What follows belongs to an exercise in optimizing a design on an open flow for small area and a short achievable clock period; a production flow would make more cautious choices. Where RTL was checked, it was by simulation tests only, not by an equivalence proof against the original. The series may have gaps, and a smaller design here may also do less where the tests do not look. No functional check of the RTL was part of runs 1 to 4 and 11.

run_1/m1.png
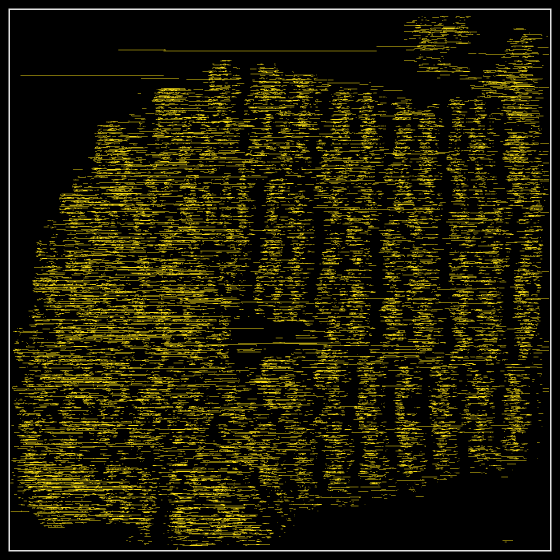
run_1/m2.png
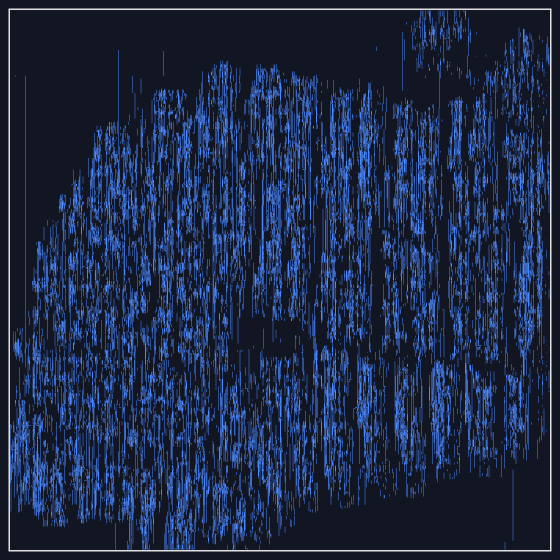
run_1/m3.png
The bar under the picture is 100 µm long.
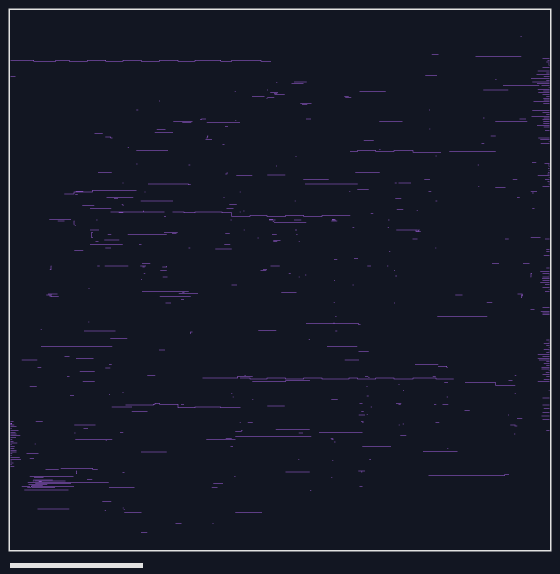
--- flow/design.v: outline only ---
// module cordic_advanced: 12194 lines
// module add_bk_15: 50 lines
// module add_bk_17: 60 lines
// module add_bk_19: 66 lines
// module add_bk_21: 74 lines
// module add_bk_23: 80 lines
// module add_bk_25: 90 lines
// module add_bk_27: 96 lines
// module add_bk_29: 104 lines
// module msb_11m: 39 lines
// module msb_11p: 39 lines
// module msb_13m: 35 lines
// module msb_13p: 35 lines
// module msb_15m: 31 lines
// module msb_15p: 31 lines
// module msb_1m: 59 lines
// module msb_1p: 59 lines
// module msb_3m: 55 lines
// module msb_3p: 55 lines
// module msb_5m: 51 lines
// module msb_5p: 51 lines
// module msb_7m: 47 lines
// module msb_7p: 47 lines
// module msb_9m: 43 lines
// module msb_9p: 43 lines
// module zpair_1: 9 lines
// module zpair_11: 9 lines
// module zpair_13: 9 lines
// module zpair_15: 9 lines
// module zpair_3: 9 lines
// module zpair_5: 9 lines
// module zpair_7: 9 lines
// module zpair_9: 9 lines
// module g_a21oi: 3 lines
// module g_inv: 3 lines
// module g_nand2: 3 lines
// module g_nor2: 3 lines
// module g_o21ai: 3 lines
// module g_xor2: 3 lines
module cordic_advanced #(
    parameter DATA_WIDTH = 18,
    parameter ANGLE_WIDTH = 32,
    parameter ITERATIONS = 18,
    parameter PIPELINE_STAGES = 18
)(
    input  wire                         clk,
    input  wire                         rst_n,
    input  wire                         enable,
    input  wire signed [DATA_WIDTH-1:0] x_in,
    input  wire signed [DATA_WIDTH-1:0] y_in,
    input  wire signed [ANGLE_WIDTH-1:0] z_in,
    input  wire                         data_valid_in,
    output wire                         data_ready_out,
    output wire signed [DATA_WIDTH:0]   x_out,
    output wire signed [DATA_WIDTH:0]   y_out,
    output wire signed [ANGLE_WIDTH-1:0] z_out,
    output wire                         data_valid_out,
    input  wire                         data_ready_in,
    output wire                         overflow,
    output wire [15:0]                  iterations_count,
    output wire [31:0]                  throughput_counter
);
  // ...
==> flow/run.sh <==
#!/bin/bash
# synth_recipe.tcl (not shown) runs the flow's synth.tcl, then flattens the netlist and writes it again
# the make line also repeats each setting of config.mk as NAME=value (left out here)
make -C /OpenROAD-flow-scripts/flow DESIGN_CONFIG=/design/flow/config.mk WORK_HOME=/design/flow/orfs CLKGATE_MAP_FILE= SYNTH_SCRIPT=/design/flow/synth_recipe.tcl finish
==> flow/config.mk <==
export PLATFORM = sky130hd
export DESIGN_NAME = cordic_advanced
export DESIGN_NICKNAME = cordic_advanced
export VERILOG_FILES = /design/flow/design.v
export SDC_FILE = /design/flow/constraint.sdc
export NUM_CORES = 4
export LEC_CHECK = 0
export CAP_MARGIN = 20
export CORE_MARGIN = 2
export CORE_UTILIZATION = 40
export SLEW_MARGIN = 20
export SYNTH_HIERARCHICAL = 1
==> flow/constraint.sdc <==
create_clock -name core_clock -period 4.5 [get_ports {clk}]
set_input_delay 0.9000 -clock core_clock [delete_from_list [all_inputs] [get_ports {clk}]]
set_output_delay 0.9000 -clock core_clock [all_outputs]
set_load 0.01 [all_outputs]
==> impl_metrics.xml, run 1 <==
<?xml version="1.0" encoding="UTF-8"?>
<metrics>
  <group name="clock_network">
    <metric name="clockBufferDepth" unit="">3</metric>
    <metric name="post_cts_resize_count" unit="">11</metric>
    <metric name="cts_tree" unit="">yes</metric>
    <metric name="clock_latency" unit="ps">690</metric>
  </group>
  <group name="floorplanning">
    <metric name="die_width" unit="µm">407</metric>
    <metric name="ports_placed_on_the_boundary" unit="">194</metric>
    <metric name="fp.coreArea" unit="µm²">161000</metric>
    <metric name="initial_core_util" unit="%">40.4</metric>
    <metric name="die_y" unit="µm">407</metric>
  </group>
  <group name="worst_setup_path">
    <metric name="worst_setup_path_end_kind" unit="">register</metric>
    <metric name="required_time_of_the_critical_path" unit="ps">4910</metric>
    <metric name="critical-path-top-delay-family" unit="">compound AO/OA/AOI/OAI gates</metric>
    <metric name="ff2ff_setup_slack" unit="ps">200</metric>
    <metric name="critical_path.max_fanout" unit="">4</metric>
    <metric name="critical_path.slowest_cell" unit="">sky130_fd_sc_hd__or4_1</metric>
  </group>
  <group name="min_path">
    <metric name="min_path_type" unit="">in2async</metric>
  </group>
  <group name="drt">
    <metric name="wirelength" unit="µm">143000</metric>
    <metric name="routed_len_inst" unit="µm">12.9</metric>
    <metric name="drt_first_iter_violations" unit="">2301</metric>
    <metric name="drcViolationCount" unit="">0</metric>
  </group>
  <group name="synth">
    <metric name="yosys.cell_count.top_type" unit="">sky130_fd_sc_hd__xor2_1</metric>
    <metric name="synth-warning-count" unit="">7</metric>
    <metric name="netlist_instances" unit="">8132</metric>
    <metric name="synth_largest_area_cell" unit="">sky130_fd_sc_hd__edfxtp_1</metric>
    <metric name="ys_seq_elements" unit="">607</metric>
  </group>
  <group name="final_layout">
    <metric name="area_delta_synth_final" unit="%">20.1</metric>
    <metric name="num-fill-cells" unit="">15277</metric>
    <metric name="sequential_cell_area" unit="µm²">17900</metric>
  </group>
  <group name="global_routing">
    <metric name="met1_usage" unit="%">19.3</metric>
    <metric name="grt_first_pass_wirelength" unit="µm">238000</metric>
    <metric name="grt_most_used_layer" unit="">met2</metric>
  </group>
  <group name="timing">
    <metric name="relSlewSlack" unit="%">32.1</metric>
    <metric name="hold_viol_final" unit="">0</metric>
    <metric name="finClkSkew" unit="ps">58.6</metric>
  </group>
  <group name="run">
    <metric name="cap_viol_max_count" unit="">0</metric>
  </group>
  <group name="outcome">
    <metric name="status" unit="">no timing/DRC/antenna violations</metric>
  </group>
  <group name="placed_design">
    <metric name="dpl_cell_area" unit="µm²">73500</metric>
    <metric name="gp_congestion" unit="">0.858</metric>
    <metric name="io_buffers" unit="">193</metric>
    <metric name="numPlacedInstances" unit="">10784</metric>
  </group>
</metrics>
## Picture notes: m1.png
longest straight run: 161 µm
main direction: horizontal

## Picture notes: m2.png
longest straight run: 220 µm
share of all routed wire: 53%

## Picture notes: m3.png
wire length on this layer: 3,840 µm
main direction: horizontal
nets with wire on the layer: 337
share of all routed wire: 2.7%
longest straight run: 60.7 µm

-- run 1: logic make-up (layout without fill, tap and decap cells) --
family                     Yosys count  after routing  synth area share [%]
DFF                                607            607                  27.6
xor gates and xnor gates          1924           1925                  26.0
adders and majority gates          261            261                  6.11
muxes                               26             26                 0.476
buffers and inverters             1242           1993                  7.57
AOI/OAI and AO/OA                 1682           1682                  17.2
other                               14             19                0.0810
and+or+nand+nor                   2376           2376                  14.9
-- run 1: layout make-up --
cell class,instances,share of cell area [%]
antenna,1,0.00321
clock buffer,99,2.68
clock inverter,43,0.632
inverter,1164,5.65
multi-input combinational,6288,56.7
sequential,607,23.0
tap,2160,3.47
timing repair buffer,680,7.80
timing repair inverter,7,0.0642
-- run 1: stage by stage --
stage	util, %	hold WS, ps
2_1_floorplan	-	475
4_1_cts	47.5	326
3_5_place_dp	45.7	469
5_1_grt	48.5	390
3_3_place_gp	45.7	461
6_report	48.5	350
-- run 1: per-layer routing --
layer / share of wire [%] / wire (µm) / up-vias
li1: - / - / 27754
met1: 42 / 59800 / 24583
met2: 53 / 75500 / 661
met3: 2.7 / 3840 / 236
met4: 2.7 / 3810 / 0
met5: 0 / 0 / -
run_1/routed.png
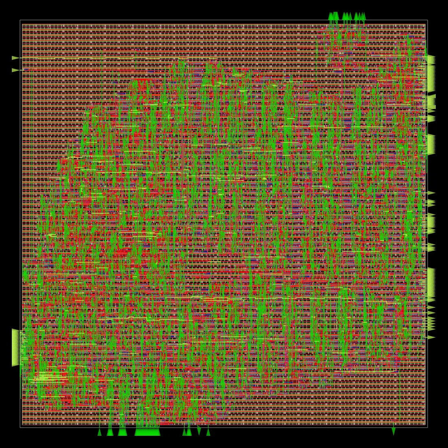

## Run 2: large edit since run 1, in outline
flow/design.v: 13624 -> 12643 lines; modules unchanged: 38
  cordic_advanced: edited, 12194 -> 11210 lines
  g_xnor2: new, 3 lines
==> module g_xnor2 as of run 2 <==
module g_xnor2 (input a, input b, output y);
    assign y = ~(a ^ b);
endmodule
run_2/routed.png
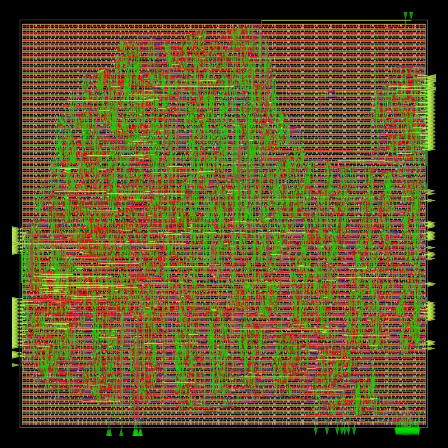
total via count in the routed design: 51,384
sum of routed wire segments on met1: 61,400 µm
aggregate routed wire length: 142,000 µm
routed len/inst: 13.6 µm
Detail Route met2 WL: 72,200 µm

==> impl_metrics.xml, run 2 <==
<?xml version="1.0" encoding="UTF-8"?>
<metrics>
  <group name="outcome">
    <metric name="status" unit="">no timing/DRC/antenna violations</metric>
  </group>
  <group name="clock_network">
    <metric name="holdBufCountCts" unit="">0</metric>
    <metric name="cts_tree" unit="">yes</metric>
    <metric name="cts_inserted_buffers" unit="">78</metric>
    <metric name="cts_setup_buffers" unit="">13</metric>
    <metric name="post_cts_resize_count" unit="">12</metric>
    <metric name="clockBufferDepth" unit="">3</metric>
    <metric name="clock_latency" unit="ps">690</metric>
  </group>
  <group name="floorplanning">
    <metric name="initial_core_util" unit="%">40.3</metric>
    <metric name="die_outline_area" unit="µm²">161000</metric>
    <metric name="die_width" unit="µm">401</metric>
    <metric name="ports_placed_on_the_boundary" unit="">194</metric>
    <metric name="die_y" unit="µm">401</metric>
    <metric name="fp.coreArea" unit="µm²">156000</metric>
  </group>
  <group name="worst_setup_path">
    <metric name="ff2ff_setup_slack" unit="ps">260</metric>
    <metric name="worst_setup_path_end_kind" unit="">output port</metric>
    <metric name="data_arrival_time_of_the_critical_path" unit="ps">3510</metric>
    <metric name="critical_path.slowest_cell" unit="">sky130_fd_sc_hd__clkdlybuf4s50_1</metric>
    <metric name="required_time_of_the_critical_path" unit="ps">3600</metric>
    <metric name="critical_path.max_fanout" unit="">7</metric>
  </group>
  <group name="timing">
    <metric name="relSlewSlack" unit="%">27.2</metric>
    <metric name="whs" unit="ps">363</metric>
    <metric name="max_slew.worst_pin.slew" unit="ps">1090</metric>
    <metric name="hold_viol_final" unit="">0</metric>
    <metric name="timing.setup.tns" unit="ps">0</metric>
    <metric name="finClkSkew" unit="ps">39.5</metric>
    <metric name="final.period_utilization" unit="%">97.9</metric>
  </group>
  <group name="global_routing">
    <metric name="grt_most_used_layer" unit="">met2</metric>
    <metric name="met1_usage" unit="%">20.4</metric>
    <metric name="grt_first_pass_wirelength" unit="µm">235000</metric>
    <metric name="grt_util_met3" unit="%">2.01</metric>
    <metric name="largest_net_degree_at_the_start_of_global_routing" unit="">173</metric>
  </group>
  <group name="final_layout">
    <metric name="area_delta_synth_final" unit="%">19.8</metric>
    <metric name="instances_no_fill" unit="">10450</metric>
    <metric name="layout-drive-gt1-share" unit="%">17.7</metric>
    <metric name="most_used_cells_in_the_layout_excluding_fill_and_tap_cells" unit="">sky130_fd_sc_hd__xor2_1 (1,329), sky130_fd_sc_hd__nor2_1 (1,072), sky130_fd_sc_hd__nand2_1 (1,013)</metric>
    <metric name="final_util" unit="%">48.3</metric>
  </group>
  <group name="synth">
    <metric name="synth-warning-count" unit="">7</metric>
    <metric name="netlist_instances" unit="">7640</metric>
    <metric name="ys_seq_elements" unit="">607</metric>
    <metric name="yosys.cell_count.top_type" unit="">sky130_fd_sc_hd__xor2_1</metric>
    <metric name="async_reset_ff_share" unit="%">9.56</metric>
    <metric name="synthesis.area_per_instance" unit="µm²">8.25</metric>
    <metric name="synth_largest_area_cell" unit="">sky130_fd_sc_hd__edfxtp_1</metric>
  </group>
  <group name="placed_design">
    <metric name="dpl_cell_area" unit="µm²">71800</metric>
    <metric name="io_buffers" unit="">193</metric>
    <metric name="numPlacedInstances" unit="">10243</metric>
    <metric name="gp_congestion" unit="">0.888</metric>
  </group>
  <group name="drt">
    <metric name="drt_first_iter_violations" unit="">2345</metric>
    <metric name="routed-wl-met3" unit="µm">4640</metric>
    <metric name="drcViolationCount" unit="">0</metric>
    <metric name="routed.top_layer" unit="">met4</metric>
  </group>
  <group name="run">
    <metric name="cap_viol_max_count" unit="">0</metric>
  </group>
  <group name="min_path">
    <metric name="min_path_type" unit="">in2async</metric>
  </group>
</metrics>
run_2/m3.png
The bar under the picture is 100 µm long.
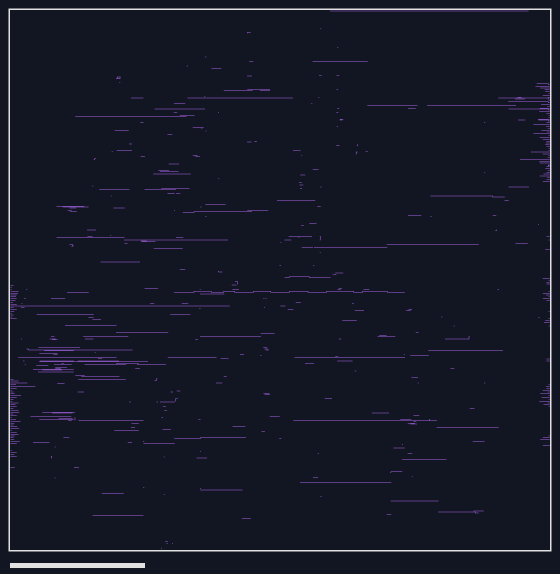
wire length on this layer: 4,640 µm
share of all routed wire: 3.3%
nets with wire on the layer: 345
main direction: horizontal

## run 2: final cells by class
| cell class | instances | area, µm² |
|---|---|---|
| fill | 14799 | 80800 |
| multi-input combinational | 6292 | 44000 |
| sequential | 607 | 17900 |
| timing repair buffer | 680 | 5930 |
| tap | 2058 | 2570 |
| inverter | 672 | 2520 |
| clock buffer | 93 | 2030 |
| clock inverter | 47 | 533 |
| antenna | 1 | 2.50 |
## run 2: logic make-up after synthesis
logic type / synth area share, %
simple gates: 15.3
xor+xnor: 26.7
compound gates: 17.7
buf+inv: 4.87
flops: 28.5
fa+ha+maj: 6.29
mux: 0.490
other cells: 0.0834
## run 2: worst max-delay path: cells and delay by family (launching register included)
kind / cells / cell delay (ps)
and+or+nand+nor: 1 / 70
buffers and inverters: 4 / 1000
xor gates and xnor gates: 2 / 480
AOI/OAI and AO/OA: 5 / 860
DFF: 1 / 410
run_2/m1.png
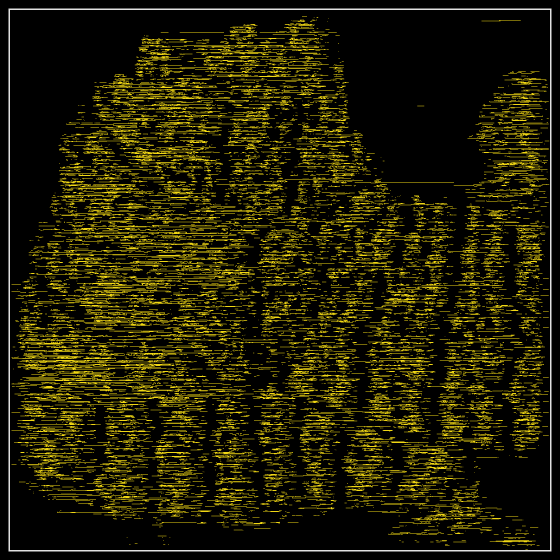

--- run 3 (diff from run 2) ---
--- a/flow/config.mk
+++ b/flow/config.mk
@@ -9,4 +9,6 @@
 export CORE_MARGIN = 2
 export CORE_UTILIZATION = 40
+export CTS_CLUSTER_DIAMETER = 100
+export CTS_CLUSTER_SIZE = 30
 export SLEW_MARGIN = 20
 export SYNTH_HIERARCHICAL = 1
run_3/m1.png
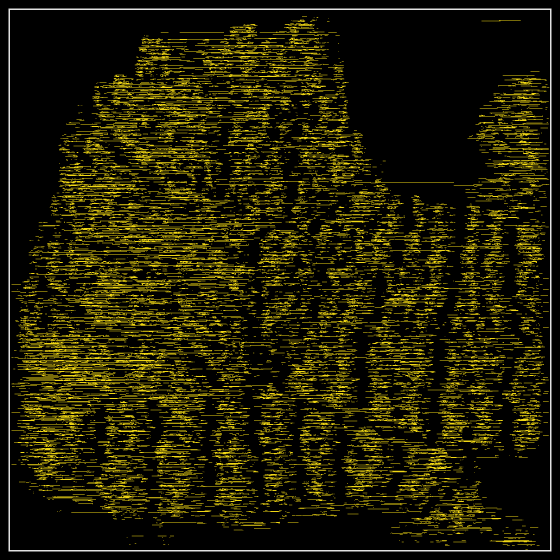
wire length on this layer: 61.5 mm
share of all routed wire: 44%
main direction: horizontal
longest straight run: 57.5 µm
nets with wire on the layer: 8,202

run_3/m4.png
Cells faint in the background.
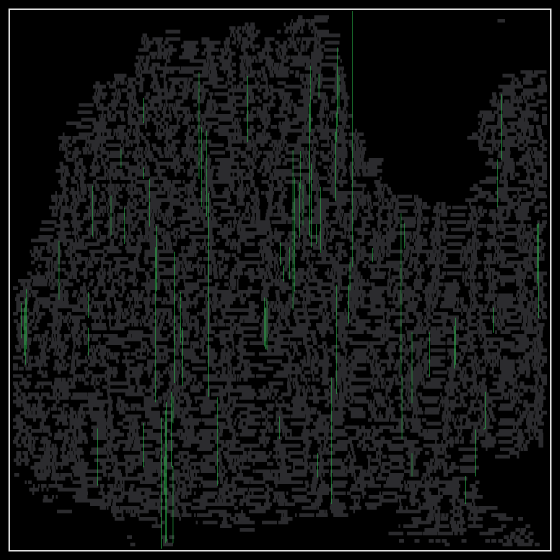
longest straight run: 190 µm
nets with wire on the layer: 53
share of all routed wire: 2.7%
wire length on this layer: 3,760 µm
main direction: vertical

==> impl_metrics.xml, run 3 <==
<?xml version="1.0" encoding="UTF-8"?>
<metrics>
  <group name="timing">
    <metric name="whs" unit="ps">368</metric>
    <metric name="hold_viol_final" unit="">0</metric>
    <metric name="finClkSkew" unit="ps">25.1</metric>
    <metric name="final.period_utilization" unit="%">96.1</metric>
    <metric name="relSlewSlack" unit="%">28.2</metric>
  </group>
  <group name="floorplanning">
    <metric name="die_y" unit="µm">401</metric>
    <metric name="die_outline_area" unit="µm²">161000</metric>
    <metric name="ports_placed_on_the_boundary" unit="">194</metric>
    <metric name="initial_core_util" unit="%">40.3</metric>
    <metric name="die_width" unit="µm">401</metric>
  </group>
  <group name="worst_setup_path">
    <metric name="ff2ff_setup_slack" unit="ps">260</metric>
    <metric name="required_time_of_the_critical_path" unit="ps">3600</metric>
    <metric name="critical_path.max_fanout" unit="">7</metric>
    <metric name="worst_setup_path_end_kind" unit="">output port</metric>
    <metric name="critical-path-top-delay-family" unit="">buffers and inverters</metric>
    <metric name="data_arrival_time_of_the_critical_path" unit="ps">3420</metric>
    <metric name="crit_cells" unit="">11</metric>
    <metric name="critical_path_buf_inv_count" unit="">4</metric>
    <metric name="critical_path.slowest_cell" unit="">sky130_fd_sc_hd__clkdlybuf4s50_1</metric>
  </group>
  <group name="final_layout">
    <metric name="most_used_cells_in_the_layout_excluding_fill_and_tap_cells" unit="">sky130_fd_sc_hd__xor2_1 (1,329), sky130_fd_sc_hd__nor2_1 (1,074), sky130_fd_sc_hd__nand2_1 (1,013)</metric>
    <metric name="layout-drive-gt1-share" unit="%">17.1</metric>
    <metric name="area_delta_synth_final" unit="%">17.8</metric>
  </group>
  <group name="clock_network">
    <metric name="clock_latency" unit="ps">630</metric>
    <metric name="cts_setup_buffers" unit="">12</metric>
    <metric name="cts_tree" unit="">yes</metric>
    <metric name="cts_inserted_buffers" unit="">36</metric>
    <metric name="clockBufferDepth" unit="">3</metric>
  </group>
  <group name="synth">
    <metric name="synthesis.area_per_instance" unit="µm²">8.25</metric>
    <metric name="yosys.cell_count.top_type" unit="">sky130_fd_sc_hd__xor2_1</metric>
    <metric name="synth-warning-count" unit="">7</metric>
    <metric name="async_reset_ff_share" unit="%">9.56</metric>
    <metric name="synth_largest_area_cell" unit="">sky130_fd_sc_hd__edfxtp_1</metric>
    <metric name="ys_seq_elements" unit="">607</metric>
  </group>
  <group name="global_routing">
    <metric name="largest_net_degree_at_the_start_of_global_routing" unit="">173</metric>
    <metric name="grt_util_met3" unit="%">1.52</metric>
    <metric name="met1_usage" unit="%">20.4</metric>
    <metric name="grt_most_used_layer" unit="">met2</metric>
  </group>
  <group name="drt">
    <metric name="drt_first_iter_violations" unit="">2382</metric>
    <metric name="total_via_count_in_the_routed_design" unit="">51109</metric>
    <metric name="drcViolationCount" unit="">0</metric>
    <metric name="routed_len_inst" unit="µm">13.6</metric>
  </group>
  <group name="placed_design">
    <metric name="gp_congestion" unit="">0.888</metric>
  </group>
  <group name="run">
    <metric name="cap_viol_max_count" unit="">0</metric>
  </group>
  <group name="outcome">
    <metric name="status" unit="">no timing/DRC/antenna violations</metric>
  </group>
  <group name="min_path">
    <metric name="min_path_type" unit="">in2async</metric>
  </group>
</metrics>
run 3: area by class of cell:
class / count / area (µm²)
antenna: 2 / 5.00
multi-input combinational: 6292 / 44000
tap: 2058 / 2570
sequential: 607 / 17900
timing repair buffer: 679 / 5910
inverter: 672 / 2520
clock inverter: 28 / 380
clock buffer: 38 / 930
fill: 14924 / 82100
run 3: through the flow:
step           cells  cell area, µm²  setup TNS (ps)
2_1_floorplan   7644           64400          -13260
3_3_place_gp   10243           71800           -4680
3_5_place_dp   10243           71800           -5500
4_1_cts        10321           73300               0
5_1_grt        10375           74200            -160
6_report       10376           74300               0
run 3: metal layers:
metal	routed length [µm]	vias to the layer above
li1	-	26657
met1	61500	23664
met2	71800	620
met3	3590	168
met4	3760	0
met5	0	-
run 3: cell families (layout without fill, tap and decap cells):
group	after synthesis	after routing	share of synthesized area, %
buffers and inverters	750	1417	4.87
AO/OA/AOI/OAI	1682	1682	17.7
AND/OR/NAND/NOR	2376	2376	15.3
adder cells (fa/ha/maj)	261	261	6.29
XOR/XNOR	1924	1929	26.7
flip-flops	607	607	28.5
multiplexers	26	26	0.490
other	14	20	0.0834
run_3/ir_map.png
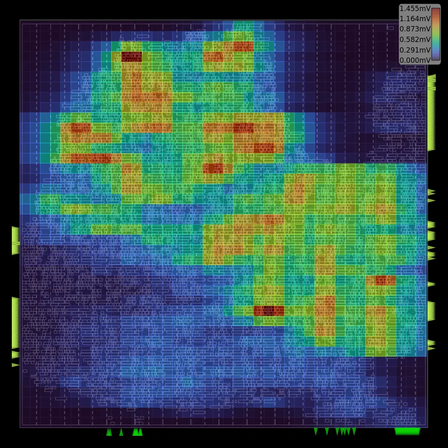

## Run 4: large edit since run 3, in outline
flow/design.v: 12643 -> 12237 lines; modules unchanged: 39
  cordic_advanced: edited, 11210 -> 10798 lines
  g_a22oi: new, 3 lines
  g_a2bb2oi: new, 3 lines
==> module g_a22oi as of run 4 <==
module g_a22oi (input a1, input a2, input b1, input b2, output y);
    assign y = ~((a1 & a2) | (b1 & b2));
endmodule
==> module g_a2bb2oi as of run 4 <==
module g_a2bb2oi (input a1n, input a2n, input b1, input b2, output y);
    assign y = ~((~a1n & ~a2n) | (b1 & b2));
endmodule
--- a/flow/config.mk
+++ b/flow/config.mk
@@ -9,6 +9,4 @@
 export CORE_MARGIN = 2
 export CORE_UTILIZATION = 40
-export CTS_CLUSTER_DIAMETER = 100
-export CTS_CLUSTER_SIZE = 30
 export SLEW_MARGIN = 20
 export SYNTH_HIERARCHICAL = 1
run_4/ir_map.png
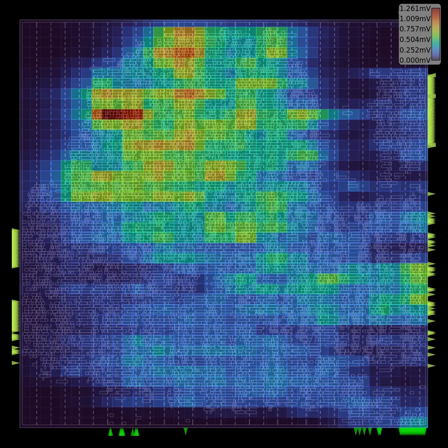

==> impl_metrics.xml, run 4 <==
<?xml version="1.0" encoding="UTF-8"?>
<metrics>
  <group name="synth">
    <metric name="largest_family_of_logic_cells_by_synthesized_area" unit="">XOR/XNOR gates</metric>
    <metric name="ys_seq_elements" unit="">607</metric>
    <metric name="synth-compound-area-share" unit="%">17.8</metric>
    <metric name="netlist_instances" unit="">7331</metric>
    <metric name="synthSimpleGateAreaFrac" unit="%">16.1</metric>
    <metric name="async_reset_ff_share" unit="%">9.56</metric>
    <metric name="synth_adder_area_share" unit="%">6.43</metric>
  </group>
  <group name="floorplanning">
    <metric name="die_outline_area" unit="µm²">157000</metric>
    <metric name="ports_placed_on_the_boundary" unit="">194</metric>
    <metric name="die_width" unit="µm">397</metric>
  </group>
  <group name="timing">
    <metric name="relSlewSlack" unit="%">34.7</metric>
    <metric name="hold_viol_final" unit="">0</metric>
    <metric name="max_slew.worst_pin.slew" unit="ps">979</metric>
    <metric name="finClkSkew" unit="ps">28.7</metric>
  </group>
  <group name="placed_design">
    <metric name="gp_congestion" unit="">0.863</metric>
    <metric name="numPlacedInstances" unit="">10005</metric>
  </group>
  <group name="worst_setup_path">
    <metric name="critical-path-top-delay-family" unit="">compound AO/OA/AOI/OAI gates</metric>
    <metric name="data_arrival_time_of_the_critical_path" unit="ps">4790</metric>
    <metric name="worst_setup_path_end_kind" unit="">register</metric>
    <metric name="critical_path.max_fanout" unit="">14</metric>
  </group>
  <group name="outcome">
    <metric name="status" unit="">no timing/DRC/antenna violations</metric>
  </group>
  <group name="drt">
    <metric name="routed.top_layer" unit="">met5</metric>
    <metric name="detail_route.wirelength.met1" unit="µm">59100</metric>
    <metric name="total_via_count_in_the_routed_design" unit="">49370</metric>
    <metric name="wirelength" unit="µm">141000</metric>
  </group>
  <group name="global_routing">
    <metric name="largest_net_degree_at_the_start_of_global_routing" unit="">151</metric>
  </group>
  <group name="final_layout">
    <metric name="finish.instance_area" unit="µm²">74700</metric>
    <metric name="layout-drive-gt1-share" unit="%">19.7</metric>
  </group>
  <group name="clock_network">
    <metric name="clockBufferDepth" unit="">3</metric>
    <metric name="clock_latency" unit="ps">680</metric>
  </group>
</metrics>
run_4/m3.png
The bar under the picture is 100 µm long.
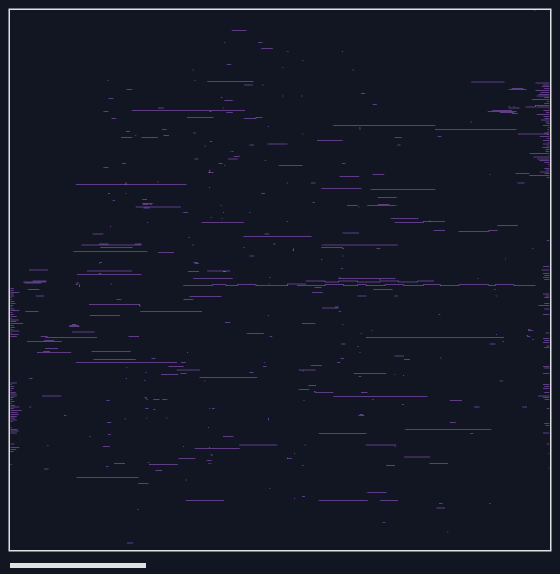
wire length on this layer: 4,000 µm
share of all routed wire: 2.8%
nets with wire on the layer: 334
main direction: horizontal
longest straight run: 101 µm

## run 4: what timing repair did
action,in CTS,in global routing
pin swaps,1,71
setup endpoints to repair,61,185
resized for setup,15,185
cloned,0,1
buffers inserted,5,49
endpoints found under the hold margin,0,0
## run 4: cell type report
class	instances	area, µm²
inverter	910	3420
sequential	607	17900
fill	14451	79000
clock buffer	99	2130
clock inverter	42	479
tap	2044	2560
antenna	1	2.50
timing repair buffer	767	6450
multi-input combinational	5732	41700
## run 4: through the flow
step | worst slack (ps) | util, % | hold slack, ps | setup TNS [ps]
after floorplan | -221 | - | 475 | -5590
after global placement | -562 | 45.8 | 466 | -5400
after detailed placement | -488 | 45.8 | 472 | -7190
after CTS | 0.465 | 47.6 | 311 | 0
after global routing | -140 | 48.6 | 394 | -1700
final | 121 | 48.6 | 357 | 0
## run 4: routing by layer
metal	GRT usage (%)	vias up
li1	-	25621
met2	33.0	652
met4	6.45	2
met5	0	-
met3	1.91	240
met1	20.2	22855
run_4/m1.png
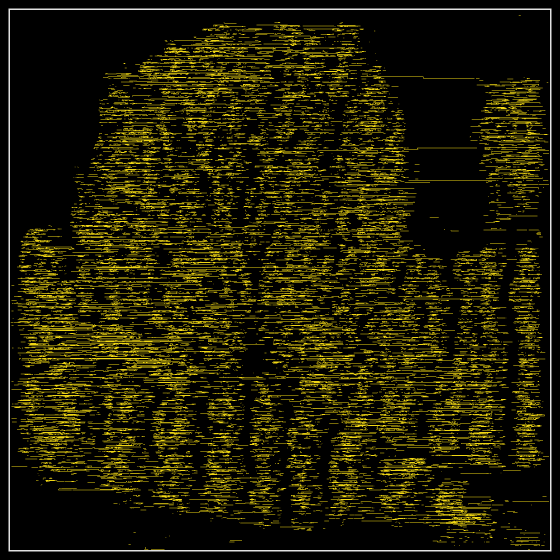

--- run 5: outline of the changes from run 4 ---
flow/design.v: 12237 -> 12419 lines; modules unchanged: 39
  cordic_advanced: edited, 10798 -> 10986 lines
  removed: g_a22oi, g_a2bb2oi
--- a/flow/config.mk
+++ b/flow/config.mk
@@ -6,7 +6,9 @@
 export NUM_CORES = 4
 export LEC_CHECK = 0
-export CAP_MARGIN = 20
+export CAP_MARGIN = 5
 export CORE_MARGIN = 2
 export CORE_UTILIZATION = 40
-export SLEW_MARGIN = 20
+export CTS_CLUSTER_DIAMETER = 100
+export CTS_CLUSTER_SIZE = 30
+export SLEW_MARGIN = 5
 export SYNTH_HIERARCHICAL = 1
run_5/m1.png
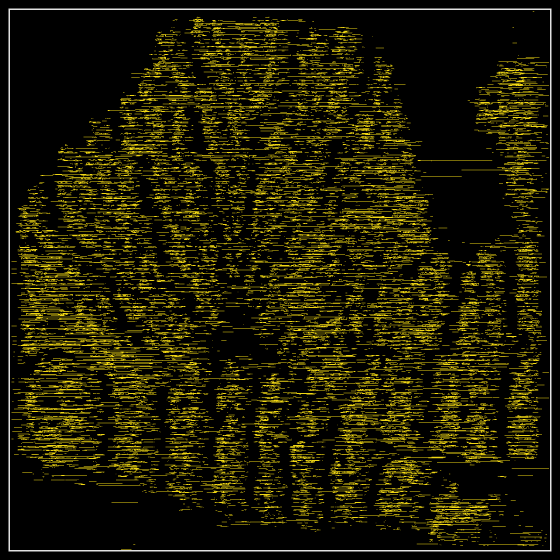
main direction: horizontal
longest straight run: 57.5 µm

==> impl_metrics.xml, run 5 <==
<?xml version="1.0" encoding="UTF-8"?>
<metrics>
  <group name="outcome">
    <metric name="status" unit="">no timing/DRC/antenna violations</metric>
  </group>
  <group name="run">
    <metric name="cap_viol_max_count" unit="">0</metric>
  </group>
  <group name="drt">
    <metric name="routed_len_inst" unit="µm">13.5</metric>
    <metric name="drcViolationCount" unit="">0</metric>
    <metric name="drt_first_iter_violations" unit="">1868</metric>
  </group>
  <group name="worst_setup_path">
    <metric name="critical_path.max_fanout" unit="">7</metric>
    <metric name="critical_path_buf_inv_count" unit="">7</metric>
    <metric name="required_time_of_the_critical_path" unit="ps">4910</metric>
    <metric name="critical-path-top-delay-family" unit="">compound AO/OA/AOI/OAI gates</metric>
    <metric name="data_arrival_time_of_the_critical_path" unit="ps">4730</metric>
    <metric name="critical_path.slowest_cell" unit="">sky130_fd_sc_hd__edfxtp_1</metric>
    <metric name="crit_cells" unit="">27</metric>
  </group>
  <group name="floorplanning">
    <metric name="ports_placed_on_the_boundary" unit="">194</metric>
    <metric name="die_y" unit="µm">390</metric>
    <metric name="well_tap_count" unit="">1930</metric>
    <metric name="die_width" unit="µm">390</metric>
    <metric name="initial_core_util" unit="%">40.3</metric>
    <metric name="die_outline_area" unit="µm²">152000</metric>
    <metric name="fp.coreArea" unit="µm²">148000</metric>
  </group>
  <group name="final_layout">
    <metric name="multi_input_comb_cells" unit="">6004</metric>
    <metric name="num_antenna_cells" unit="">2</metric>
    <metric name="most_used_cells_in_the_layout_excluding_fill_and_tap_cells" unit="">sky130_fd_sc_hd__nand2_1 (1,330), sky130_fd_sc_hd__xor2_1 (1,156), sky130_fd_sc_hd__nor2_1 (1,043)</metric>
    <metric name="layout-drive-gt1-share" unit="%">15.7</metric>
    <metric name="sequential_cell_area" unit="µm²">17900</metric>
    <metric name="area_delta_synth_final" unit="%">19.3</metric>
    <metric name="seq_area_share" unit="%">25.3</metric>
    <metric name="num-fill-cells" unit="">14025</metric>
  </group>
  <group name="timing">
    <metric name="final.period_utilization" unit="%">96.0</metric>
    <metric name="relSlewSlack" unit="%">30.7</metric>
    <metric name="max_slew.worst_pin.slew" unit="ps">1030</metric>
    <metric name="finClkSkew" unit="ps">38.2</metric>
  </group>
  <group name="placed_design">
    <metric name="dp_worst_setup_slack" unit="ps">-465</metric>
    <metric name="gp_congestion" unit="">0.868</metric>
    <metric name="io_buffers" unit="">193</metric>
    <metric name="numPlacedInstances" unit="">9909</metric>
  </group>
  <group name="synth">
    <metric name="netlist_instances" unit="">7429</metric>
    <metric name="yosys.cell_count.top_type" unit="">sky130_fd_sc_hd__nand2_1</metric>
  </group>
  <group name="min_path">
    <metric name="min_path_type" unit="">in2async</metric>
  </group>
  <group name="clock_network">
    <metric name="cts_tree" unit="">yes</metric>
    <metric name="clockBufferDepth" unit="">3</metric>
    <metric name="holdBufCountCts" unit="">0</metric>
    <metric name="clock_latency" unit="ps">650</metric>
    <metric name="cts_inserted_buffers" unit="">38</metric>
  </group>
  <group name="global_routing">
    <metric name="grt_first_pass_wirelength" unit="µm">222000</metric>
  </group>
</metrics>
run_5/m2.png
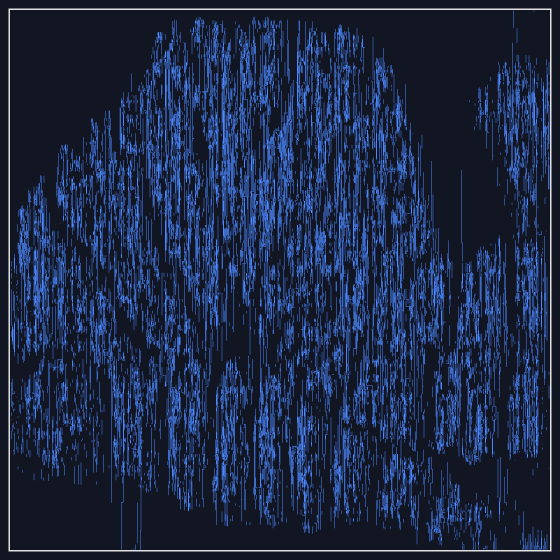
nets with wire on the layer: 6,929
share of all routed wire: 53%

==> run 5: logic make-up (layout without fill, tap and decap cells) <==
kind of cell             after synthesis  in the layout  share of synthesized area (%)
XOR/XNOR                            1654           1654                           24.3
other                                 14             20                         0.0883
AND/OR/NAND/NOR                     2713           2713                           18.4
flip-flops                           607            607                           30.1
buffers and inverters                822           1527                           5.63
AO/OA/AOI/OAI                       1333           1333                           14.2
multiplexers                          25             25                          0.502
adder cells (fa/ha/maj)              261            261                           6.66
==> run 5: through the flow <==
stage	util (%)	cell area (µm²)	setup TNS [ps]	hold slack [ps]
after global placement	45.6	67400	-4460	461
final	48.1	71000	0	261
after CTS	46.7	69000	0	236
after floorplan	-	60200	-3380	475
after detailed placement	45.6	67400	-5030	470
after global routing	48.1	71000	-1330	279
==> run 5: routing by layer <==
layer	up-vias	wire length [µm]	track usage [%]
met5	-	0	0
met4	0	4340	4.98
met3	191	3720	1.69
met2	627	71400	33.7
met1	22623	56200	19.5
li1	25625	-	-
run_5/m4.png
Cells faint in the background.
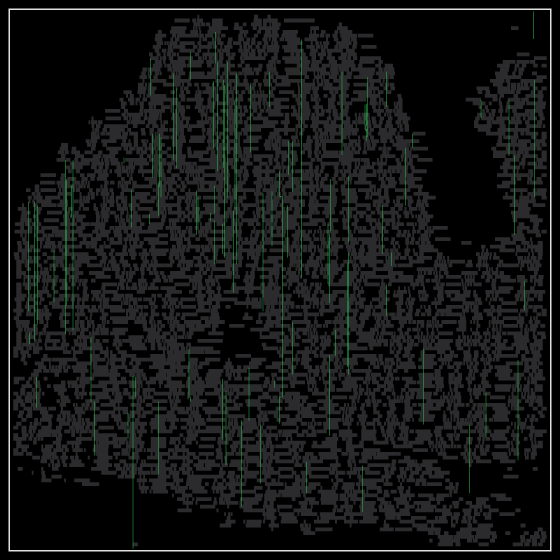

--- run 6 (diff from run 5) ---
--- a/flow/config.mk
+++ b/flow/config.mk
@@ -6,9 +6,10 @@
 export NUM_CORES = 4
 export LEC_CHECK = 0
-export CAP_MARGIN = 5
+export CAP_MARGIN = 20
 export CORE_MARGIN = 2
 export CORE_UTILIZATION = 40
 export CTS_CLUSTER_DIAMETER = 100
 export CTS_CLUSTER_SIZE = 30
-export SLEW_MARGIN = 5
+export GPL_TIMING_DRIVEN = 0
+export SLEW_MARGIN = 20
 export SYNTH_HIERARCHICAL = 1
run_6/m4.png
Cells faint in the background.
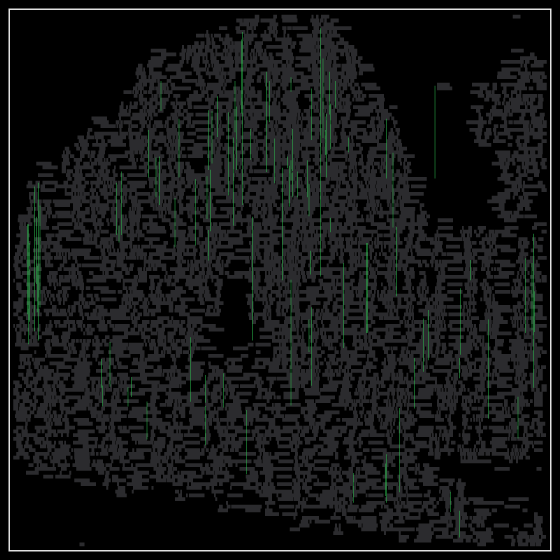
share of all routed wire: 3.0%
longest straight run: 179 µm

run_6/m3.png
The bar under the picture is 100 µm long.
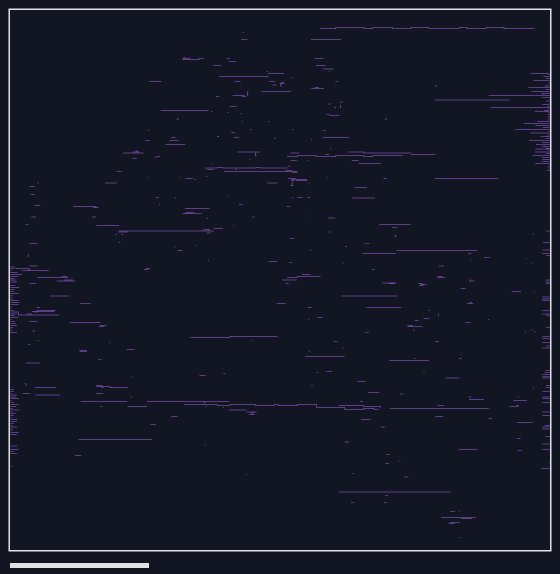
nets with wire on the layer: 372
main direction: horizontal
share of all routed wire: 2.6%

==> impl_metrics.xml, run 6 <==
<?xml version="1.0" encoding="UTF-8"?>
<metrics>
  <group name="worst_setup_path">
    <metric name="data_arrival_time_of_the_critical_path" unit="ps">4780</metric>
    <metric name="critical_path.max_fanout" unit="">7</metric>
    <metric name="critical-path-top-delay-family" unit="">compound AO/OA/AOI/OAI gates</metric>
    <metric name="required_time_of_the_critical_path" unit="ps">4870</metric>
    <metric name="ff2ff_setup_slack" unit="ps">90</metric>
    <metric name="critical_path_buf_inv_count" unit="">5</metric>
  </group>
  <group name="placed_design">
    <metric name="dpl_cell_area" unit="µm²">65000</metric>
    <metric name="gp_congestion" unit="">0.863</metric>
    <metric name="io_buffers" unit="">186</metric>
    <metric name="numPlacedInstances" unit="">9578</metric>
  </group>
  <group name="final_layout">
    <metric name="fraction_of_area_in_multi_input_gates" unit="%">59.0</metric>
    <metric name="num-fill-cells" unit="">13641</metric>
    <metric name="num_antenna_cells" unit="">0</metric>
    <metric name="layout-drive-gt1-share" unit="%">17.5</metric>
    <metric name="seq_cell_count" unit="">607</metric>
    <metric name="area_dominant_class" unit="">multi-input gates</metric>
    <metric name="seq_area_share" unit="%">24.8</metric>
    <metric name="layout.clock_buffers" unit="">38</metric>
    <metric name="final_clock_cell_share" unit="%">1.83</metric>
    <metric name="final-nonclk-buf-share" unit="%">7.29</metric>
    <metric name="multiInputGateArea" unit="µm²">42700</metric>
    <metric name="inverters_excl_clock" unit="">736</metric>
  </group>
  <group name="timing">
    <metric name="finClkSkew" unit="ps">32.4</metric>
    <metric name="whs" unit="ps">96.1</metric>
    <metric name="hold_viol_final" unit="">0</metric>
  </group>
  <group name="synth">
    <metric name="async_reset_ff_share" unit="%">9.56</metric>
    <metric name="synth_largest_area_cell" unit="">sky130_fd_sc_hd__edfxtp_1</metric>
    <metric name="ys_seq_elements" unit="">607</metric>
    <metric name="yosys-mux-area-fraction" unit="%">0.502</metric>
    <metric name="synth-warning-count" unit="">7</metric>
    <metric name="synthesis.area_per_instance" unit="µm²">8.01</metric>
    <metric name="synthSimpleGateAreaFrac" unit="%">18.4</metric>
    <metric name="largest_family_of_logic_cells_by_synthesized_area" unit="">XOR/XNOR gates</metric>
    <metric name="yosys.cell_count.top_type" unit="">sky130_fd_sc_hd__nand2_1</metric>
  </group>
  <group name="clock_network">
    <metric name="clockBufferDepth" unit="">3</metric>
    <metric name="cts_tree" unit="">yes</metric>
    <metric name="clock_latency" unit="ps">640</metric>
    <metric name="holdBufCountCts" unit="">0</metric>
  </group>
  <group name="drt">
    <metric name="wirelength" unit="µm">136000</metric>
    <metric name="wl_met2" unit="µm">71000</metric>
    <metric name="detail_route.wirelength.met1" unit="µm">57100</metric>
    <metric name="drcViolationCount" unit="">0</metric>
    <metric name="routed-wl-met3" unit="µm">3490</metric>
    <metric name="routed_len_inst" unit="µm">13.7</metric>
    <metric name="total_via_count_in_the_routed_design" unit="">48585</metric>
  </group>
  <group name="floorplanning">
    <metric name="ports_placed_on_the_boundary" unit="">194</metric>
    <metric name="die_y" unit="µm">390</metric>
  </group>
  <group name="global_routing">
    <metric name="met1_usage" unit="%">20.0</metric>
    <metric name="grt_first_pass_wirelength" unit="µm">220000</metric>
  </group>
  <group name="outcome">
    <metric name="status" unit="">no timing/DRC/antenna violations</metric>
  </group>
  <group name="run">
    <metric name="cap_viol_max_count" unit="">0</metric>
  </group>
  <group name="min_path">
    <metric name="min_path_type" unit="">in2async</metric>
  </group>
</metrics>
## run 6: cell types whose count changed in the layout (fill, tap and decap cells not counted), sizes merged, moves of 2 or more
cell           previous run  this run
buf                     529       367
clkdlybuf4s50           191       171
clkbuf                   44        57
dlymetal6s2s              0        13
inv                     749       744
diode                     2         0
## run 6: timing repair
action	CTS	global route
buffers inserted	76	191
setup endpoints to repair	213	225
cloned	2	2
hold endpoints to repair	0	0
pin swaps	54	201
resized for setup	210	481
## run 6: stage by stage
| stage | setup WS (ps) | setup TNS, ps | utilization (%) |
|---|---|---|---|
| 6_report | 88.8 | 0 | 49.1 |
| 5_1_grt | -178 | -4640 | 49.1 |
| 4_1_cts | -9.32 | -20.1 | 46.3 |
| 3_5_place_dp | -1100 | -109190 | 44.0 |
| 3_3_place_gp | -19850 | -9650930 | 43.6 |
| 2_1_floorplan | -235 | -3380 | - |
## run 6: cells by family (layout without fill, tap and decap cells)
kind of cell / after synthesis / after routing
XOR/XNOR: 1654 / 1654
buffers and inverters: 822 / 1369
flip-flops: 607 / 607
adder cells (fa/ha/maj): 261 / 261
AND/OR/NAND/NOR: 2713 / 2713
multiplexers: 25 / 26
other: 14 / 18
AO/OA/AOI/OAI: 1333 / 1333
run_6/routed.png
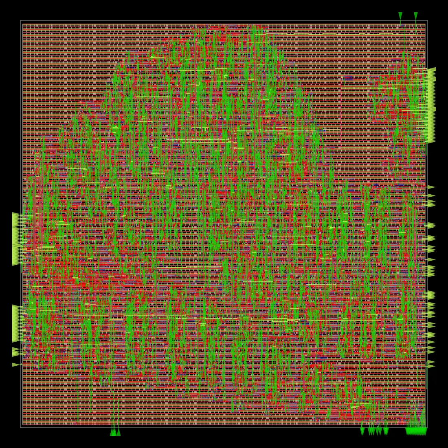

--- run 7 (diff from run 6) ---
--- a/flow/config.mk
+++ b/flow/config.mk
@@ -11,5 +11,5 @@
 export CTS_CLUSTER_DIAMETER = 100
 export CTS_CLUSTER_SIZE = 30
-export GPL_TIMING_DRIVEN = 0
+export SETUP_SLACK_MARGIN = 0.7
 export SLEW_MARGIN = 20
 export SYNTH_HIERARCHICAL = 1
run_7/routed.png
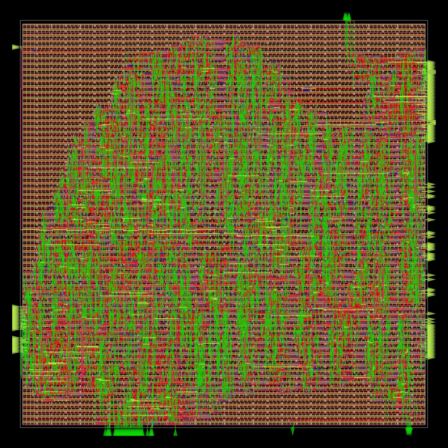
routed len/inst: 13.7 µm
sum of routed wire segments on met1: 55,900 µm
metal3 WL: 3480 µm
highest metal layer with signal wires: met4
total via count in the routed design: 49,955

run_7/m4.png
Cells faint in the background.
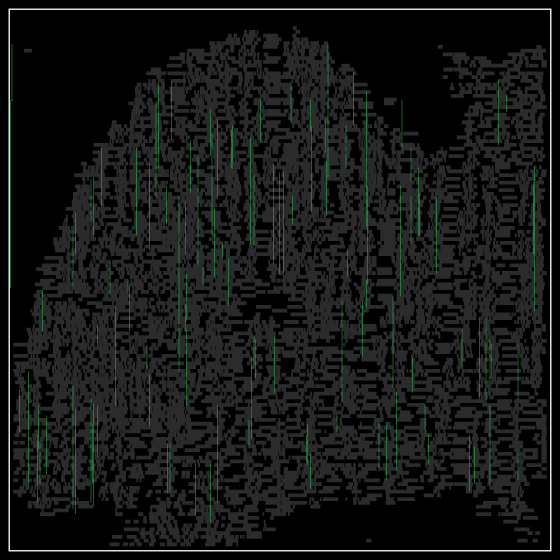
nets with wire on the layer: 90
longest straight run: 135 µm
wire length on this layer: 4,960 µm
share of all routed wire: 3.5%

==> impl_metrics.xml, run 7 <==
<?xml version="1.0" encoding="UTF-8"?>
<metrics>
  <group name="outcome">
    <metric name="status" unit="">no timing/DRC/antenna violations</metric>
  </group>
  <group name="worst_setup_path">
    <metric name="critical_path.max_fanout" unit="">5</metric>
    <metric name="data_arrival_time_of_the_critical_path" unit="ps">4680</metric>
    <metric name="critical_path_buf_inv_count" unit="">8</metric>
    <metric name="critical-path-top-delay-family" unit="">compound AO/OA/AOI/OAI gates</metric>
    <metric name="required_time_of_the_critical_path" unit="ps">4900</metric>
    <metric name="critical_path.slowest_cell" unit="">sky130_fd_sc_hd__edfxtp_1</metric>
  </group>
  <group name="floorplanning">
    <metric name="die_width" unit="µm">390</metric>
    <metric name="die_outline_area" unit="µm²">152000</metric>
    <metric name="fp.coreArea" unit="µm²">148000</metric>
    <metric name="initial_core_util" unit="%">40.3</metric>
    <metric name="ports_placed_on_the_boundary" unit="">194</metric>
  </group>
  <group name="global_routing">
    <metric name="largest_net_degree_at_the_start_of_global_routing" unit="">107</metric>
    <metric name="grt_first_pass_wirelength" unit="µm">226000</metric>
  </group>
  <group name="synth">
    <metric name="async_reset_ff_share" unit="%">9.56</metric>
    <metric name="synth_largest_area_cell" unit="">sky130_fd_sc_hd__edfxtp_1</metric>
    <metric name="synthesis.area_per_instance" unit="µm²">8.01</metric>
    <metric name="synth-warning-count" unit="">7</metric>
  </group>
  <group name="timing">
    <metric name="hold_viol_final" unit="">0</metric>
    <metric name="final.period_utilization" unit="%">95.1</metric>
    <metric name="postLayoutSetupSlackWorst" unit="ps">221</metric>
    <metric name="timing.setup.tns" unit="ps">0</metric>
    <metric name="finClkSkew" unit="ps">64.9</metric>
    <metric name="max_slew.worst_pin.slew" unit="ps">1330</metric>
    <metric name="relSlewSlack" unit="%">11.3</metric>
    <metric name="whs" unit="ps">198</metric>
  </group>
  <group name="final_layout">
    <metric name="finish.instance_area" unit="µm²">75100</metric>
    <metric name="final_clock_cell_share" unit="%">1.75</metric>
    <metric name="layout-drive-gt1-share" unit="%">22.0</metric>
    <metric name="inverters_excl_clock" unit="">736</metric>
    <metric name="num-fill-cells" unit="">13554</metric>
    <metric name="area_delta_synth_final" unit="%">26.2</metric>
    <metric name="non_clock_buffer_count" unit="">891</metric>
    <metric name="layout.clock_buffers" unit="">40</metric>
    <metric name="final_util" unit="%">50.9</metric>
    <metric name="final-nonclk-buf-share" unit="%">10.2</metric>
    <metric name="sequential_cell_area" unit="µm²">17900</metric>
    <metric name="multi_input_comb_cells" unit="">6006</metric>
    <metric name="num_antenna_cells" unit="">1</metric>
  </group>
  <group name="clock_network">
    <metric name="holdBufCountCts" unit="">0</metric>
    <metric name="clockBufferDepth" unit="">3</metric>
    <metric name="post_cts_resize_count" unit="">304</metric>
    <metric name="cts_inserted_buffers" unit="">37</metric>
    <metric name="cts_setup_buffers" unit="">190</metric>
    <metric name="cts_tree" unit="">yes</metric>
    <metric name="clock_latency" unit="ps">660</metric>
  </group>
  <group name="drt">
    <metric name="wirelength" unit="µm">141000</metric>
    <metric name="drt_first_iter_violations" unit="">2016</metric>
  </group>
  <group name="placed_design">
    <metric name="gp_congestion" unit="">0.867</metric>
    <metric name="dpl_cell_area" unit="µm²">67800</metric>
    <metric name="io_buffers" unit="">193</metric>
  </group>
  <group name="min_path">
    <metric name="min_path_type" unit="">in2async</metric>
  </group>
</metrics>
[run 7: cell counts after synthesis]
Identical to the previous run, type by type.
[run 7: logic make-up (layout without fill, tap and decap cells)]
family,count (synthesis),after routing,share of synthesized area (%)
flops,607,607,30.1
simple gates,2713,2713,18.4
compound gates,1333,1333,14.2
xor+xnor,1654,1654,24.3
fa+ha+maj,261,261,6.66
other cells,14,19,0.0883
mux,25,27,0.502
buf+inv,822,1693,5.63
[run 7: metal layers]
| metal | routed length, µm | GRT usage [%] |
|---|---|---|
| met1 | 55900 | 19.0 |
| met2 | 76200 | 35.3 |
| met3 | 3480 | 1.64 |
| met4 | 4960 | 6.26 |
| met5 | 0 | 0 |
[run 7: worst register-to-register path, delay by kind of cell, from the launching register on]
kind                   cells  cell delay, ps
buffers and inverters      8             990
XOR/XNOR                   4             700
AND/OR/NAND/NOR            5             480
flip-flops                 1             390
AO/OA/AOI/OAI             11            1490
run_7/m3.png
The bar under the picture is 100 µm long.
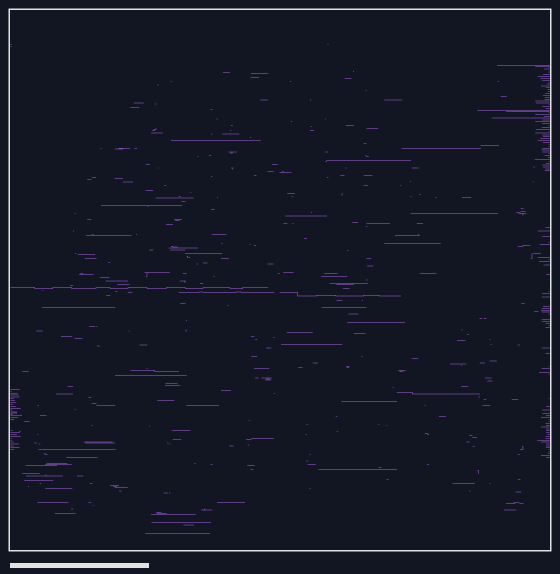

--- run 8 (diff from run 7) ---
--- a/flow/config.mk
+++ b/flow/config.mk
@@ -11,5 +11,4 @@
 export CTS_CLUSTER_DIAMETER = 100
 export CTS_CLUSTER_SIZE = 30
-export SETUP_SLACK_MARGIN = 0.7
 export SLEW_MARGIN = 20
 export SYNTH_HIERARCHICAL = 1
run_8/m3.png
The bar under the picture is 100 µm long.
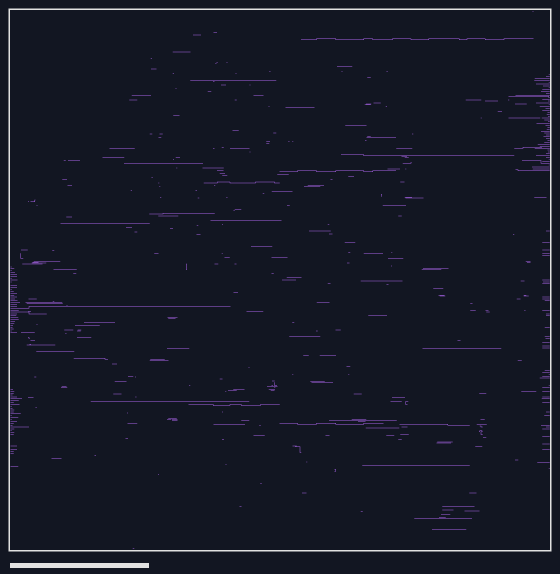
main direction: horizontal
nets with wire on the layer: 353
longest straight run: 145 µm
wire length on this layer: 3,720 µm

==> impl_metrics.xml, run 8 <==
<?xml version="1.0" encoding="UTF-8"?>
<metrics>
  <group name="placed_design">
    <metric name="io_buffers" unit="">193</metric>
    <metric name="dp_worst_setup_slack" unit="ps">-465</metric>
    <metric name="numPlacedInstances" unit="">9909</metric>
  </group>
  <group name="worst_setup_path">
    <metric name="crit_cells" unit="">27</metric>
    <metric name="ff2ff_setup_slack" unit="ps">180</metric>
    <metric name="worst_setup_path_end_kind" unit="">register</metric>
    <metric name="critical_path_buf_inv_count" unit="">7</metric>
  </group>
  <group name="synth">
    <metric name="async_reset_ff_share" unit="%">9.56</metric>
    <metric name="yosys-mux-area-fraction" unit="%">0.502</metric>
    <metric name="synthSimpleGateAreaFrac" unit="%">18.4</metric>
    <metric name="synthesis.area_per_instance" unit="µm²">8.01</metric>
    <metric name="synth_largest_area_cell" unit="">sky130_fd_sc_hd__edfxtp_1</metric>
    <metric name="yosys.cell_count.top_type" unit="">sky130_fd_sc_hd__nand2_1</metric>
    <metric name="netlist_instances" unit="">7429</metric>
  </group>
  <group name="drt">
    <metric name="total_via_count_in_the_routed_design" unit="">49066</metric>
    <metric name="drt_first_iter_violations" unit="">1868</metric>
    <metric name="wirelength" unit="µm">136000</metric>
  </group>
  <group name="final_layout">
    <metric name="layout.clock_buffers" unit="">42</metric>
    <metric name="most_used_cells_in_the_layout_excluding_fill_and_tap_cells" unit="">sky130_fd_sc_hd__nand2_1 (1,330), sky130_fd_sc_hd__xor2_1 (1,156), sky130_fd_sc_hd__nor2_1 (1,043)</metric>
    <metric name="multi_input_comb_cells" unit="">6004</metric>
    <metric name="final_clock_cell_share" unit="%">2.05</metric>
    <metric name="seq_area_share" unit="%">25.3</metric>
    <metric name="num_antenna_cells" unit="">2</metric>
    <metric name="multiInputGateArea" unit="µm²">40300</metric>
    <metric name="seq_cell_count" unit="">607</metric>
    <metric name="final-nonclk-buf-share" unit="%">8.60</metric>
    <metric name="area_dominant_class" unit="">multi-input gates</metric>
    <metric name="fraction_of_area_in_multi_input_gates" unit="%">56.8</metric>
  </group>
  <group name="global_routing">
    <metric name="largest_net_degree_at_the_start_of_global_routing" unit="">181</metric>
  </group>
  <group name="clock_network">
    <metric name="clockBufferDepth" unit="">3</metric>
    <metric name="cts_tree" unit="">yes</metric>
    <metric name="clock_latency" unit="ps">650</metric>
  </group>
  <group name="floorplanning">
    <metric name="ports_placed_on_the_boundary" unit="">194</metric>
    <metric name="die_outline_area" unit="µm²">152000</metric>
  </group>
  <group name="timing">
    <metric name="relSlewSlack" unit="%">30.7</metric>
    <metric name="postLayoutSetupSlackWorst" unit="ps">179</metric>
    <metric name="max_slew.worst_pin.slew" unit="ps">1030</metric>
    <metric name="whs" unit="ps">261</metric>
    <metric name="timing.setup.tns" unit="ps">0</metric>
  </group>
  <group name="outcome">
    <metric name="status" unit="">no timing/DRC/antenna violations</metric>
  </group>
  <group name="run">
    <metric name="cap_viol_max_count" unit="">0</metric>
  </group>
</metrics>
run_8/ir_map.png
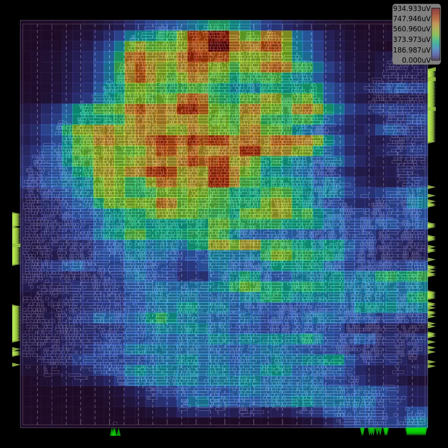

-- run 8: cell count changes in the layout (fill, tap and decap cells not counted), sizes merged --
cell / previous run / this run
buf: 708 / 529
clkdlybuf4s50: 159 / 191
dlygate4sd2: 14 / 0
clkdlybuf4s15: 5 / 0
bufinv: 0 / 4
clkinv: 12 / 9
mux2: 20 / 18
clkbuf: 45 / 44
diode: 1 / 2
-- run 8: per-layer routing --
metal | global-route usage [%] | vias up | routed length, µm
li1 | - | 25625 | -
met1 | 19.5 | 22623 | 56200
met2 | 33.7 | 627 | 71400
met3 | 1.69 | 191 | 3720
met4 | 4.98 | 0 | 4340
met5 | 0 | - | 0
-- run 8: cells by family (layout without fill, tap and decap cells) --
logic type	count (synthesis)	count (layout)
flops	607	607
other cells	14	20
xor+xnor	1654	1654
mux	25	25
compound gates	1333	1333
fa+ha+maj	261	261
simple gates	2713	2713
buf+inv	822	1527
run_8/routed.png
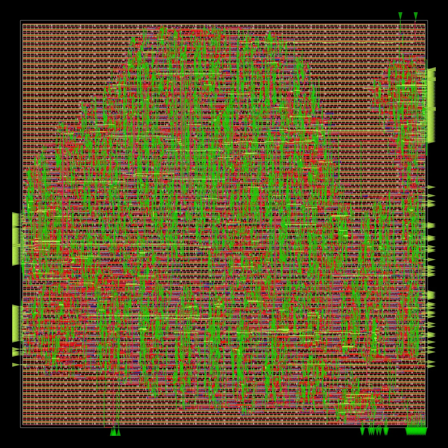

--- run 9 (diff from run 8) ---
--- a/flow/config.mk
+++ b/flow/config.mk
@@ -11,4 +11,5 @@
 export CTS_CLUSTER_DIAMETER = 100
 export CTS_CLUSTER_SIZE = 30
+export SETUP_SLACK_MARGIN = 0.3
 export SLEW_MARGIN = 20
 export SYNTH_HIERARCHICAL = 1
run_9/routed.png
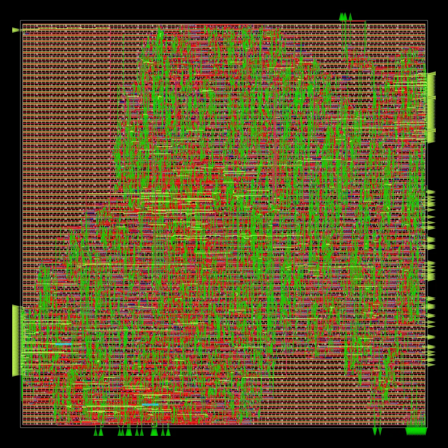
total via count in the routed design: 49,622
routed len/inst: 14.3 µm
metal3 WL: 4350 µm
Detail Route met2 WL: 74,900 µm
GRT Util Overall: 18.4%

==> impl_metrics.xml, run 9 <==
<?xml version="1.0" encoding="UTF-8"?>
<metrics>
  <group name="final_layout">
    <metric name="seq_area_share" unit="%">24.7</metric>
    <metric name="layout-drive-gt1-share" unit="%">18.5</metric>
    <metric name="layout.clock_buffers" unit="">41</metric>
    <metric name="multiInputGateArea" unit="µm²">41400</metric>
    <metric name="final-nonclk-buf-share" unit="%">9.08</metric>
    <metric name="num-fill-cells" unit="">13799</metric>
  </group>
  <group name="synth">
    <metric name="yosys.cell_count.top_type" unit="">sky130_fd_sc_hd__nand2_1</metric>
    <metric name="synth-warning-count" unit="">7</metric>
    <metric name="ys_seq_elements" unit="">607</metric>
    <metric name="synth_largest_area_cell" unit="">sky130_fd_sc_hd__edfxtp_1</metric>
    <metric name="synthesis.area_per_instance" unit="µm²">8.01</metric>
  </group>
  <group name="outcome">
    <metric name="status" unit="">no timing/DRC/antenna violations</metric>
  </group>
  <group name="floorplanning">
    <metric name="initial_core_util" unit="%">40.3</metric>
    <metric name="die_y" unit="µm">390</metric>
    <metric name="ports_placed_on_the_boundary" unit="">194</metric>
  </group>
  <group name="worst_setup_path">
    <metric name="critical_path_buf_inv_count" unit="">5</metric>
    <metric name="data_arrival_time_of_the_critical_path" unit="ps">4610</metric>
  </group>
  <group name="drt">
    <metric name="drt_first_iter_violations" unit="">2596</metric>
  </group>
  <group name="placed_design">
    <metric name="dp_worst_setup_slack" unit="ps">-444</metric>
  </group>
  <group name="min_path">
    <metric name="min_path_type" unit="">in2async</metric>
  </group>
  <group name="timing">
    <metric name="max_slew.worst_pin.slew" unit="ps">1110</metric>
    <metric name="relSlewSlack" unit="%">25.9</metric>
  </group>
  <group name="clock_network">
    <metric name="clock_latency" unit="ps">650</metric>
  </group>
  <group name="global_routing">
    <metric name="gr_layer_usage_met2" unit="%">34.3</metric>
    <metric name="grt_first_pass_wirelength" unit="µm">233000</metric>
  </group>
</metrics>
run_9/ir_map.png
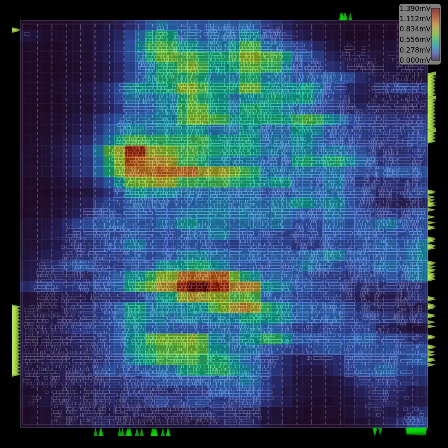

run 9: cell counts after synthesis:
No cell type changed its count.
run 9: logic make-up after synthesis:
kind of cell / count (synthesis) / synth area share [%]
simple gates: 2713 / 18.4
compound gates: 1333 / 14.2
other cells: 14 / 0.0883
xor+xnor: 1654 / 24.3
flops: 607 / 30.1
buf+inv: 822 / 5.63
mux: 25 / 0.502
fa+ha+maj: 261 / 6.66
run 9: per-layer routing:
| metal | share of wire [%] | vias to the layer above | wire length (µm) |
|---|---|---|---|
| li1 | - | 25690 | - |
| met1 | 44 | 23120 | 63200 |
| met2 | 52 | 655 | 74900 |
| met3 | 3.0 | 153 | 4350 |
| met4 | 1.9 | 4 | 2780 |
| met5 | 0.019 | - | 27 |
run 9: what timing repair did:
| item | 4_1_cts | 5_1_grt |
|---|---|---|
| endpoints found under the setup margin | 180 | 237 |
| cloned | 0 | 4 |
| pin swaps | 79 | 129 |
| buffers inserted | 158 | 107 |
| hold buffers | 0 | 0 |
| resized for setup | 136 | 286 |
run_9/m1.png
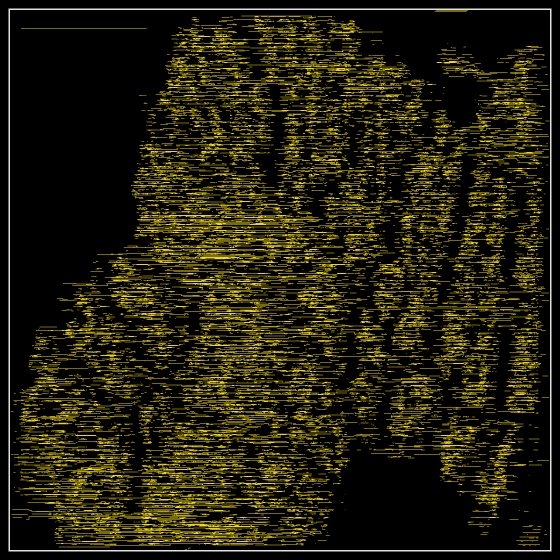

--- run 10: outline of the changes from run 9 ---
flow/design.v: 12419 -> 13178 lines; modules unchanged: 22
  cordic_advanced: edited, 10986 -> 11604 lines
  add_sk_15: new, 58 lines
  add_sk_17: new, 72 lines
  add_sk_19: new, 78 lines
  add_sk_21: new, 88 lines
  add_sk_23: new, 98 lines
  add_sk_25: new, 112 lines
  add_sk_27: new, 122 lines
  add_sk_29: new, 136 lines
  zpair_1: edited, 9 -> 9 lines
  zpair_11: edited, 9 -> 9 lines
  zpair_13: edited, 9 -> 9 lines
  zpair_15: edited, 9 -> 9 lines
  zpair_3: edited, 9 -> 9 lines
  zpair_5: edited, 9 -> 9 lines
  zpair_7: edited, 9 -> 9 lines
  zpair_9: edited, 9 -> 9 lines
  removed: add_bk_15, add_bk_17, add_bk_19, add_bk_21, add_bk_23, add_bk_25, add_bk_27, add_bk_29, g_xnor2
==> module zpair_3 as of run 10 <==
module zpair_3 (input [28:0] z, output d, output dn, output [26:0] zo);
    assign d = z[28];
    wire sp, sm;
    msb_3p u_p (.z(z[27:0]), .o(sp));
    msb_3m u_m (.z(z[27:0]), .o(sm));
    assign dn = d ? sp : sm;
    wire [26:0] k = d ? (dn ? 27'h79c1f17 : 27'h2860491) : (dn ? 27'h579fb6f : 27'h63e0e9);
    add_sk_27 u_add (.a(z[26:0]), .b(k), .ci(1'b0), .s(zo));
endmodule
==> module add_sk_17 as of run 10 <==
module add_sk_17 (input [16:0] a, input [16:0] b, input ci, output [16:0] s);
    wire [16:0] p = a ^ b;
    wire [16:0] g = a & b;
    wire [16:0] c;
    wire G0_15 = g[15] | (p[15] & g[14]);
    wire P0_15 = p[15] & p[14];
    wire G0_13 = g[13] | (p[13] & g[12]);
    wire P0_13 = p[13] & p[12];
    wire G0_11 = g[11] | (p[11] & g[10]);
    wire P0_11 = p[11] & p[10];
    wire G0_9 = g[9] | (p[9] & g[8]);
    wire P0_9 = p[9] & p[8];
    wire G0_7 = g[7] | (p[7] & g[6]);
    wire P0_7 = p[7] & p[6];
    wire G0_5 = g[5] | (p[5] & g[4]);
    wire P0_5 = p[5] & p[4];
    wire G0_3 = g[3] | (p[3] & g[2]);
    wire P0_3 = p[3] & p[2];
    wire G0_1 = g[1] | (p[1] & (g[0] | (p[0] & ci)));
    wire G1_15 = G0_15 | (P0_15 & G0_13);
    wire P1_15 = P0_15 & P0_13;
    wire G1_14 = g[14] | (p[14] & G0_13);
    wire P1_14 = p[14] & P0_13;
    wire G1_11 = G0_11 | (P0_11 & G0_9);
    wire P1_11 = P0_11 & P0_9;
    wire G1_10 = g[10] | (p[10] & G0_9);
    wire P1_10 = p[10] & P0_9;
    wire G1_7 = G0_7 | (P0_7 & G0_5);
    wire P1_7 = P0_7 & P0_5;
    wire G1_6 = g[6] | (p[6] & G0_5);
    wire P1_6 = p[6] & P0_5;
    wire G1_3 = G0_3 | (P0_3 & G0_1);
    wire G1_2 = g[2] | (p[2] & G0_1);
    wire G2_15 = G1_15 | (P1_15 & G1_11);
    wire P2_15 = P1_15 & P1_11;
    wire G2_14 = G1_14 | (P1_14 & G1_11);
    wire P2_14 = P1_14 & P1_11;
    wire G2_13 = G0_13 | (P0_13 & G1_11);
    wire P2_13 = P0_13 & P1_11;
    wire G2_12 = g[12] | (p[12] & G1_11);
    wire P2_12 = p[12] & P1_11;
    wire G2_7 = G1_7 | (P1_7 & G1_3);
    wire G2_6 = G1_6 | (P1_6 & G1_3);
    wire G2_5 = G0_5 | (P0_5 & G1_3);
    wire G2_4 = g[4] | (p[4] & G1_3);
    wire G3_15 = G2_15 | (P2_15 & G2_7);
    wire G3_14 = G2_14 | (P2_14 & G2_7);
    wire G3_13 = G2_13 | (P2_13 & G2_7);
    wire G3_12 = G2_12 | (P2_12 & G2_7);
    wire G3_11 = G1_11 | (P1_11 & G2_7);
    wire G3_10 = G1_10 | (P1_10 & G2_7);
    wire G3_9 = G0_9 | (P0_9 & G2_7);
    wire G3_8 = g[8] | (p[8] & G2_7);
    assign c[0] = ci;
    assign c[1] = (g[0] | (p[0] & ci));
    assign c[2] = G0_1;
    assign c[3] = G1_2;
    assign c[4] = G1_3;
    assign c[5] = G2_4;
    assign c[6] = G2_5;
    assign c[7] = G2_6;
    assign c[8] = G2_7;
    assign c[9] = G3_8;
    assign c[10] = G3_9;
    assign c[11] = G3_10;
    assign c[12] = G3_11;
    assign c[13] = G3_12;
    assign c[14] = G3_13;
    assign c[15] = G3_14;
    assign c[16] = G3_15;
    assign s = p ^ c;
endmodule
==> module add_sk_27 as of run 10 <==
module add_sk_27 (input [26:0] a, input [26:0] b, input ci, output [26:0] s);
    wire [26:0] p = a ^ b;
    wire [26:0] g = a & b;
    wire [26:0] c;
    wire G0_25 = g[25] | (p[25] & g[24]);
    wire P0_25 = p[25] & p[24];
    wire G0_23 = g[23] | (p[23] & g[22]);
    wire P0_23 = p[23] & p[22];
    wire G0_21 = g[21] | (p[21] & g[20]);
    wire P0_21 = p[21] & p[20];
    wire G0_19 = g[19] | (p[19] & g[18]);
    wire P0_19 = p[19] & p[18];
    wire G0_17 = g[17] | (p[17] & g[16]);
    wire P0_17 = p[17] & p[16];
    wire G0_15 = g[15] | (p[15] & g[14]);
    wire P0_15 = p[15] & p[14];
    wire G0_13 = g[13] | (p[13] & g[12]);
    wire P0_13 = p[13] & p[12];
    wire G0_11 = g[11] | (p[11] & g[10]);
    wire P0_11 = p[11] & p[10];
    wire G0_9 = g[9] | (p[9] & g[8]);
    wire P0_9 = p[9] & p[8];
    wire G0_7 = g[7] | (p[7] & g[6]);
    wire P0_7 = p[7] & p[6];
    wire G0_5 = g[5] | (p[5] & g[4]);
    wire P0_5 = p[5] & p[4];
    wire G0_3 = g[3] | (p[3] & g[2]);
    wire P0_3 = p[3] & p[2];
    wire G0_1 = g[1] | (p[1] & (g[0] | (p[0] & ci)));
    wire G1_23 = G0_23 | (P0_23 & G0_21);
    wire P1_23 = P0_23 & P0_21;
    wire G1_22 = g[22] | (p[22] & G0_21);
    wire P1_22 = p[22] & P0_21;
    wire G1_19 = G0_19 | (P0_19 & G0_17);
    wire P1_19 = P0_19 & P0_17;
    wire G1_18 = g[18] | (p[18] & G0_17);
    wire P1_18 = p[18] & P0_17;
    wire G1_15 = G0_15 | (P0_15 & G0_13);
    wire P1_15 = P0_15 & P0_13;
    wire G1_14 = g[14] | (p[14] & G0_13);
    wire P1_14 = p[14] & P0_13;
    wire G1_11 = G0_11 | (P0_11 & G0_9);
    wire P1_11 = P0_11 & P0_9;
    wire G1_10 = g[10] | (p[10] & G0_9);
    wire P1_10 = p[10] & P0_9;
    wire G1_7 = G0_7 | (P0_7 & G0_5);
    wire P1_7 = P0_7 & P0_5;
    wire G1_6 = g[6] | (p[6] & G0_5);
    wire P1_6 = p[6] & P0_5;
    wire G1_3 = G0_3 | (P0_3 & G0_1);
    wire G1_2 = g[2] | (p[2] & G0_1);
    wire G2_23 = G1_23 | (P1_23 & G1_19);
    wire P2_23 = P1_23 & P1_19;
    wire G2_22 = G1_22 | (P1_22 & G1_19);
    wire P2_22 = P1_22 & P1_19;
    wire G2_21 = G0_21 | (P0_21 & G1_19);
    wire P2_21 = P0_21 & P1_19;
    wire G2_20 = g[20] | (p[20] & G1_19);
    wire P2_20 = p[20] & P1_19;
    wire G2_15 = G1_15 | (P1_15 & G1_11);
    wire P2_15 = P1_15 & P1_11;
    wire G2_14 = G1_14 | (P1_14 & G1_11);
    wire P2_14 = P1_14 & P1_11;
    wire G2_13 = G0_13 | (P0_13 & G1_11);
    wire P2_13 = P0_13 & P1_11;
    wire G2_12 = g[12] | (p[12] & G1_11);
    wire P2_12 = p[12] & P1_11;
    wire G2_7 = G1_7 | (P1_7 & G1_3);
    wire G2_6 = G1_6 | (P1_6 & G1_3);
    wire G2_5 = G0_5 | (P0_5 & G1_3);
    wire G2_4 = g[4] | (p[4] & G1_3);
    wire G3_25 = G0_25 | (P0_25 & G2_23);
    wire P3_25 = P0_25 & P2_23;
    wire G3_24 = g[24] | (p[24] & G2_23);
    wire P3_24 = p[24] & P2_23;
    wire G3_15 = G2_15 | (P2_15 & G2_7);
    wire G3_14 = G2_14 | (P2_14 & G2_7);
    wire G3_13 = G2_13 | (P2_13 & G2_7);
    wire G3_12 = G2_12 | (P2_12 & G2_7);
    wire G3_11 = G1_11 | (P1_11 & G2_7);
    wire G3_10 = G1_10 | (P1_10 & G2_7);
    wire G3_9 = G0_9 | (P0_9 & G2_7);
    wire G3_8 = g[8] | (p[8] & G2_7);
    wire G4_25 = G3_25 | (P3_25 & G3_15);
    wire G4_24 = G3_24 | (P3_24 & G3_15);
    wire G4_23 = G2_23 | (P2_23 & G3_15);
    wire G4_22 = G2_22 | (P2_22 & G3_15);
    wire G4_21 = G2_21 | (P2_21 & G3_15);
    wire G4_20 = G2_20 | (P2_20 & G3_15);
    wire G4_19 = G1_19 | (P1_19 & G3_15);
    wire G4_18 = G1_18 | (P1_18 & G3_15);
    wire G4_17 = G0_17 | (P0_17 & G3_15);
    wire G4_16 = g[16] | (p[16] & G3_15);
    assign c[0] = ci;
    assign c[1] = (g[0] | (p[0] & ci));
    assign c[2] = G0_1;
    assign c[3] = G1_2;
    assign c[4] = G1_3;
    assign c[5] = G2_4;
    assign c[6] = G2_5;
    assign c[7] = G2_6;
    assign c[8] = G2_7;
    assign c[9] = G3_8;
    assign c[10] = G3_9;
    assign c[11] = G3_10;
    assign c[12] = G3_11;
    assign c[13] = G3_12;
    assign c[14] = G3_13;
    assign c[15] = G3_14;
    assign c[16] = G3_15;
    assign c[17] = G4_16;
    assign c[18] = G4_17;
    assign c[19] = G4_18;
    assign c[20] = G4_19;
    assign c[21] = G4_20;
    assign c[22] = G4_21;
    assign c[23] = G4_22;
    assign c[24] = G4_23;
    assign c[25] = G4_24;
    assign c[26] = G4_25;
    assign s = p ^ c;
endmodule
==> module add_sk_15 as of run 10 <==
module add_sk_15 (input [14:0] a, input [14:0] b, input ci, output [14:0] s);
    wire [14:0] p = a ^ b;
    wire [14:0] g = a & b;
    wire [14:0] c;
    wire G0_13 = g[13] | (p[13] & g[12]);
    wire P0_13 = p[13] & p[12];
    wire G0_11 = g[11] | (p[11] & g[10]);
    wire P0_11 = p[11] & p[10];
    wire G0_9 = g[9] | (p[9] & g[8]);
    wire P0_9 = p[9] & p[8];
    wire G0_7 = g[7] | (p[7] & g[6]);
    wire P0_7 = p[7] & p[6];
    wire G0_5 = g[5] | (p[5] & g[4]);
    wire P0_5 = p[5] & p[4];
    wire G0_3 = g[3] | (p[3] & g[2]);
    wire P0_3 = p[3] & p[2];
    wire G0_1 = g[1] | (p[1] & (g[0] | (p[0] & ci)));
    wire G1_11 = G0_11 | (P0_11 & G0_9);
    wire P1_11 = P0_11 & P0_9;
    wire G1_10 = g[10] | (p[10] & G0_9);
    wire P1_10 = p[10] & P0_9;
    wire G1_7 = G0_7 | (P0_7 & G0_5);
    wire P1_7 = P0_7 & P0_5;
    wire G1_6 = g[6] | (p[6] & G0_5);
    wire P1_6 = p[6] & P0_5;
    wire G1_3 = G0_3 | (P0_3 & G0_1);
    wire G1_2 = g[2] | (p[2] & G0_1);
    wire G2_13 = G0_13 | (P0_13 & G1_11);
    wire P2_13 = P0_13 & P1_11;
    wire G2_12 = g[12] | (p[12] & G1_11);
    wire P2_12 = p[12] & P1_11;
    wire G2_7 = G1_7 | (P1_7 & G1_3);
    wire G2_6 = G1_6 | (P1_6 & G1_3);
    wire G2_5 = G0_5 | (P0_5 & G1_3);
    wire G2_4 = g[4] | (p[4] & G1_3);
    wire G3_13 = G2_13 | (P2_13 & G2_7);
    wire G3_12 = G2_12 | (P2_12 & G2_7);
    wire G3_11 = G1_11 | (P1_11 & G2_7);
    wire G3_10 = G1_10 | (P1_10 & G2_7);
    wire G3_9 = G0_9 | (P0_9 & G2_7);
    wire G3_8 = g[8] | (p[8] & G2_7);
    assign c[0] = ci;
    assign c[1] = (g[0] | (p[0] & ci));
    assign c[2] = G0_1;
    assign c[3] = G1_2;
    assign c[4] = G1_3;
    assign c[5] = G2_4;
    assign c[6] = G2_5;
    assign c[7] = G2_6;
    assign c[8] = G2_7;
    assign c[9] = G3_8;
    assign c[10] = G3_9;
    assign c[11] = G3_10;
    assign c[12] = G3_11;
    assign c[13] = G3_12;
    assign c[14] = G3_13;
    assign s = p ^ c;
endmodule
==> module zpair_15 as of run 10 <==
module zpair_15 (input [16:0] z, output d, output dn, output [14:0] zo);
    assign d = z[16];
    wire sp, sm;
    msb_15p u_p (.z(z[15:0]), .o(sp));
    msb_15m u_m (.z(z[15:0]), .o(sm));
    assign dn = d ? sp : sm;
    wire [14:0] k = d ? (dn ? 15'h7a3b : 15'h28bf) : (dn ? 15'h5741 : 15'h5c5);
    add_sk_15 u_add (.a(z[14:0]), .b(k), .ci(1'b0), .s(zo));
endmodule
==> module zpair_1 as of run 10 <==
module zpair_1 (input [29:0] z, output d, output dn, output [28:0] zo);
    assign d = z[29];
    wire sp, sm;
    msb_1p u_p (.z(z[29:0]), .o(sp));
    msb_1m u_m (.z(z[29:0]), .o(sm));
    assign dn = d ? sp : sm;
    wire [28:0] k = d ? (dn ? 29'h1cdf3d79 : 29'h8e8ccc3) : (dn ? 29'h1717333d : 29'h320c287);
    add_sk_29 u_add (.a(z[28:0]), .b(k), .ci(1'b0), .s(zo));
endmodule
==> module zpair_7 as of run 10 <==
module zpair_7 (input [24:0] z, output d, output dn, output [22:0] zo);
    assign d = z[24];
    wire sp, sm;
    msb_7p u_p (.z(z[23:0]), .o(sp));
    msb_7m u_m (.z(z[23:0]), .o(sm));
    assign dn = d ? sp : sm;
    wire [22:0] k = d ? (dn ? 23'h7a3aa8 : 23'h28be02) : (dn ? 23'h5741fe : 23'h5c558);
    add_sk_23 u_add (.a(z[22:0]), .b(k), .ci(1'b0), .s(zo));
endmodule
==> module zpair_11 as of run 10 <==
module zpair_11 (input [20:0] z, output d, output dn, output [18:0] zo);
    assign d = z[20];
    wire sp, sm;
    msb_11p u_p (.z(z[19:0]), .o(sp));
    msb_11m u_m (.z(z[19:0]), .o(sm));
    assign dn = d ? sp : sm;
    wire [18:0] k = d ? (dn ? 19'h7a3b2 : 19'h28be6) : (dn ? 19'h5741a : 19'h5c4e);
    add_sk_19 u_add (.a(z[18:0]), .b(k), .ci(1'b0), .s(zo));
endmodule
--- a/flow/config.mk
+++ b/flow/config.mk
@@ -9,7 +9,4 @@
 export CORE_MARGIN = 2
 export CORE_UTILIZATION = 40
-export CTS_CLUSTER_DIAMETER = 100
-export CTS_CLUSTER_SIZE = 30
-export SETUP_SLACK_MARGIN = 0.3
 export SLEW_MARGIN = 20
 export SYNTH_HIERARCHICAL = 1
run_10/m1.png
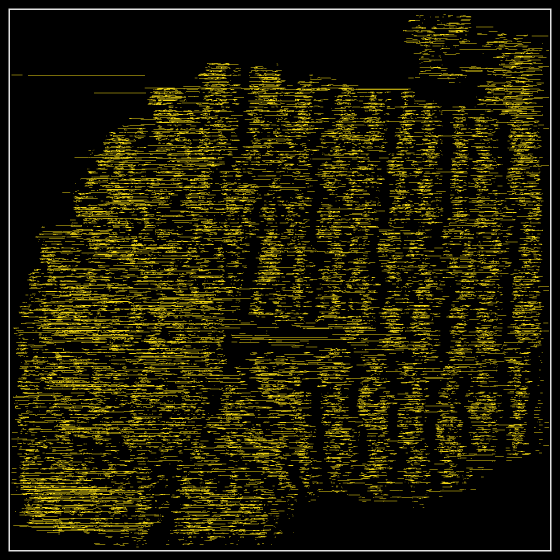
longest straight run: 87.9 µm
nets with wire on the layer: 8,660
share of all routed wire: 42%

==> impl_metrics.xml, run 10 <==
<?xml version="1.0" encoding="UTF-8"?>
<metrics>
  <group name="final_layout">
    <metric name="num-fill-cells" unit="">15282</metric>
    <metric name="num_antenna_cells" unit="">0</metric>
    <metric name="instances_no_fill" unit="">11011</metric>
    <metric name="finish.instance_area" unit="µm²">78100</metric>
  </group>
  <group name="worst_setup_path">
    <metric name="critical_path.slowest_cell" unit="">sky130_fd_sc_hd__or4_1</metric>
    <metric name="critical_path.max_fanout" unit="">4</metric>
    <metric name="crit_cells" unit="">14</metric>
    <metric name="data_arrival_time_of_the_critical_path" unit="ps">4800</metric>
  </group>
  <group name="drt">
    <metric name="routed_len_inst" unit="µm">13.2</metric>
    <metric name="total_via_count_in_the_routed_design" unit="">53701</metric>
  </group>
  <group name="placed_design">
    <metric name="gp_congestion" unit="">0.875</metric>
    <metric name="numPlacedInstances" unit="">10723</metric>
    <metric name="dpl_cell_area" unit="µm²">73100</metric>
  </group>
  <group name="run">
    <metric name="cap_viol_max_count" unit="">0</metric>
  </group>
  <group name="min_path">
    <metric name="min_path_type" unit="">in2async</metric>
  </group>
  <group name="timing">
    <metric name="hold_viol_final" unit="">0</metric>
    <metric name="relSlewSlack" unit="%">35.6</metric>
    <metric name="finClkSkew" unit="ps">23.7</metric>
    <metric name="timing.setup.tns" unit="ps">0</metric>
  </group>
  <group name="synth">
    <metric name="synth-warning-count" unit="">7</metric>
    <metric name="async_reset_ff_share" unit="%">9.56</metric>
    <metric name="synth-xor-area-share" unit="%">25.5</metric>
  </group>
  <group name="floorplanning">
    <metric name="initial_core_util" unit="%">40.3</metric>
    <metric name="fp.coreArea" unit="µm²">161000</metric>
  </group>
  <group name="clock_network">
    <metric name="clockBufferDepth" unit="">3</metric>
    <metric name="cts_setup_buffers" unit="">12</metric>
    <metric name="post_cts_resize_count" unit="">23</metric>
    <metric name="cts_inserted_buffers" unit="">81</metric>
  </group>
  <group name="global_routing">
    <metric name="largest_net_degree_at_the_start_of_global_routing" unit="">153</metric>
    <metric name="grt_util_overall" unit="%">16.9</metric>
  </group>
  <group name="outcome">
    <metric name="status" unit="">no timing/DRC/antenna violations</metric>
  </group>
</metrics>
run_10/m3.png
The bar under the picture is 100 µm long.
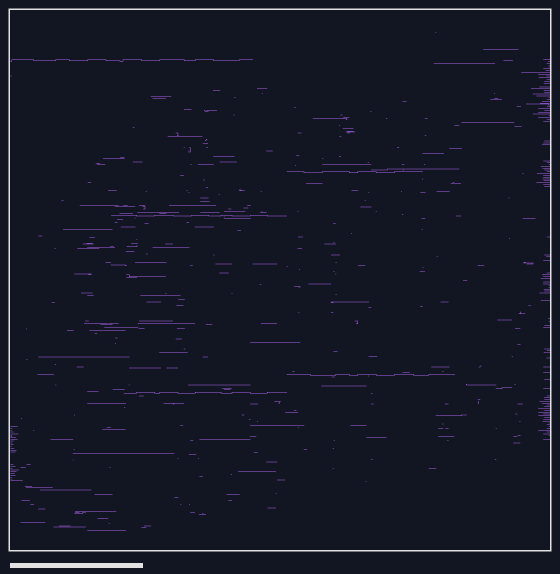
main direction: horizontal
wire length on this layer: 3,890 µm

[run 10: per-stage QoR]
stage | util, % | setup slack, ps
finish | 48.6 | 112
global placement | 45.5 | -239
detailed placement | 45.5 | -224
global route | 48.6 | -62.5
CTS | 47.3 | 3.29
floorplan | - | -816
[run 10: layer usage]
layer / part of all wire [%] / global-route usage (%) / vias up
met5: 0 / 0 / -
met4: 2.6 / 4.09 / 0
met3: 2.7 / 1.93 / 230
met2: 53 / 33.0 / 681
met1: 42 / 19.3 / 24918
li1: - / - / 27872
[run 10: layout make-up]
cell class / count / share of cell area (%)
multi-input cells: 6311 / 57.0
flip-flops and latches: 607 / 23.0
repair buffers: 669 / 7.72
inverters: 1112 / 5.39
well taps: 2160 / 3.46
clock buffers: 100 / 2.83
clock inverters: 43 / 0.541
repair inverters: 9 / 0.0833
run_10/m4.png
Cells faint in the background.
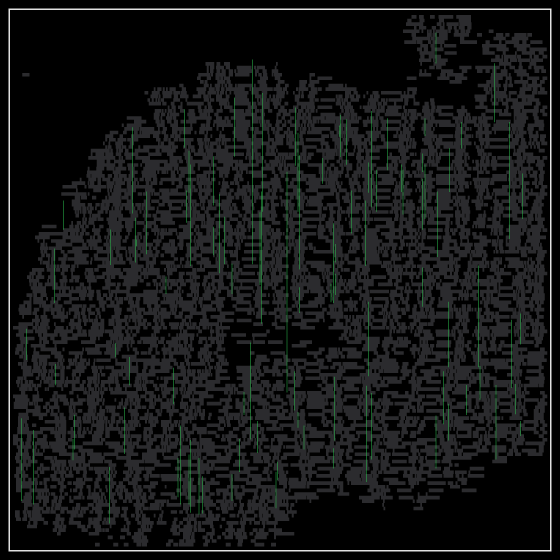

==> run 11: too many edits to list; what changed since run 10 <==
flow/design.v: 13178 -> 12739 lines; modules unchanged: 22
  cordic_advanced: edited, 11604 -> 11306 lines
  add_bk_15: new, 50 lines
  add_bk_17: new, 60 lines
  add_bk_19: new, 66 lines
  add_bk_21: new, 74 lines
  add_bk_23: new, 80 lines
  add_bk_25: new, 90 lines
  add_bk_27: new, 96 lines
  add_bk_29: new, 104 lines
  zpair_1: edited, 9 -> 9 lines
  zpair_11: edited, 9 -> 9 lines
  zpair_13: edited, 9 -> 9 lines
  zpair_15: edited, 9 -> 9 lines
  zpair_3: edited, 9 -> 9 lines
  zpair_5: edited, 9 -> 9 lines
  zpair_7: edited, 9 -> 9 lines
  zpair_9: edited, 9 -> 9 lines
  g_xnor2: new, 3 lines
  removed: add_sk_15, add_sk_17, add_sk_19, add_sk_21, add_sk_23, add_sk_25, add_sk_27, add_sk_29
==> module zpair_1 as of run 11 <==
module zpair_1 (input [29:0] z, output d, output dn, output [28:0] zo);
    assign d = z[29];
    wire sp, sm;
    msb_1p u_p (.z(z[29:0]), .o(sp));
    msb_1m u_m (.z(z[29:0]), .o(sm));
    assign dn = d ? sp : sm;
    wire [28:0] k = d ? (dn ? 29'h1cdf3d79 : 29'h8e8ccc3) : (dn ? 29'h1717333d : 29'h320c287);
    add_bk_29 u_add (.a(z[28:0]), .b(k), .ci(1'b0), .s(zo));
endmodule
==> module zpair_7 as of run 11 <==
module zpair_7 (input [24:0] z, output d, output dn, output [22:0] zo);
    assign d = z[24];
    wire sp, sm;
    msb_7p u_p (.z(z[23:0]), .o(sp));
    msb_7m u_m (.z(z[23:0]), .o(sm));
    assign dn = d ? sp : sm;
    wire [22:0] k = d ? (dn ? 23'h7a3aa8 : 23'h28be02) : (dn ? 23'h5741fe : 23'h5c558);
    add_bk_23 u_add (.a(z[22:0]), .b(k), .ci(1'b0), .s(zo));
endmodule
==> module add_bk_25 as of run 11 <==
module add_bk_25 (input [24:0] a, input [24:0] b, input ci, output [24:0] s);
    wire [24:0] p = a ^ b;
    wire [24:0] g = a & b;
    wire [24:0] c;
    wire Gu0_1 = g[1] | (p[1] & (g[0] | (p[0] & ci)));
    wire Gu0_3 = g[3] | (p[3] & g[2]);
    wire Pu0_3 = p[3] & p[2];
    wire Gu0_5 = g[5] | (p[5] & g[4]);
    wire Pu0_5 = p[5] & p[4];
    wire Gu0_7 = g[7] | (p[7] & g[6]);
    wire Pu0_7 = p[7] & p[6];
    wire Gu0_9 = g[9] | (p[9] & g[8]);
    wire Pu0_9 = p[9] & p[8];
    wire Gu0_11 = g[11] | (p[11] & g[10]);
    wire Pu0_11 = p[11] & p[10];
    wire Gu0_13 = g[13] | (p[13] & g[12]);
    wire Pu0_13 = p[13] & p[12];
    wire Gu0_15 = g[15] | (p[15] & g[14]);
    wire Pu0_15 = p[15] & p[14];
    wire Gu0_17 = g[17] | (p[17] & g[16]);
    wire Pu0_17 = p[17] & p[16];
    wire Gu0_19 = g[19] | (p[19] & g[18]);
    wire Pu0_19 = p[19] & p[18];
    wire Gu0_21 = g[21] | (p[21] & g[20]);
    wire Pu0_21 = p[21] & p[20];
    wire Gu0_23 = g[23] | (p[23] & g[22]);
    wire Pu0_23 = p[23] & p[22];
    wire Gu1_3 = Gu0_3 | (Pu0_3 & Gu0_1);
    wire Gu1_7 = Gu0_7 | (Pu0_7 & Gu0_5);
    wire Pu1_7 = Pu0_7 & Pu0_5;
    wire Gu1_11 = Gu0_11 | (Pu0_11 & Gu0_9);
    wire Pu1_11 = Pu0_11 & Pu0_9;
    wire Gu1_15 = Gu0_15 | (Pu0_15 & Gu0_13);
    wire Pu1_15 = Pu0_15 & Pu0_13;
    wire Gu1_19 = Gu0_19 | (Pu0_19 & Gu0_17);
    wire Pu1_19 = Pu0_19 & Pu0_17;
    wire Gu1_23 = Gu0_23 | (Pu0_23 & Gu0_21);
    wire Pu1_23 = Pu0_23 & Pu0_21;
    wire Gu2_7 = Gu1_7 | (Pu1_7 & Gu1_3);
    wire Gu2_15 = Gu1_15 | (Pu1_15 & Gu1_11);
    wire Pu2_15 = Pu1_15 & Pu1_11;
    wire Gu2_23 = Gu1_23 | (Pu1_23 & Gu1_19);
    wire Pu2_23 = Pu1_23 & Pu1_19;
    wire Gu3_15 = Gu2_15 | (Pu2_15 & Gu2_7);
    wire Gd3_23 = Gu2_23 | (Pu2_23 & Gu3_15);
    wire Gd2_11 = Gu1_11 | (Pu1_11 & Gu2_7);
    wire Gd2_19 = Gu1_19 | (Pu1_19 & Gu3_15);
    wire Gd1_5 = Gu0_5 | (Pu0_5 & Gu1_3);
    wire Gd1_9 = Gu0_9 | (Pu0_9 & Gu2_7);
    wire Gd1_13 = Gu0_13 | (Pu0_13 & Gd2_11);
    wire Gd1_17 = Gu0_17 | (Pu0_17 & Gu3_15);
    wire Gd1_21 = Gu0_21 | (Pu0_21 & Gd2_19);
    wire Gd0_2 = g[2] | (p[2] & Gu0_1);
    wire Gd0_4 = g[4] | (p[4] & Gu1_3);
    wire Gd0_6 = g[6] | (p[6] & Gd1_5);
    wire Gd0_8 = g[8] | (p[8] & Gu2_7);
    wire Gd0_10 = g[10] | (p[10] & Gd1_9);
    wire Gd0_12 = g[12] | (p[12] & Gd2_11);
    wire Gd0_14 = g[14] | (p[14] & Gd1_13);
    wire Gd0_16 = g[16] | (p[16] & Gu3_15);
    wire Gd0_18 = g[18] | (p[18] & Gd1_17);
    wire Gd0_20 = g[20] | (p[20] & Gd2_19);
    wire Gd0_22 = g[22] | (p[22] & Gd1_21);
    assign c[0] = ci;
    assign c[1] = (g[0] | (p[0] & ci));
    assign c[2] = Gu0_1;
    assign c[3] = Gd0_2;
    assign c[4] = Gu1_3;
    assign c[5] = Gd0_4;
    assign c[6] = Gd1_5;
    assign c[7] = Gd0_6;
    assign c[8] = Gu2_7;
    assign c[9] = Gd0_8;
    assign c[10] = Gd1_9;
    assign c[11] = Gd0_10;
    assign c[12] = Gd2_11;
    assign c[13] = Gd0_12;
    assign c[14] = Gd1_13;
    assign c[15] = Gd0_14;
    assign c[16] = Gu3_15;
    assign c[17] = Gd0_16;
    assign c[18] = Gd1_17;
    assign c[19] = Gd0_18;
    assign c[20] = Gd2_19;
    assign c[21] = Gd0_20;
    assign c[22] = Gd1_21;
    assign c[23] = Gd0_22;
    assign c[24] = Gd3_23;
    assign s = p ^ c;
endmodule
==> module zpair_15 as of run 11 <==
module zpair_15 (input [16:0] z, output d, output dn, output [14:0] zo);
    assign d = z[16];
    wire sp, sm;
    msb_15p u_p (.z(z[15:0]), .o(sp));
    msb_15m u_m (.z(z[15:0]), .o(sm));
    assign dn = d ? sp : sm;
    wire [14:0] k = d ? (dn ? 15'h7a3b : 15'h28bf) : (dn ? 15'h5741 : 15'h5c5);
    add_bk_15 u_add (.a(z[14:0]), .b(k), .ci(1'b0), .s(zo));
endmodule
==> module g_xnor2 as of run 11 <==
module g_xnor2 (input a, input b, output y);
    assign y = ~(a ^ b);
endmodule
==> module zpair_13 as of run 11 <==
module zpair_13 (input [18:0] z, output d, output dn, output [16:0] zo);
    assign d = z[18];
    wire sp, sm;
    msb_13p u_p (.z(z[17:0]), .o(sp));
    msb_13m u_m (.z(z[17:0]), .o(sm));
    assign dn = d ? sp : sm;
    wire [16:0] k = d ? (dn ? 17'h1e8ec : 17'ha2fa) : (dn ? 17'h15d06 : 17'h1714);
    add_bk_17 u_add (.a(z[16:0]), .b(k), .ci(1'b0), .s(zo));
endmodule
==> module zpair_3 as of run 11 <==
module zpair_3 (input [28:0] z, output d, output dn, output [26:0] zo);
    assign d = z[28];
    wire sp, sm;
    msb_3p u_p (.z(z[27:0]), .o(sp));
    msb_3m u_m (.z(z[27:0]), .o(sm));
    assign dn = d ? sp : sm;
    wire [26:0] k = d ? (dn ? 27'h79c1f17 : 27'h2860491) : (dn ? 27'h579fb6f : 27'h63e0e9);
    add_bk_27 u_add (.a(z[26:0]), .b(k), .ci(1'b0), .s(zo));
endmodule
==> module zpair_5 as of run 11 <==
module zpair_5 (input [26:0] z, output d, output dn, output [24:0] zo);
    assign d = z[26];
    wire sp, sm;
    msb_5p u_p (.z(z[25:0]), .o(sp));
    msb_5m u_m (.z(z[25:0]), .o(sm));
    assign dn = d ? sp : sm;
    wire [24:0] k = d ? (dn ? 25'h1e8cdff : 25'ha2e1c3) : (dn ? 25'h15d1e3d : 25'h173201);
    add_bk_25 u_add (.a(z[24:0]), .b(k), .ci(1'b0), .s(zo));
endmodule
==> module zpair_9 as of run 11 <==
module zpair_9 (input [22:0] z, output d, output dn, output [20:0] zo);
    assign d = z[22];
    wire sp, sm;
    msb_9p u_p (.z(z[21:0]), .o(sp));
    msb_9m u_m (.z(z[21:0]), .o(sm));
    assign dn = d ? sp : sm;
    wire [20:0] k = d ? (dn ? 21'h1e8ec6 : 21'ha2f96) : (dn ? 21'h15d06a : 21'h1713a);
    add_bk_21 u_add (.a(z[20:0]), .b(k), .ci(1'b0), .s(zo));
endmodule
--- a/flow/config.mk
+++ b/flow/config.mk
@@ -9,4 +9,6 @@
 export CORE_MARGIN = 2
 export CORE_UTILIZATION = 40
+export CTS_CLUSTER_DIAMETER = 100
+export CTS_CLUSTER_SIZE = 30
 export SLEW_MARGIN = 20
 export SYNTH_HIERARCHICAL = 1
run_11/m4.png
Cells faint in the background.
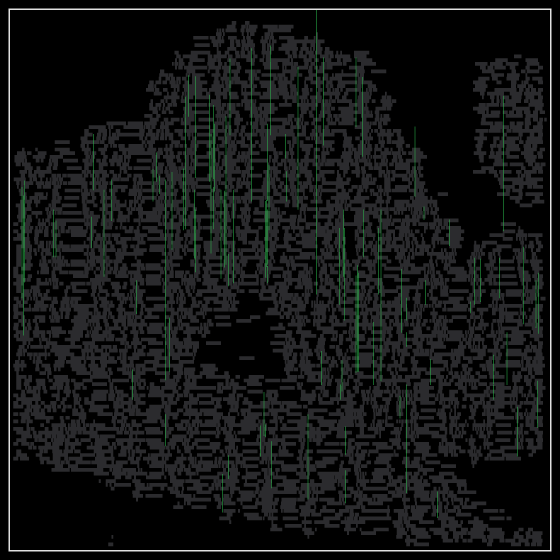
wire length on this layer: 4,540 µm
share of all routed wire: 3.4%
longest straight run: 207 µm
main direction: vertical
nets with wire on the layer: 79

run_11/m2.png
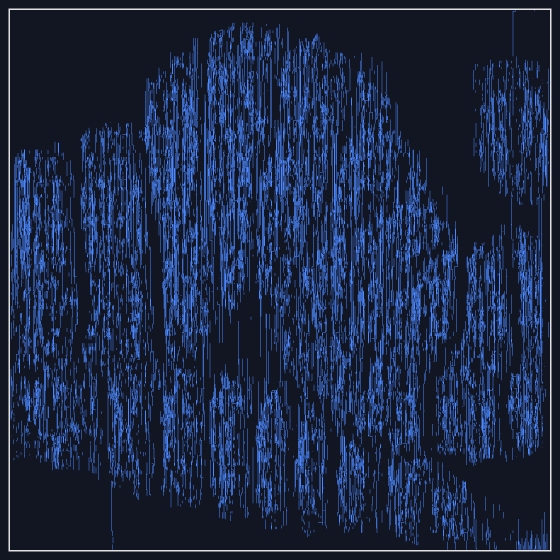
nets with wire on the layer: 6,813
longest straight run: 134 µm

==> impl_metrics.xml, run 11 <==
<?xml version="1.0" encoding="UTF-8"?>
<metrics>
  <group name="worst_setup_path">
    <metric name="critical_path.max_fanout" unit="">4</metric>
    <metric name="data_arrival_time_of_the_critical_path" unit="ps">4710</metric>
    <metric name="critical_path_buf_inv_count" unit="">1</metric>
    <metric name="critical-path-top-delay-family" unit="">compound AO/OA/AOI/OAI gates</metric>
  </group>
  <group name="synth">
    <metric name="synth_largest_area_cell" unit="">sky130_fd_sc_hd__edfxtp_1</metric>
    <metric name="netlist_instances" unit="">7589</metric>
    <metric name="synthSimpleGateAreaFrac" unit="%">18.0</metric>
    <metric name="synth-compound-area-share" unit="%">13.9</metric>
    <metric name="synth-warning-count" unit="">7</metric>
    <metric name="yosys.cell_count.top_type" unit="">sky130_fd_sc_hd__xor2_1</metric>
    <metric name="synth-xor-area-share" unit="%">26.1</metric>
  </group>
  <group name="final_layout">
    <metric name="sequential_cell_area" unit="µm²">17900</metric>
    <metric name="most_used_cells_in_the_layout_excluding_fill_and_tap_cells" unit="">sky130_fd_sc_hd__nand2_1 (1,344), sky130_fd_sc_hd__xor2_1 (1,309), sky130_fd_sc_hd__nor2_1 (1,081)</metric>
    <metric name="num-fill-cells" unit="">14585</metric>
    <metric name="finish.instance_area" unit="µm²">70200</metric>
    <metric name="area_delta_synth_final" unit="%">15.2</metric>
    <metric name="instances_no_fill" unit="">10146</metric>
  </group>
  <group name="global_routing">
    <metric name="grt_first_pass_wirelength" unit="µm">223000</metric>
    <metric name="grt_util_overall" unit="%">16.8</metric>
    <metric name="gr_layer_usage_met2" unit="%">33.0</metric>
    <metric name="largest_net_degree_at_the_start_of_global_routing" unit="">156</metric>
  </group>
  <group name="placed_design">
    <metric name="dpl_cell_area" unit="µm²">67700</metric>
    <metric name="io_buffers" unit="">193</metric>
  </group>
  <group name="clock_network">
    <metric name="cts_inserted_buffers" unit="">37</metric>
    <metric name="clockBufferDepth" unit="">3</metric>
    <metric name="clock_latency" unit="ps">650</metric>
  </group>
  <group name="timing">
    <metric name="timing.setup.tns" unit="ps">0</metric>
    <metric name="postLayoutSetupSlackWorst" unit="ps">163</metric>
    <metric name="max_slew.worst_pin.slew" unit="ps">931</metric>
    <metric name="whs" unit="ps">384</metric>
    <metric name="hold_viol_final" unit="">0</metric>
    <metric name="final.period_utilization" unit="%">96.4</metric>
  </group>
  <group name="run">
    <metric name="cap_viol_max_count" unit="">0</metric>
  </group>
  <group name="floorplanning">
    <metric name="die_y" unit="µm">394</metric>
    <metric name="die_outline_area" unit="µm²">155000</metric>
    <metric name="die_width" unit="µm">394</metric>
  </group>
  <group name="drt">
    <metric name="drt_first_iter_violations" unit="">1842</metric>
    <metric name="routed_len_inst" unit="µm">13.2</metric>
    <metric name="drcViolationCount" unit="">0</metric>
  </group>
  <group name="outcome">
    <metric name="status" unit="">no timing/DRC/antenna violations</metric>
  </group>
</metrics>
run 11: changes by cell type after synthesis, moves of 20 or more:
| cell | change |
|---|---|
| sky130_fd_sc_hd__fa_1 | +34 |
| sky130_fd_sc_hd__ha_1 | -32 |
| sky130_fd_sc_hd__xnor2_1 | +303 |
| sky130_fd_sc_hd__a21oi_2 | -253 |
| sky130_fd_sc_hd__nor3_1 | -20 |
| sky130_fd_sc_hd__inv_1 | -377 |
| sky130_fd_sc_hd__a21oi_1 | -29 |
| sky130_fd_sc_hd__o21ai_1 | -32 |
| sky130_fd_sc_hd__xor2_1 | -377 |
| sky130_fd_sc_hd__nand2_1 | +400 |
run 11: final cells by class:
cell class | instances | area share [%]
multi-input combinational | 6164 | 58.2
sequential | 607 | 25.6
timing repair buffer | 541 | 6.70
inverter | 736 | 3.94
tap | 2030 | 3.62
clock buffer | 41 | 1.40
clock inverter | 27 | 0.540
run 11: what timing repair did:
action	CTS	global route
gates cloned	0	1
endpoints found under the setup margin	43	182
pin swaps	0	45
setup buffers	2	27
gates resized for setup	6	158
run 11: per-layer routing:
layer	part of all wire [%]	wire length, µm
met1	41	54800
met2	53	71500
met3	2.5	3380
met4	3.4	4540
met5	0	0
run_11/m3.png
The bar under the picture is 100 µm long.
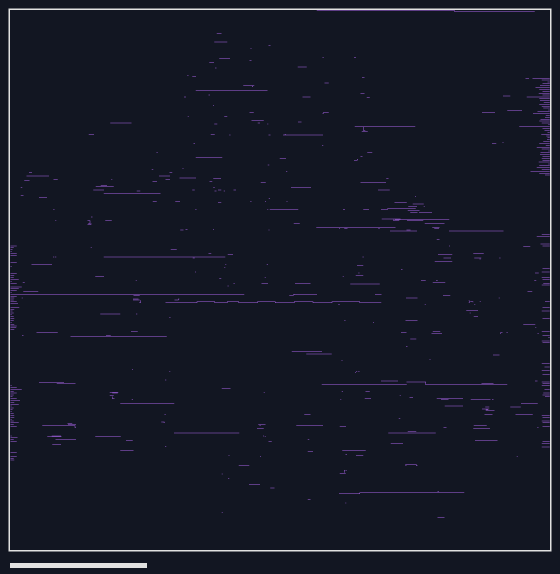

--- run 12: outline of the changes from run 11 ---
flow/design.v: 12739 -> 12751 lines; modules unchanged: 39
  cordic_advanced: edited, 11306 -> 11306 lines
  g_a21o: new, 3 lines
  g_and2: new, 3 lines
  g_o21a: new, 3 lines
  g_or2: new, 3 lines
==> module g_a21o as of run 12 <==
module g_a21o (input a1, input a2, input b1, output y);
    assign y = (a1 & a2) | b1;
endmodule
==> module g_and2 as of run 12 <==
module g_and2 (input a, input b, output y);
    assign y = a & b;
endmodule
==> module g_or2 as of run 12 <==
module g_or2 (input a, input b, output y);
    assign y = a | b;
endmodule
==> module g_o21a as of run 12 <==
module g_o21a (input a1, input a2, input b1, output y);
    assign y = (a1 | a2) & b1;
endmodule
--- a/flow/config.mk
+++ b/flow/config.mk
@@ -8,7 +8,8 @@
 export CAP_MARGIN = 20
 export CORE_MARGIN = 2
-export CORE_UTILIZATION = 40
+export CORE_UTILIZATION = 65
 export CTS_CLUSTER_DIAMETER = 100
 export CTS_CLUSTER_SIZE = 30
+export PLACE_DENSITY = 0.75
 export SLEW_MARGIN = 20
 export SYNTH_HIERARCHICAL = 1
run_12/m3.png
The bar under the picture is 100 µm long.
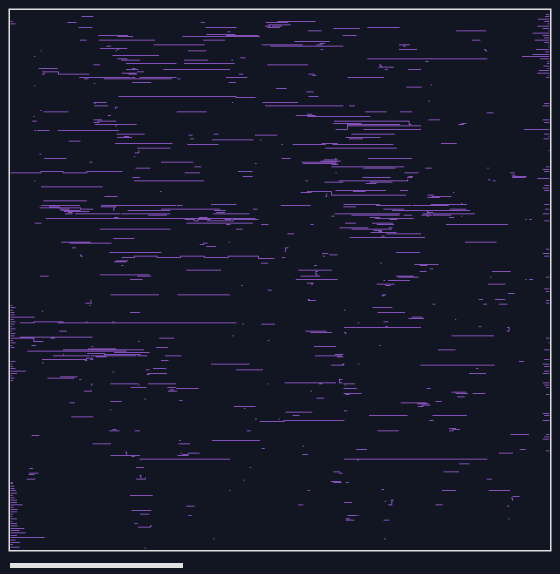
wire length on this layer: 6,310 µm
main direction: horizontal
nets with wire on the layer: 544
longest straight run: 121 µm
share of all routed wire: 4.4%

==> impl_metrics.xml, run 12 <==
<?xml version="1.0" encoding="UTF-8"?>
<metrics>
  <group name="timing">
    <metric name="final.period_utilization" unit="%">96.6</metric>
    <metric name="relSlewSlack" unit="%">28.1</metric>
    <metric name="timing.setup.tns" unit="ps">0</metric>
    <metric name="hold_viol_final" unit="">0</metric>
    <metric name="postLayoutSetupSlackWorst" unit="ps">154</metric>
  </group>
  <group name="synth">
    <metric name="yosys.cell_count.top_type" unit="">sky130_fd_sc_hd__xor2_1</metric>
    <metric name="ys_seq_elements" unit="">607</metric>
    <metric name="synth-warning-count" unit="">7</metric>
    <metric name="netlist_instances" unit="">7503</metric>
  </group>
  <group name="placed_design">
    <metric name="io_buffers" unit="">193</metric>
    <metric name="dp_worst_setup_slack" unit="ps">-620</metric>
    <metric name="numPlacedInstances" unit="">9178</metric>
  </group>
  <group name="final_layout">
    <metric name="non_clock_buffer_count" unit="">514</metric>
    <metric name="inverters_excl_clock" unit="">238</metric>
    <metric name="sequential_cell_area" unit="µm²">17900</metric>
    <metric name="multiInputGateArea" unit="µm²">43500</metric>
    <metric name="num-fill-cells" unit="">7463</metric>
    <metric name="seq_cell_count" unit="">607</metric>
    <metric name="layout.clock_buffers" unit="">33</metric>
    <metric name="area_delta_synth_final" unit="%">12.0</metric>
    <metric name="instances_no_fill" unit="">9256</metric>
    <metric name="layout-drive-gt1-share" unit="%">10.6</metric>
    <metric name="final_util" unit="%">73.2</metric>
    <metric name="final_clock_cell_share" unit="%">1.57</metric>
    <metric name="most_used_cells_in_the_layout_excluding_fill_and_tap_cells" unit="">sky130_fd_sc_hd__xor2_1 (1,322), sky130_fd_sc_hd__nand2_1 (1,307), sky130_fd_sc_hd__nor2_1 (1,050)</metric>
    <metric name="fraction_of_area_in_multi_input_gates" unit="%">62.6</metric>
    <metric name="seq_area_share" unit="%">25.8</metric>
  </group>
  <group name="worst_setup_path">
    <metric name="ff2ff_setup_slack" unit="ps">150</metric>
    <metric name="data_arrival_time_of_the_critical_path" unit="ps">4840</metric>
    <metric name="critical-path-top-delay-family" unit="">compound AO/OA/AOI/OAI gates</metric>
    <metric name="critical_path.max_fanout" unit="">7</metric>
  </group>
  <group name="clock_network">
    <metric name="holdBufCountCts" unit="">0</metric>
    <metric name="cts_tree" unit="">yes</metric>
  </group>
  <group name="floorplanning">
    <metric name="well_tap_count" unit="">1265</metric>
    <metric name="die_y" unit="µm">313</metric>
    <metric name="ports_placed_on_the_boundary" unit="">194</metric>
  </group>
  <group name="global_routing">
    <metric name="grt_util_overall" unit="%">28.6</metric>
    <metric name="grt_util_met3" unit="%">2.15</metric>
    <metric name="gr_layer_usage_met2" unit="%">50.2</metric>
    <metric name="grt_most_used_layer" unit="">met2</metric>
    <metric name="met1_usage" unit="%">38.3</metric>
    <metric name="largest_net_degree_at_the_start_of_global_routing" unit="">88</metric>
  </group>
  <group name="drt">
    <metric name="total_via_count_in_the_routed_design" unit="">51415</metric>
    <metric name="drt_first_iter_violations" unit="">3337</metric>
  </group>
  <group name="outcome">
    <metric name="status" unit="">no timing/DRC/antenna violations</metric>
  </group>
  <group name="run">
    <metric name="cap_viol_max_count" unit="">0</metric>
  </group>
  <group name="min_path">
    <metric name="min_path_type" unit="">in2async</metric>
  </group>
</metrics>
run_12/ir_map.png
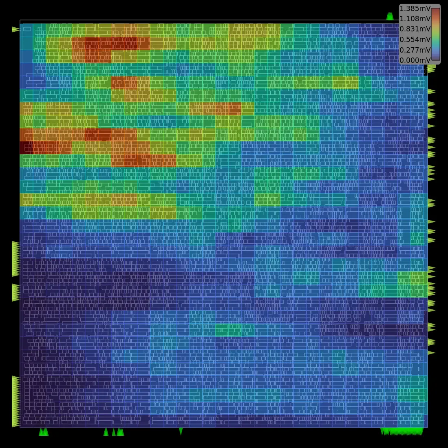

[run 12: cell families after synthesis]
logic type / Yosys count / synth area share [%]
other: 14 / 0.0847
multiplexers: 25 / 0.482
AND/OR/NAND/NOR: 2965 / 20.5
XOR/XNOR: 1816 / 25.6
buffers and inverters: 324 / 2.39
flip-flops: 607 / 28.9
adder cells (fa/ha/maj): 261 / 6.39
AO/OA/AOI/OAI: 1491 / 15.6
[run 12: what timing repair did]
action | CTS | global route
pin swaps | 0 | 20
setup endpoints to repair | 16 | 168
gates resized for setup | 4 | 125
setup buffers | 0 | 21
gates cloned | 0 | 1
[run 12: metal layers]
metal / vias up / part of all wire (%) / routed length (µm)
li1: 26097 / - / -
met1: 24001 / 45 / 64300
met2: 1140 / 48 / 69400
met3: 177 / 4.4 / 6310
met4: 0 / 2.3 / 3350
met5: - / 0 / 0
run_12/m2.png
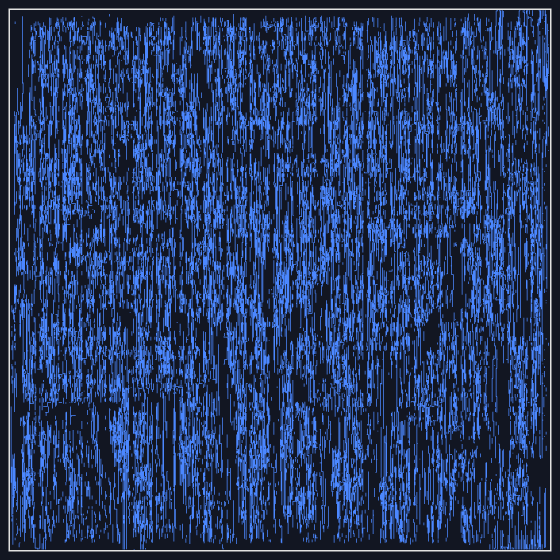

--- run 13 (diff from run 12) ---
--- a/flow/config.mk
+++ b/flow/config.mk
@@ -8,8 +8,7 @@
 export CAP_MARGIN = 20
 export CORE_MARGIN = 2
-export CORE_UTILIZATION = 65
+export CORE_UTILIZATION = 40
 export CTS_CLUSTER_DIAMETER = 100
 export CTS_CLUSTER_SIZE = 30
-export PLACE_DENSITY = 0.75
 export SLEW_MARGIN = 20
 export SYNTH_HIERARCHICAL = 1
run_13/m2.png
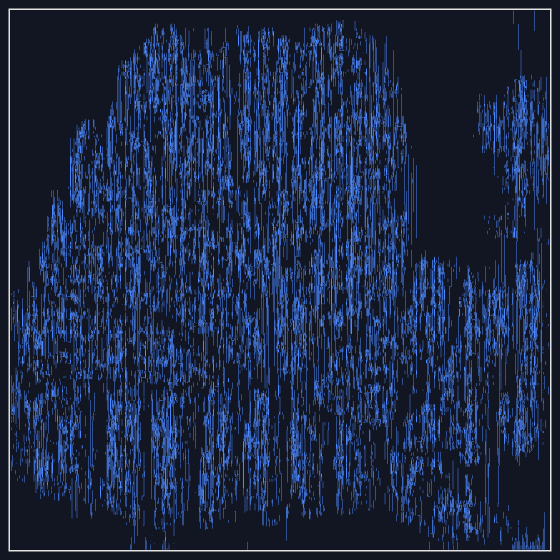
longest straight run: 155 µm
nets with wire on the layer: 6,898
share of all routed wire: 50%

run_13/ir_map.png
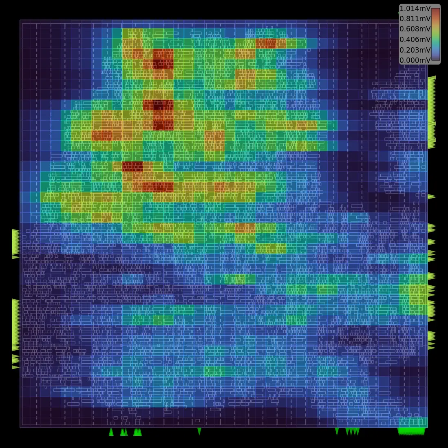

==> impl_metrics.xml, run 13 <==
<?xml version="1.0" encoding="UTF-8"?>
<metrics>
  <group name="outcome">
    <metric name="status" unit="">no timing/DRC/antenna violations</metric>
  </group>
  <group name="final_layout">
    <metric name="instances_no_fill" unit="">10119</metric>
    <metric name="multi_input_comb_cells" unit="">6576</metric>
    <metric name="layout-drive-gt1-share" unit="%">11.6</metric>
    <metric name="seq_cell_count" unit="">607</metric>
    <metric name="fraction_of_area_in_multi_input_gates" unit="%">60.9</metric>
    <metric name="final_clock_cell_share" unit="%">2.11</metric>
    <metric name="area_delta_synth_final" unit="%">14.9</metric>
  </group>
  <group name="floorplanning">
    <metric name="die_y" unit="µm">398</metric>
    <metric name="die_outline_area" unit="µm²">158000</metric>
  </group>
  <group name="synth">
    <metric name="synth-compound-area-share" unit="%">15.6</metric>
    <metric name="netlist_instances" unit="">7503</metric>
    <metric name="ys_seq_elements" unit="">607</metric>
    <metric name="synthesis.area_per_instance" unit="µm²">8.27</metric>
    <metric name="async_reset_ff_share" unit="%">9.56</metric>
  </group>
  <group name="run">
    <metric name="cap_viol_max_count" unit="">0</metric>
  </group>
  <group name="worst_setup_path">
    <metric name="data_arrival_time_of_the_critical_path" unit="ps">4700</metric>
    <metric name="critical-path-top-delay-family" unit="">compound AO/OA/AOI/OAI gates</metric>
    <metric name="crit_cells" unit="">16</metric>
    <metric name="worst_setup_path_end_kind" unit="">register</metric>
    <metric name="critical_path.slowest_cell" unit="">sky130_fd_sc_hd__fa_1</metric>
    <metric name="ff2ff_setup_slack" unit="ps">240</metric>
  </group>
  <group name="min_path">
    <metric name="min_path_type" unit="">in2async</metric>
  </group>
  <group name="drt">
    <metric name="wirelength" unit="µm">146000</metric>
    <metric name="drcViolationCount" unit="">0</metric>
  </group>
  <group name="clock_network">
    <metric name="cts_tree" unit="">yes</metric>
    <metric name="post_cts_resize_count" unit="">2</metric>
    <metric name="clockBufferDepth" unit="">3</metric>
    <metric name="cts_inserted_buffers" unit="">39</metric>
  </group>
  <group name="global_routing">
    <metric name="largest_net_degree_at_the_start_of_global_routing" unit="">173</metric>
  </group>
  <group name="timing">
    <metric name="timing.setup.tns" unit="ps">0</metric>
    <metric name="relSlewSlack" unit="%">32.6</metric>
    <metric name="final.period_utilization" unit="%">95.2</metric>
  </group>
  <group name="placed_design">
    <metric name="gp_congestion" unit="">0.867</metric>
  </group>
</metrics>
-- run 13: metrics by stage --
| stage | worst slack, ps | hold WS, ps | util (%) | area (µm²) |
|---|---|---|---|---|
| 4_1_cts | 37.6 | 348 | 45.7 | 70400 |
| 5_1_grt | -5.75 | 379 | 46.3 | 71300 |
| 3_5_place_dp | -598 | 471 | 44.7 | 68900 |
| 2_1_floorplan | -40.1 | 475 | - | 62200 |
| 3_3_place_gp | -603 | 465 | 44.7 | 68900 |
| 6_report | 214 | 364 | 46.3 | 71300 |
-- run 13: routing by layer --
metal | wire length [µm] | global-route usage, % | vias up | share of wire, %
met5 | 0 | 0 | - | 0
met4 | 3010 | 4.13 | 0 | 2.1
met3 | 4200 | 1.59 | 136 | 2.9
met2 | 72500 | 33.0 | 691 | 50
met1 | 66600 | 23.1 | 23331 | 46
li1 | - | - | 26251 | -

==> layout pictures side by side <==
Routing view.
picture 1
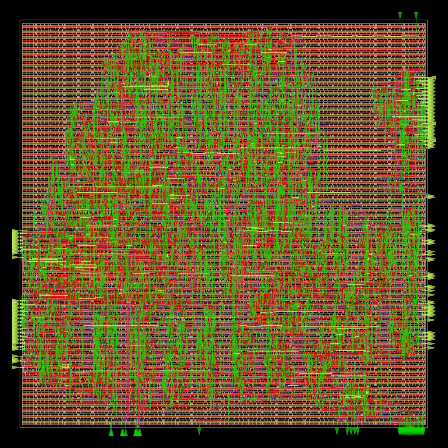
picture 2
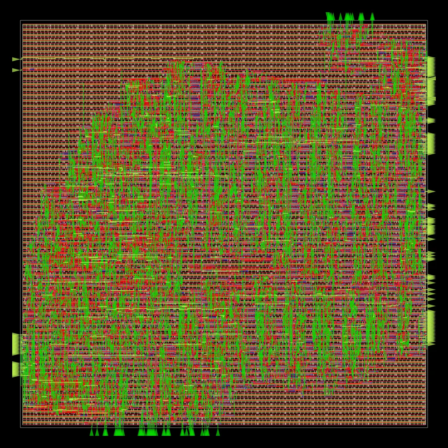
picture 3
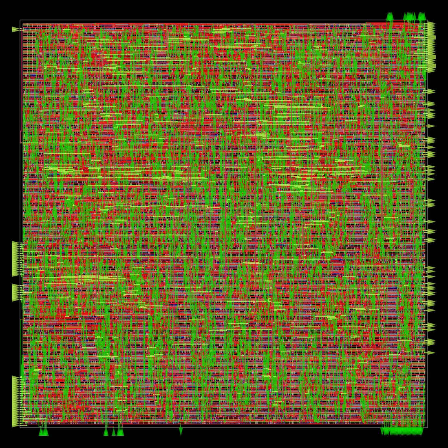
| from | picture |
|---|---|
| run 13 | picture 1 |
| run 10 | picture 2 |
| run 12 | picture 3 |
Of these, highest track usage: picture 3


==> notes/layouts.md <==
Pictures saved along the way, in no particular order.

Signal wires on met1.
image #1
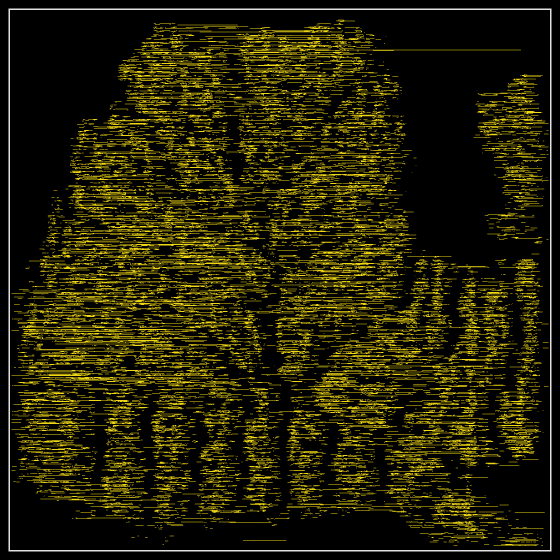
image #2
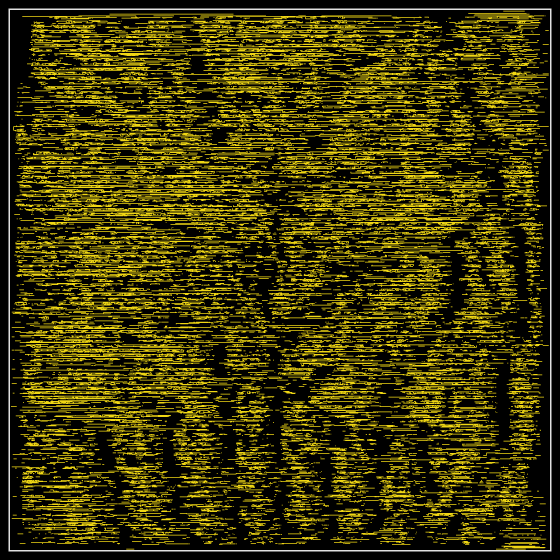
image #3
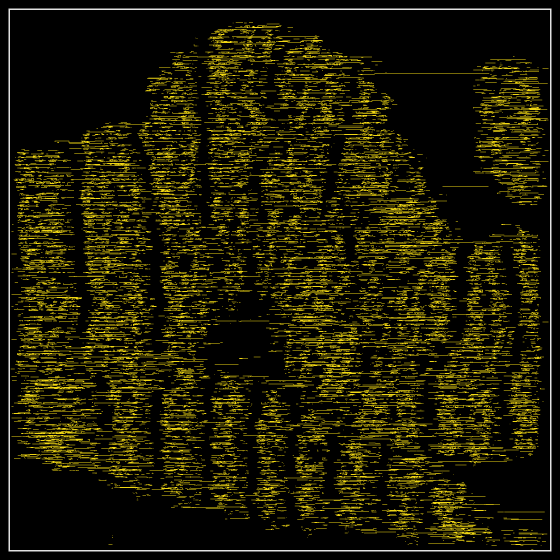
Image #3 comes from run 11.
Image #2 comes from run 12.
Image #1 comes from run 13.

Key to image #2:
nets with wire on the layer: 7,861
longest straight run: 93.8 µm
main direction: horizontal
wire length on this layer: 64.3 mm

[separate check: timing with driven ports]
The flow's constraints put no driver on any port. The routed layouts listed below were extracted and timed again, unchanged, in two steps.
Step 1: set_driving_cell puts a clkbuf_16 on clk and a buf_2 on each other input, an assumption about the parent block.
Step 2 times the ports against the registers' clock, not the clock port: input delays grow and output delays shrink by t, the midpoint of the rising clock arrivals with the driver on.
a / b / c = no drivers / after step 1 / after step 2; a / b = the first two.
run | t (ns) | setup slack, ns | worst setup path after step 2
run 1 | 0.738 | 0.196 / 0.159 / -0.460 | input to register
run 2 | 0.746 | 0.094 / 0.014 / -0.379 | input to register
run 3 | 0.703 | 0.176 / 0.097 / -0.384 | input to register
run 4 | 0.749 | 0.121 / 0.104 / -0.489 | input to register
run 5 | 0.712 | 0.179 / 0.139 / -0.346 | input to register
run 6 | 0.708 | 0.089 / 0.089 / -0.511 | input to register
run 7 | 0.699 | 0.221 / 0.221 / -0.331 | input to register
run 8 | 0.712 | 0.179 / 0.139 / -0.346 | input to register
run 9 | 0.715 | 0.263 / 0.221 / -0.391 | input to register
run 10 | 0.736 | 0.112 / 0.110 / -0.247 | input to register
run 11 | 0.708 | 0.163 / 0.110 / -0.487 | input to register
run 12 | 0.744 | 0.154 / 0.135 / -0.458 | input to register
run 13 | 0.734 | 0.214 / 0.130 / -0.456 | input to register
With both steps, setup timing fails in every run listed, where it was met with ideal ports. The setup slack of run 13, which loses most, moves by -0.084 ns with the drivers and by -0.670 ns with both steps.
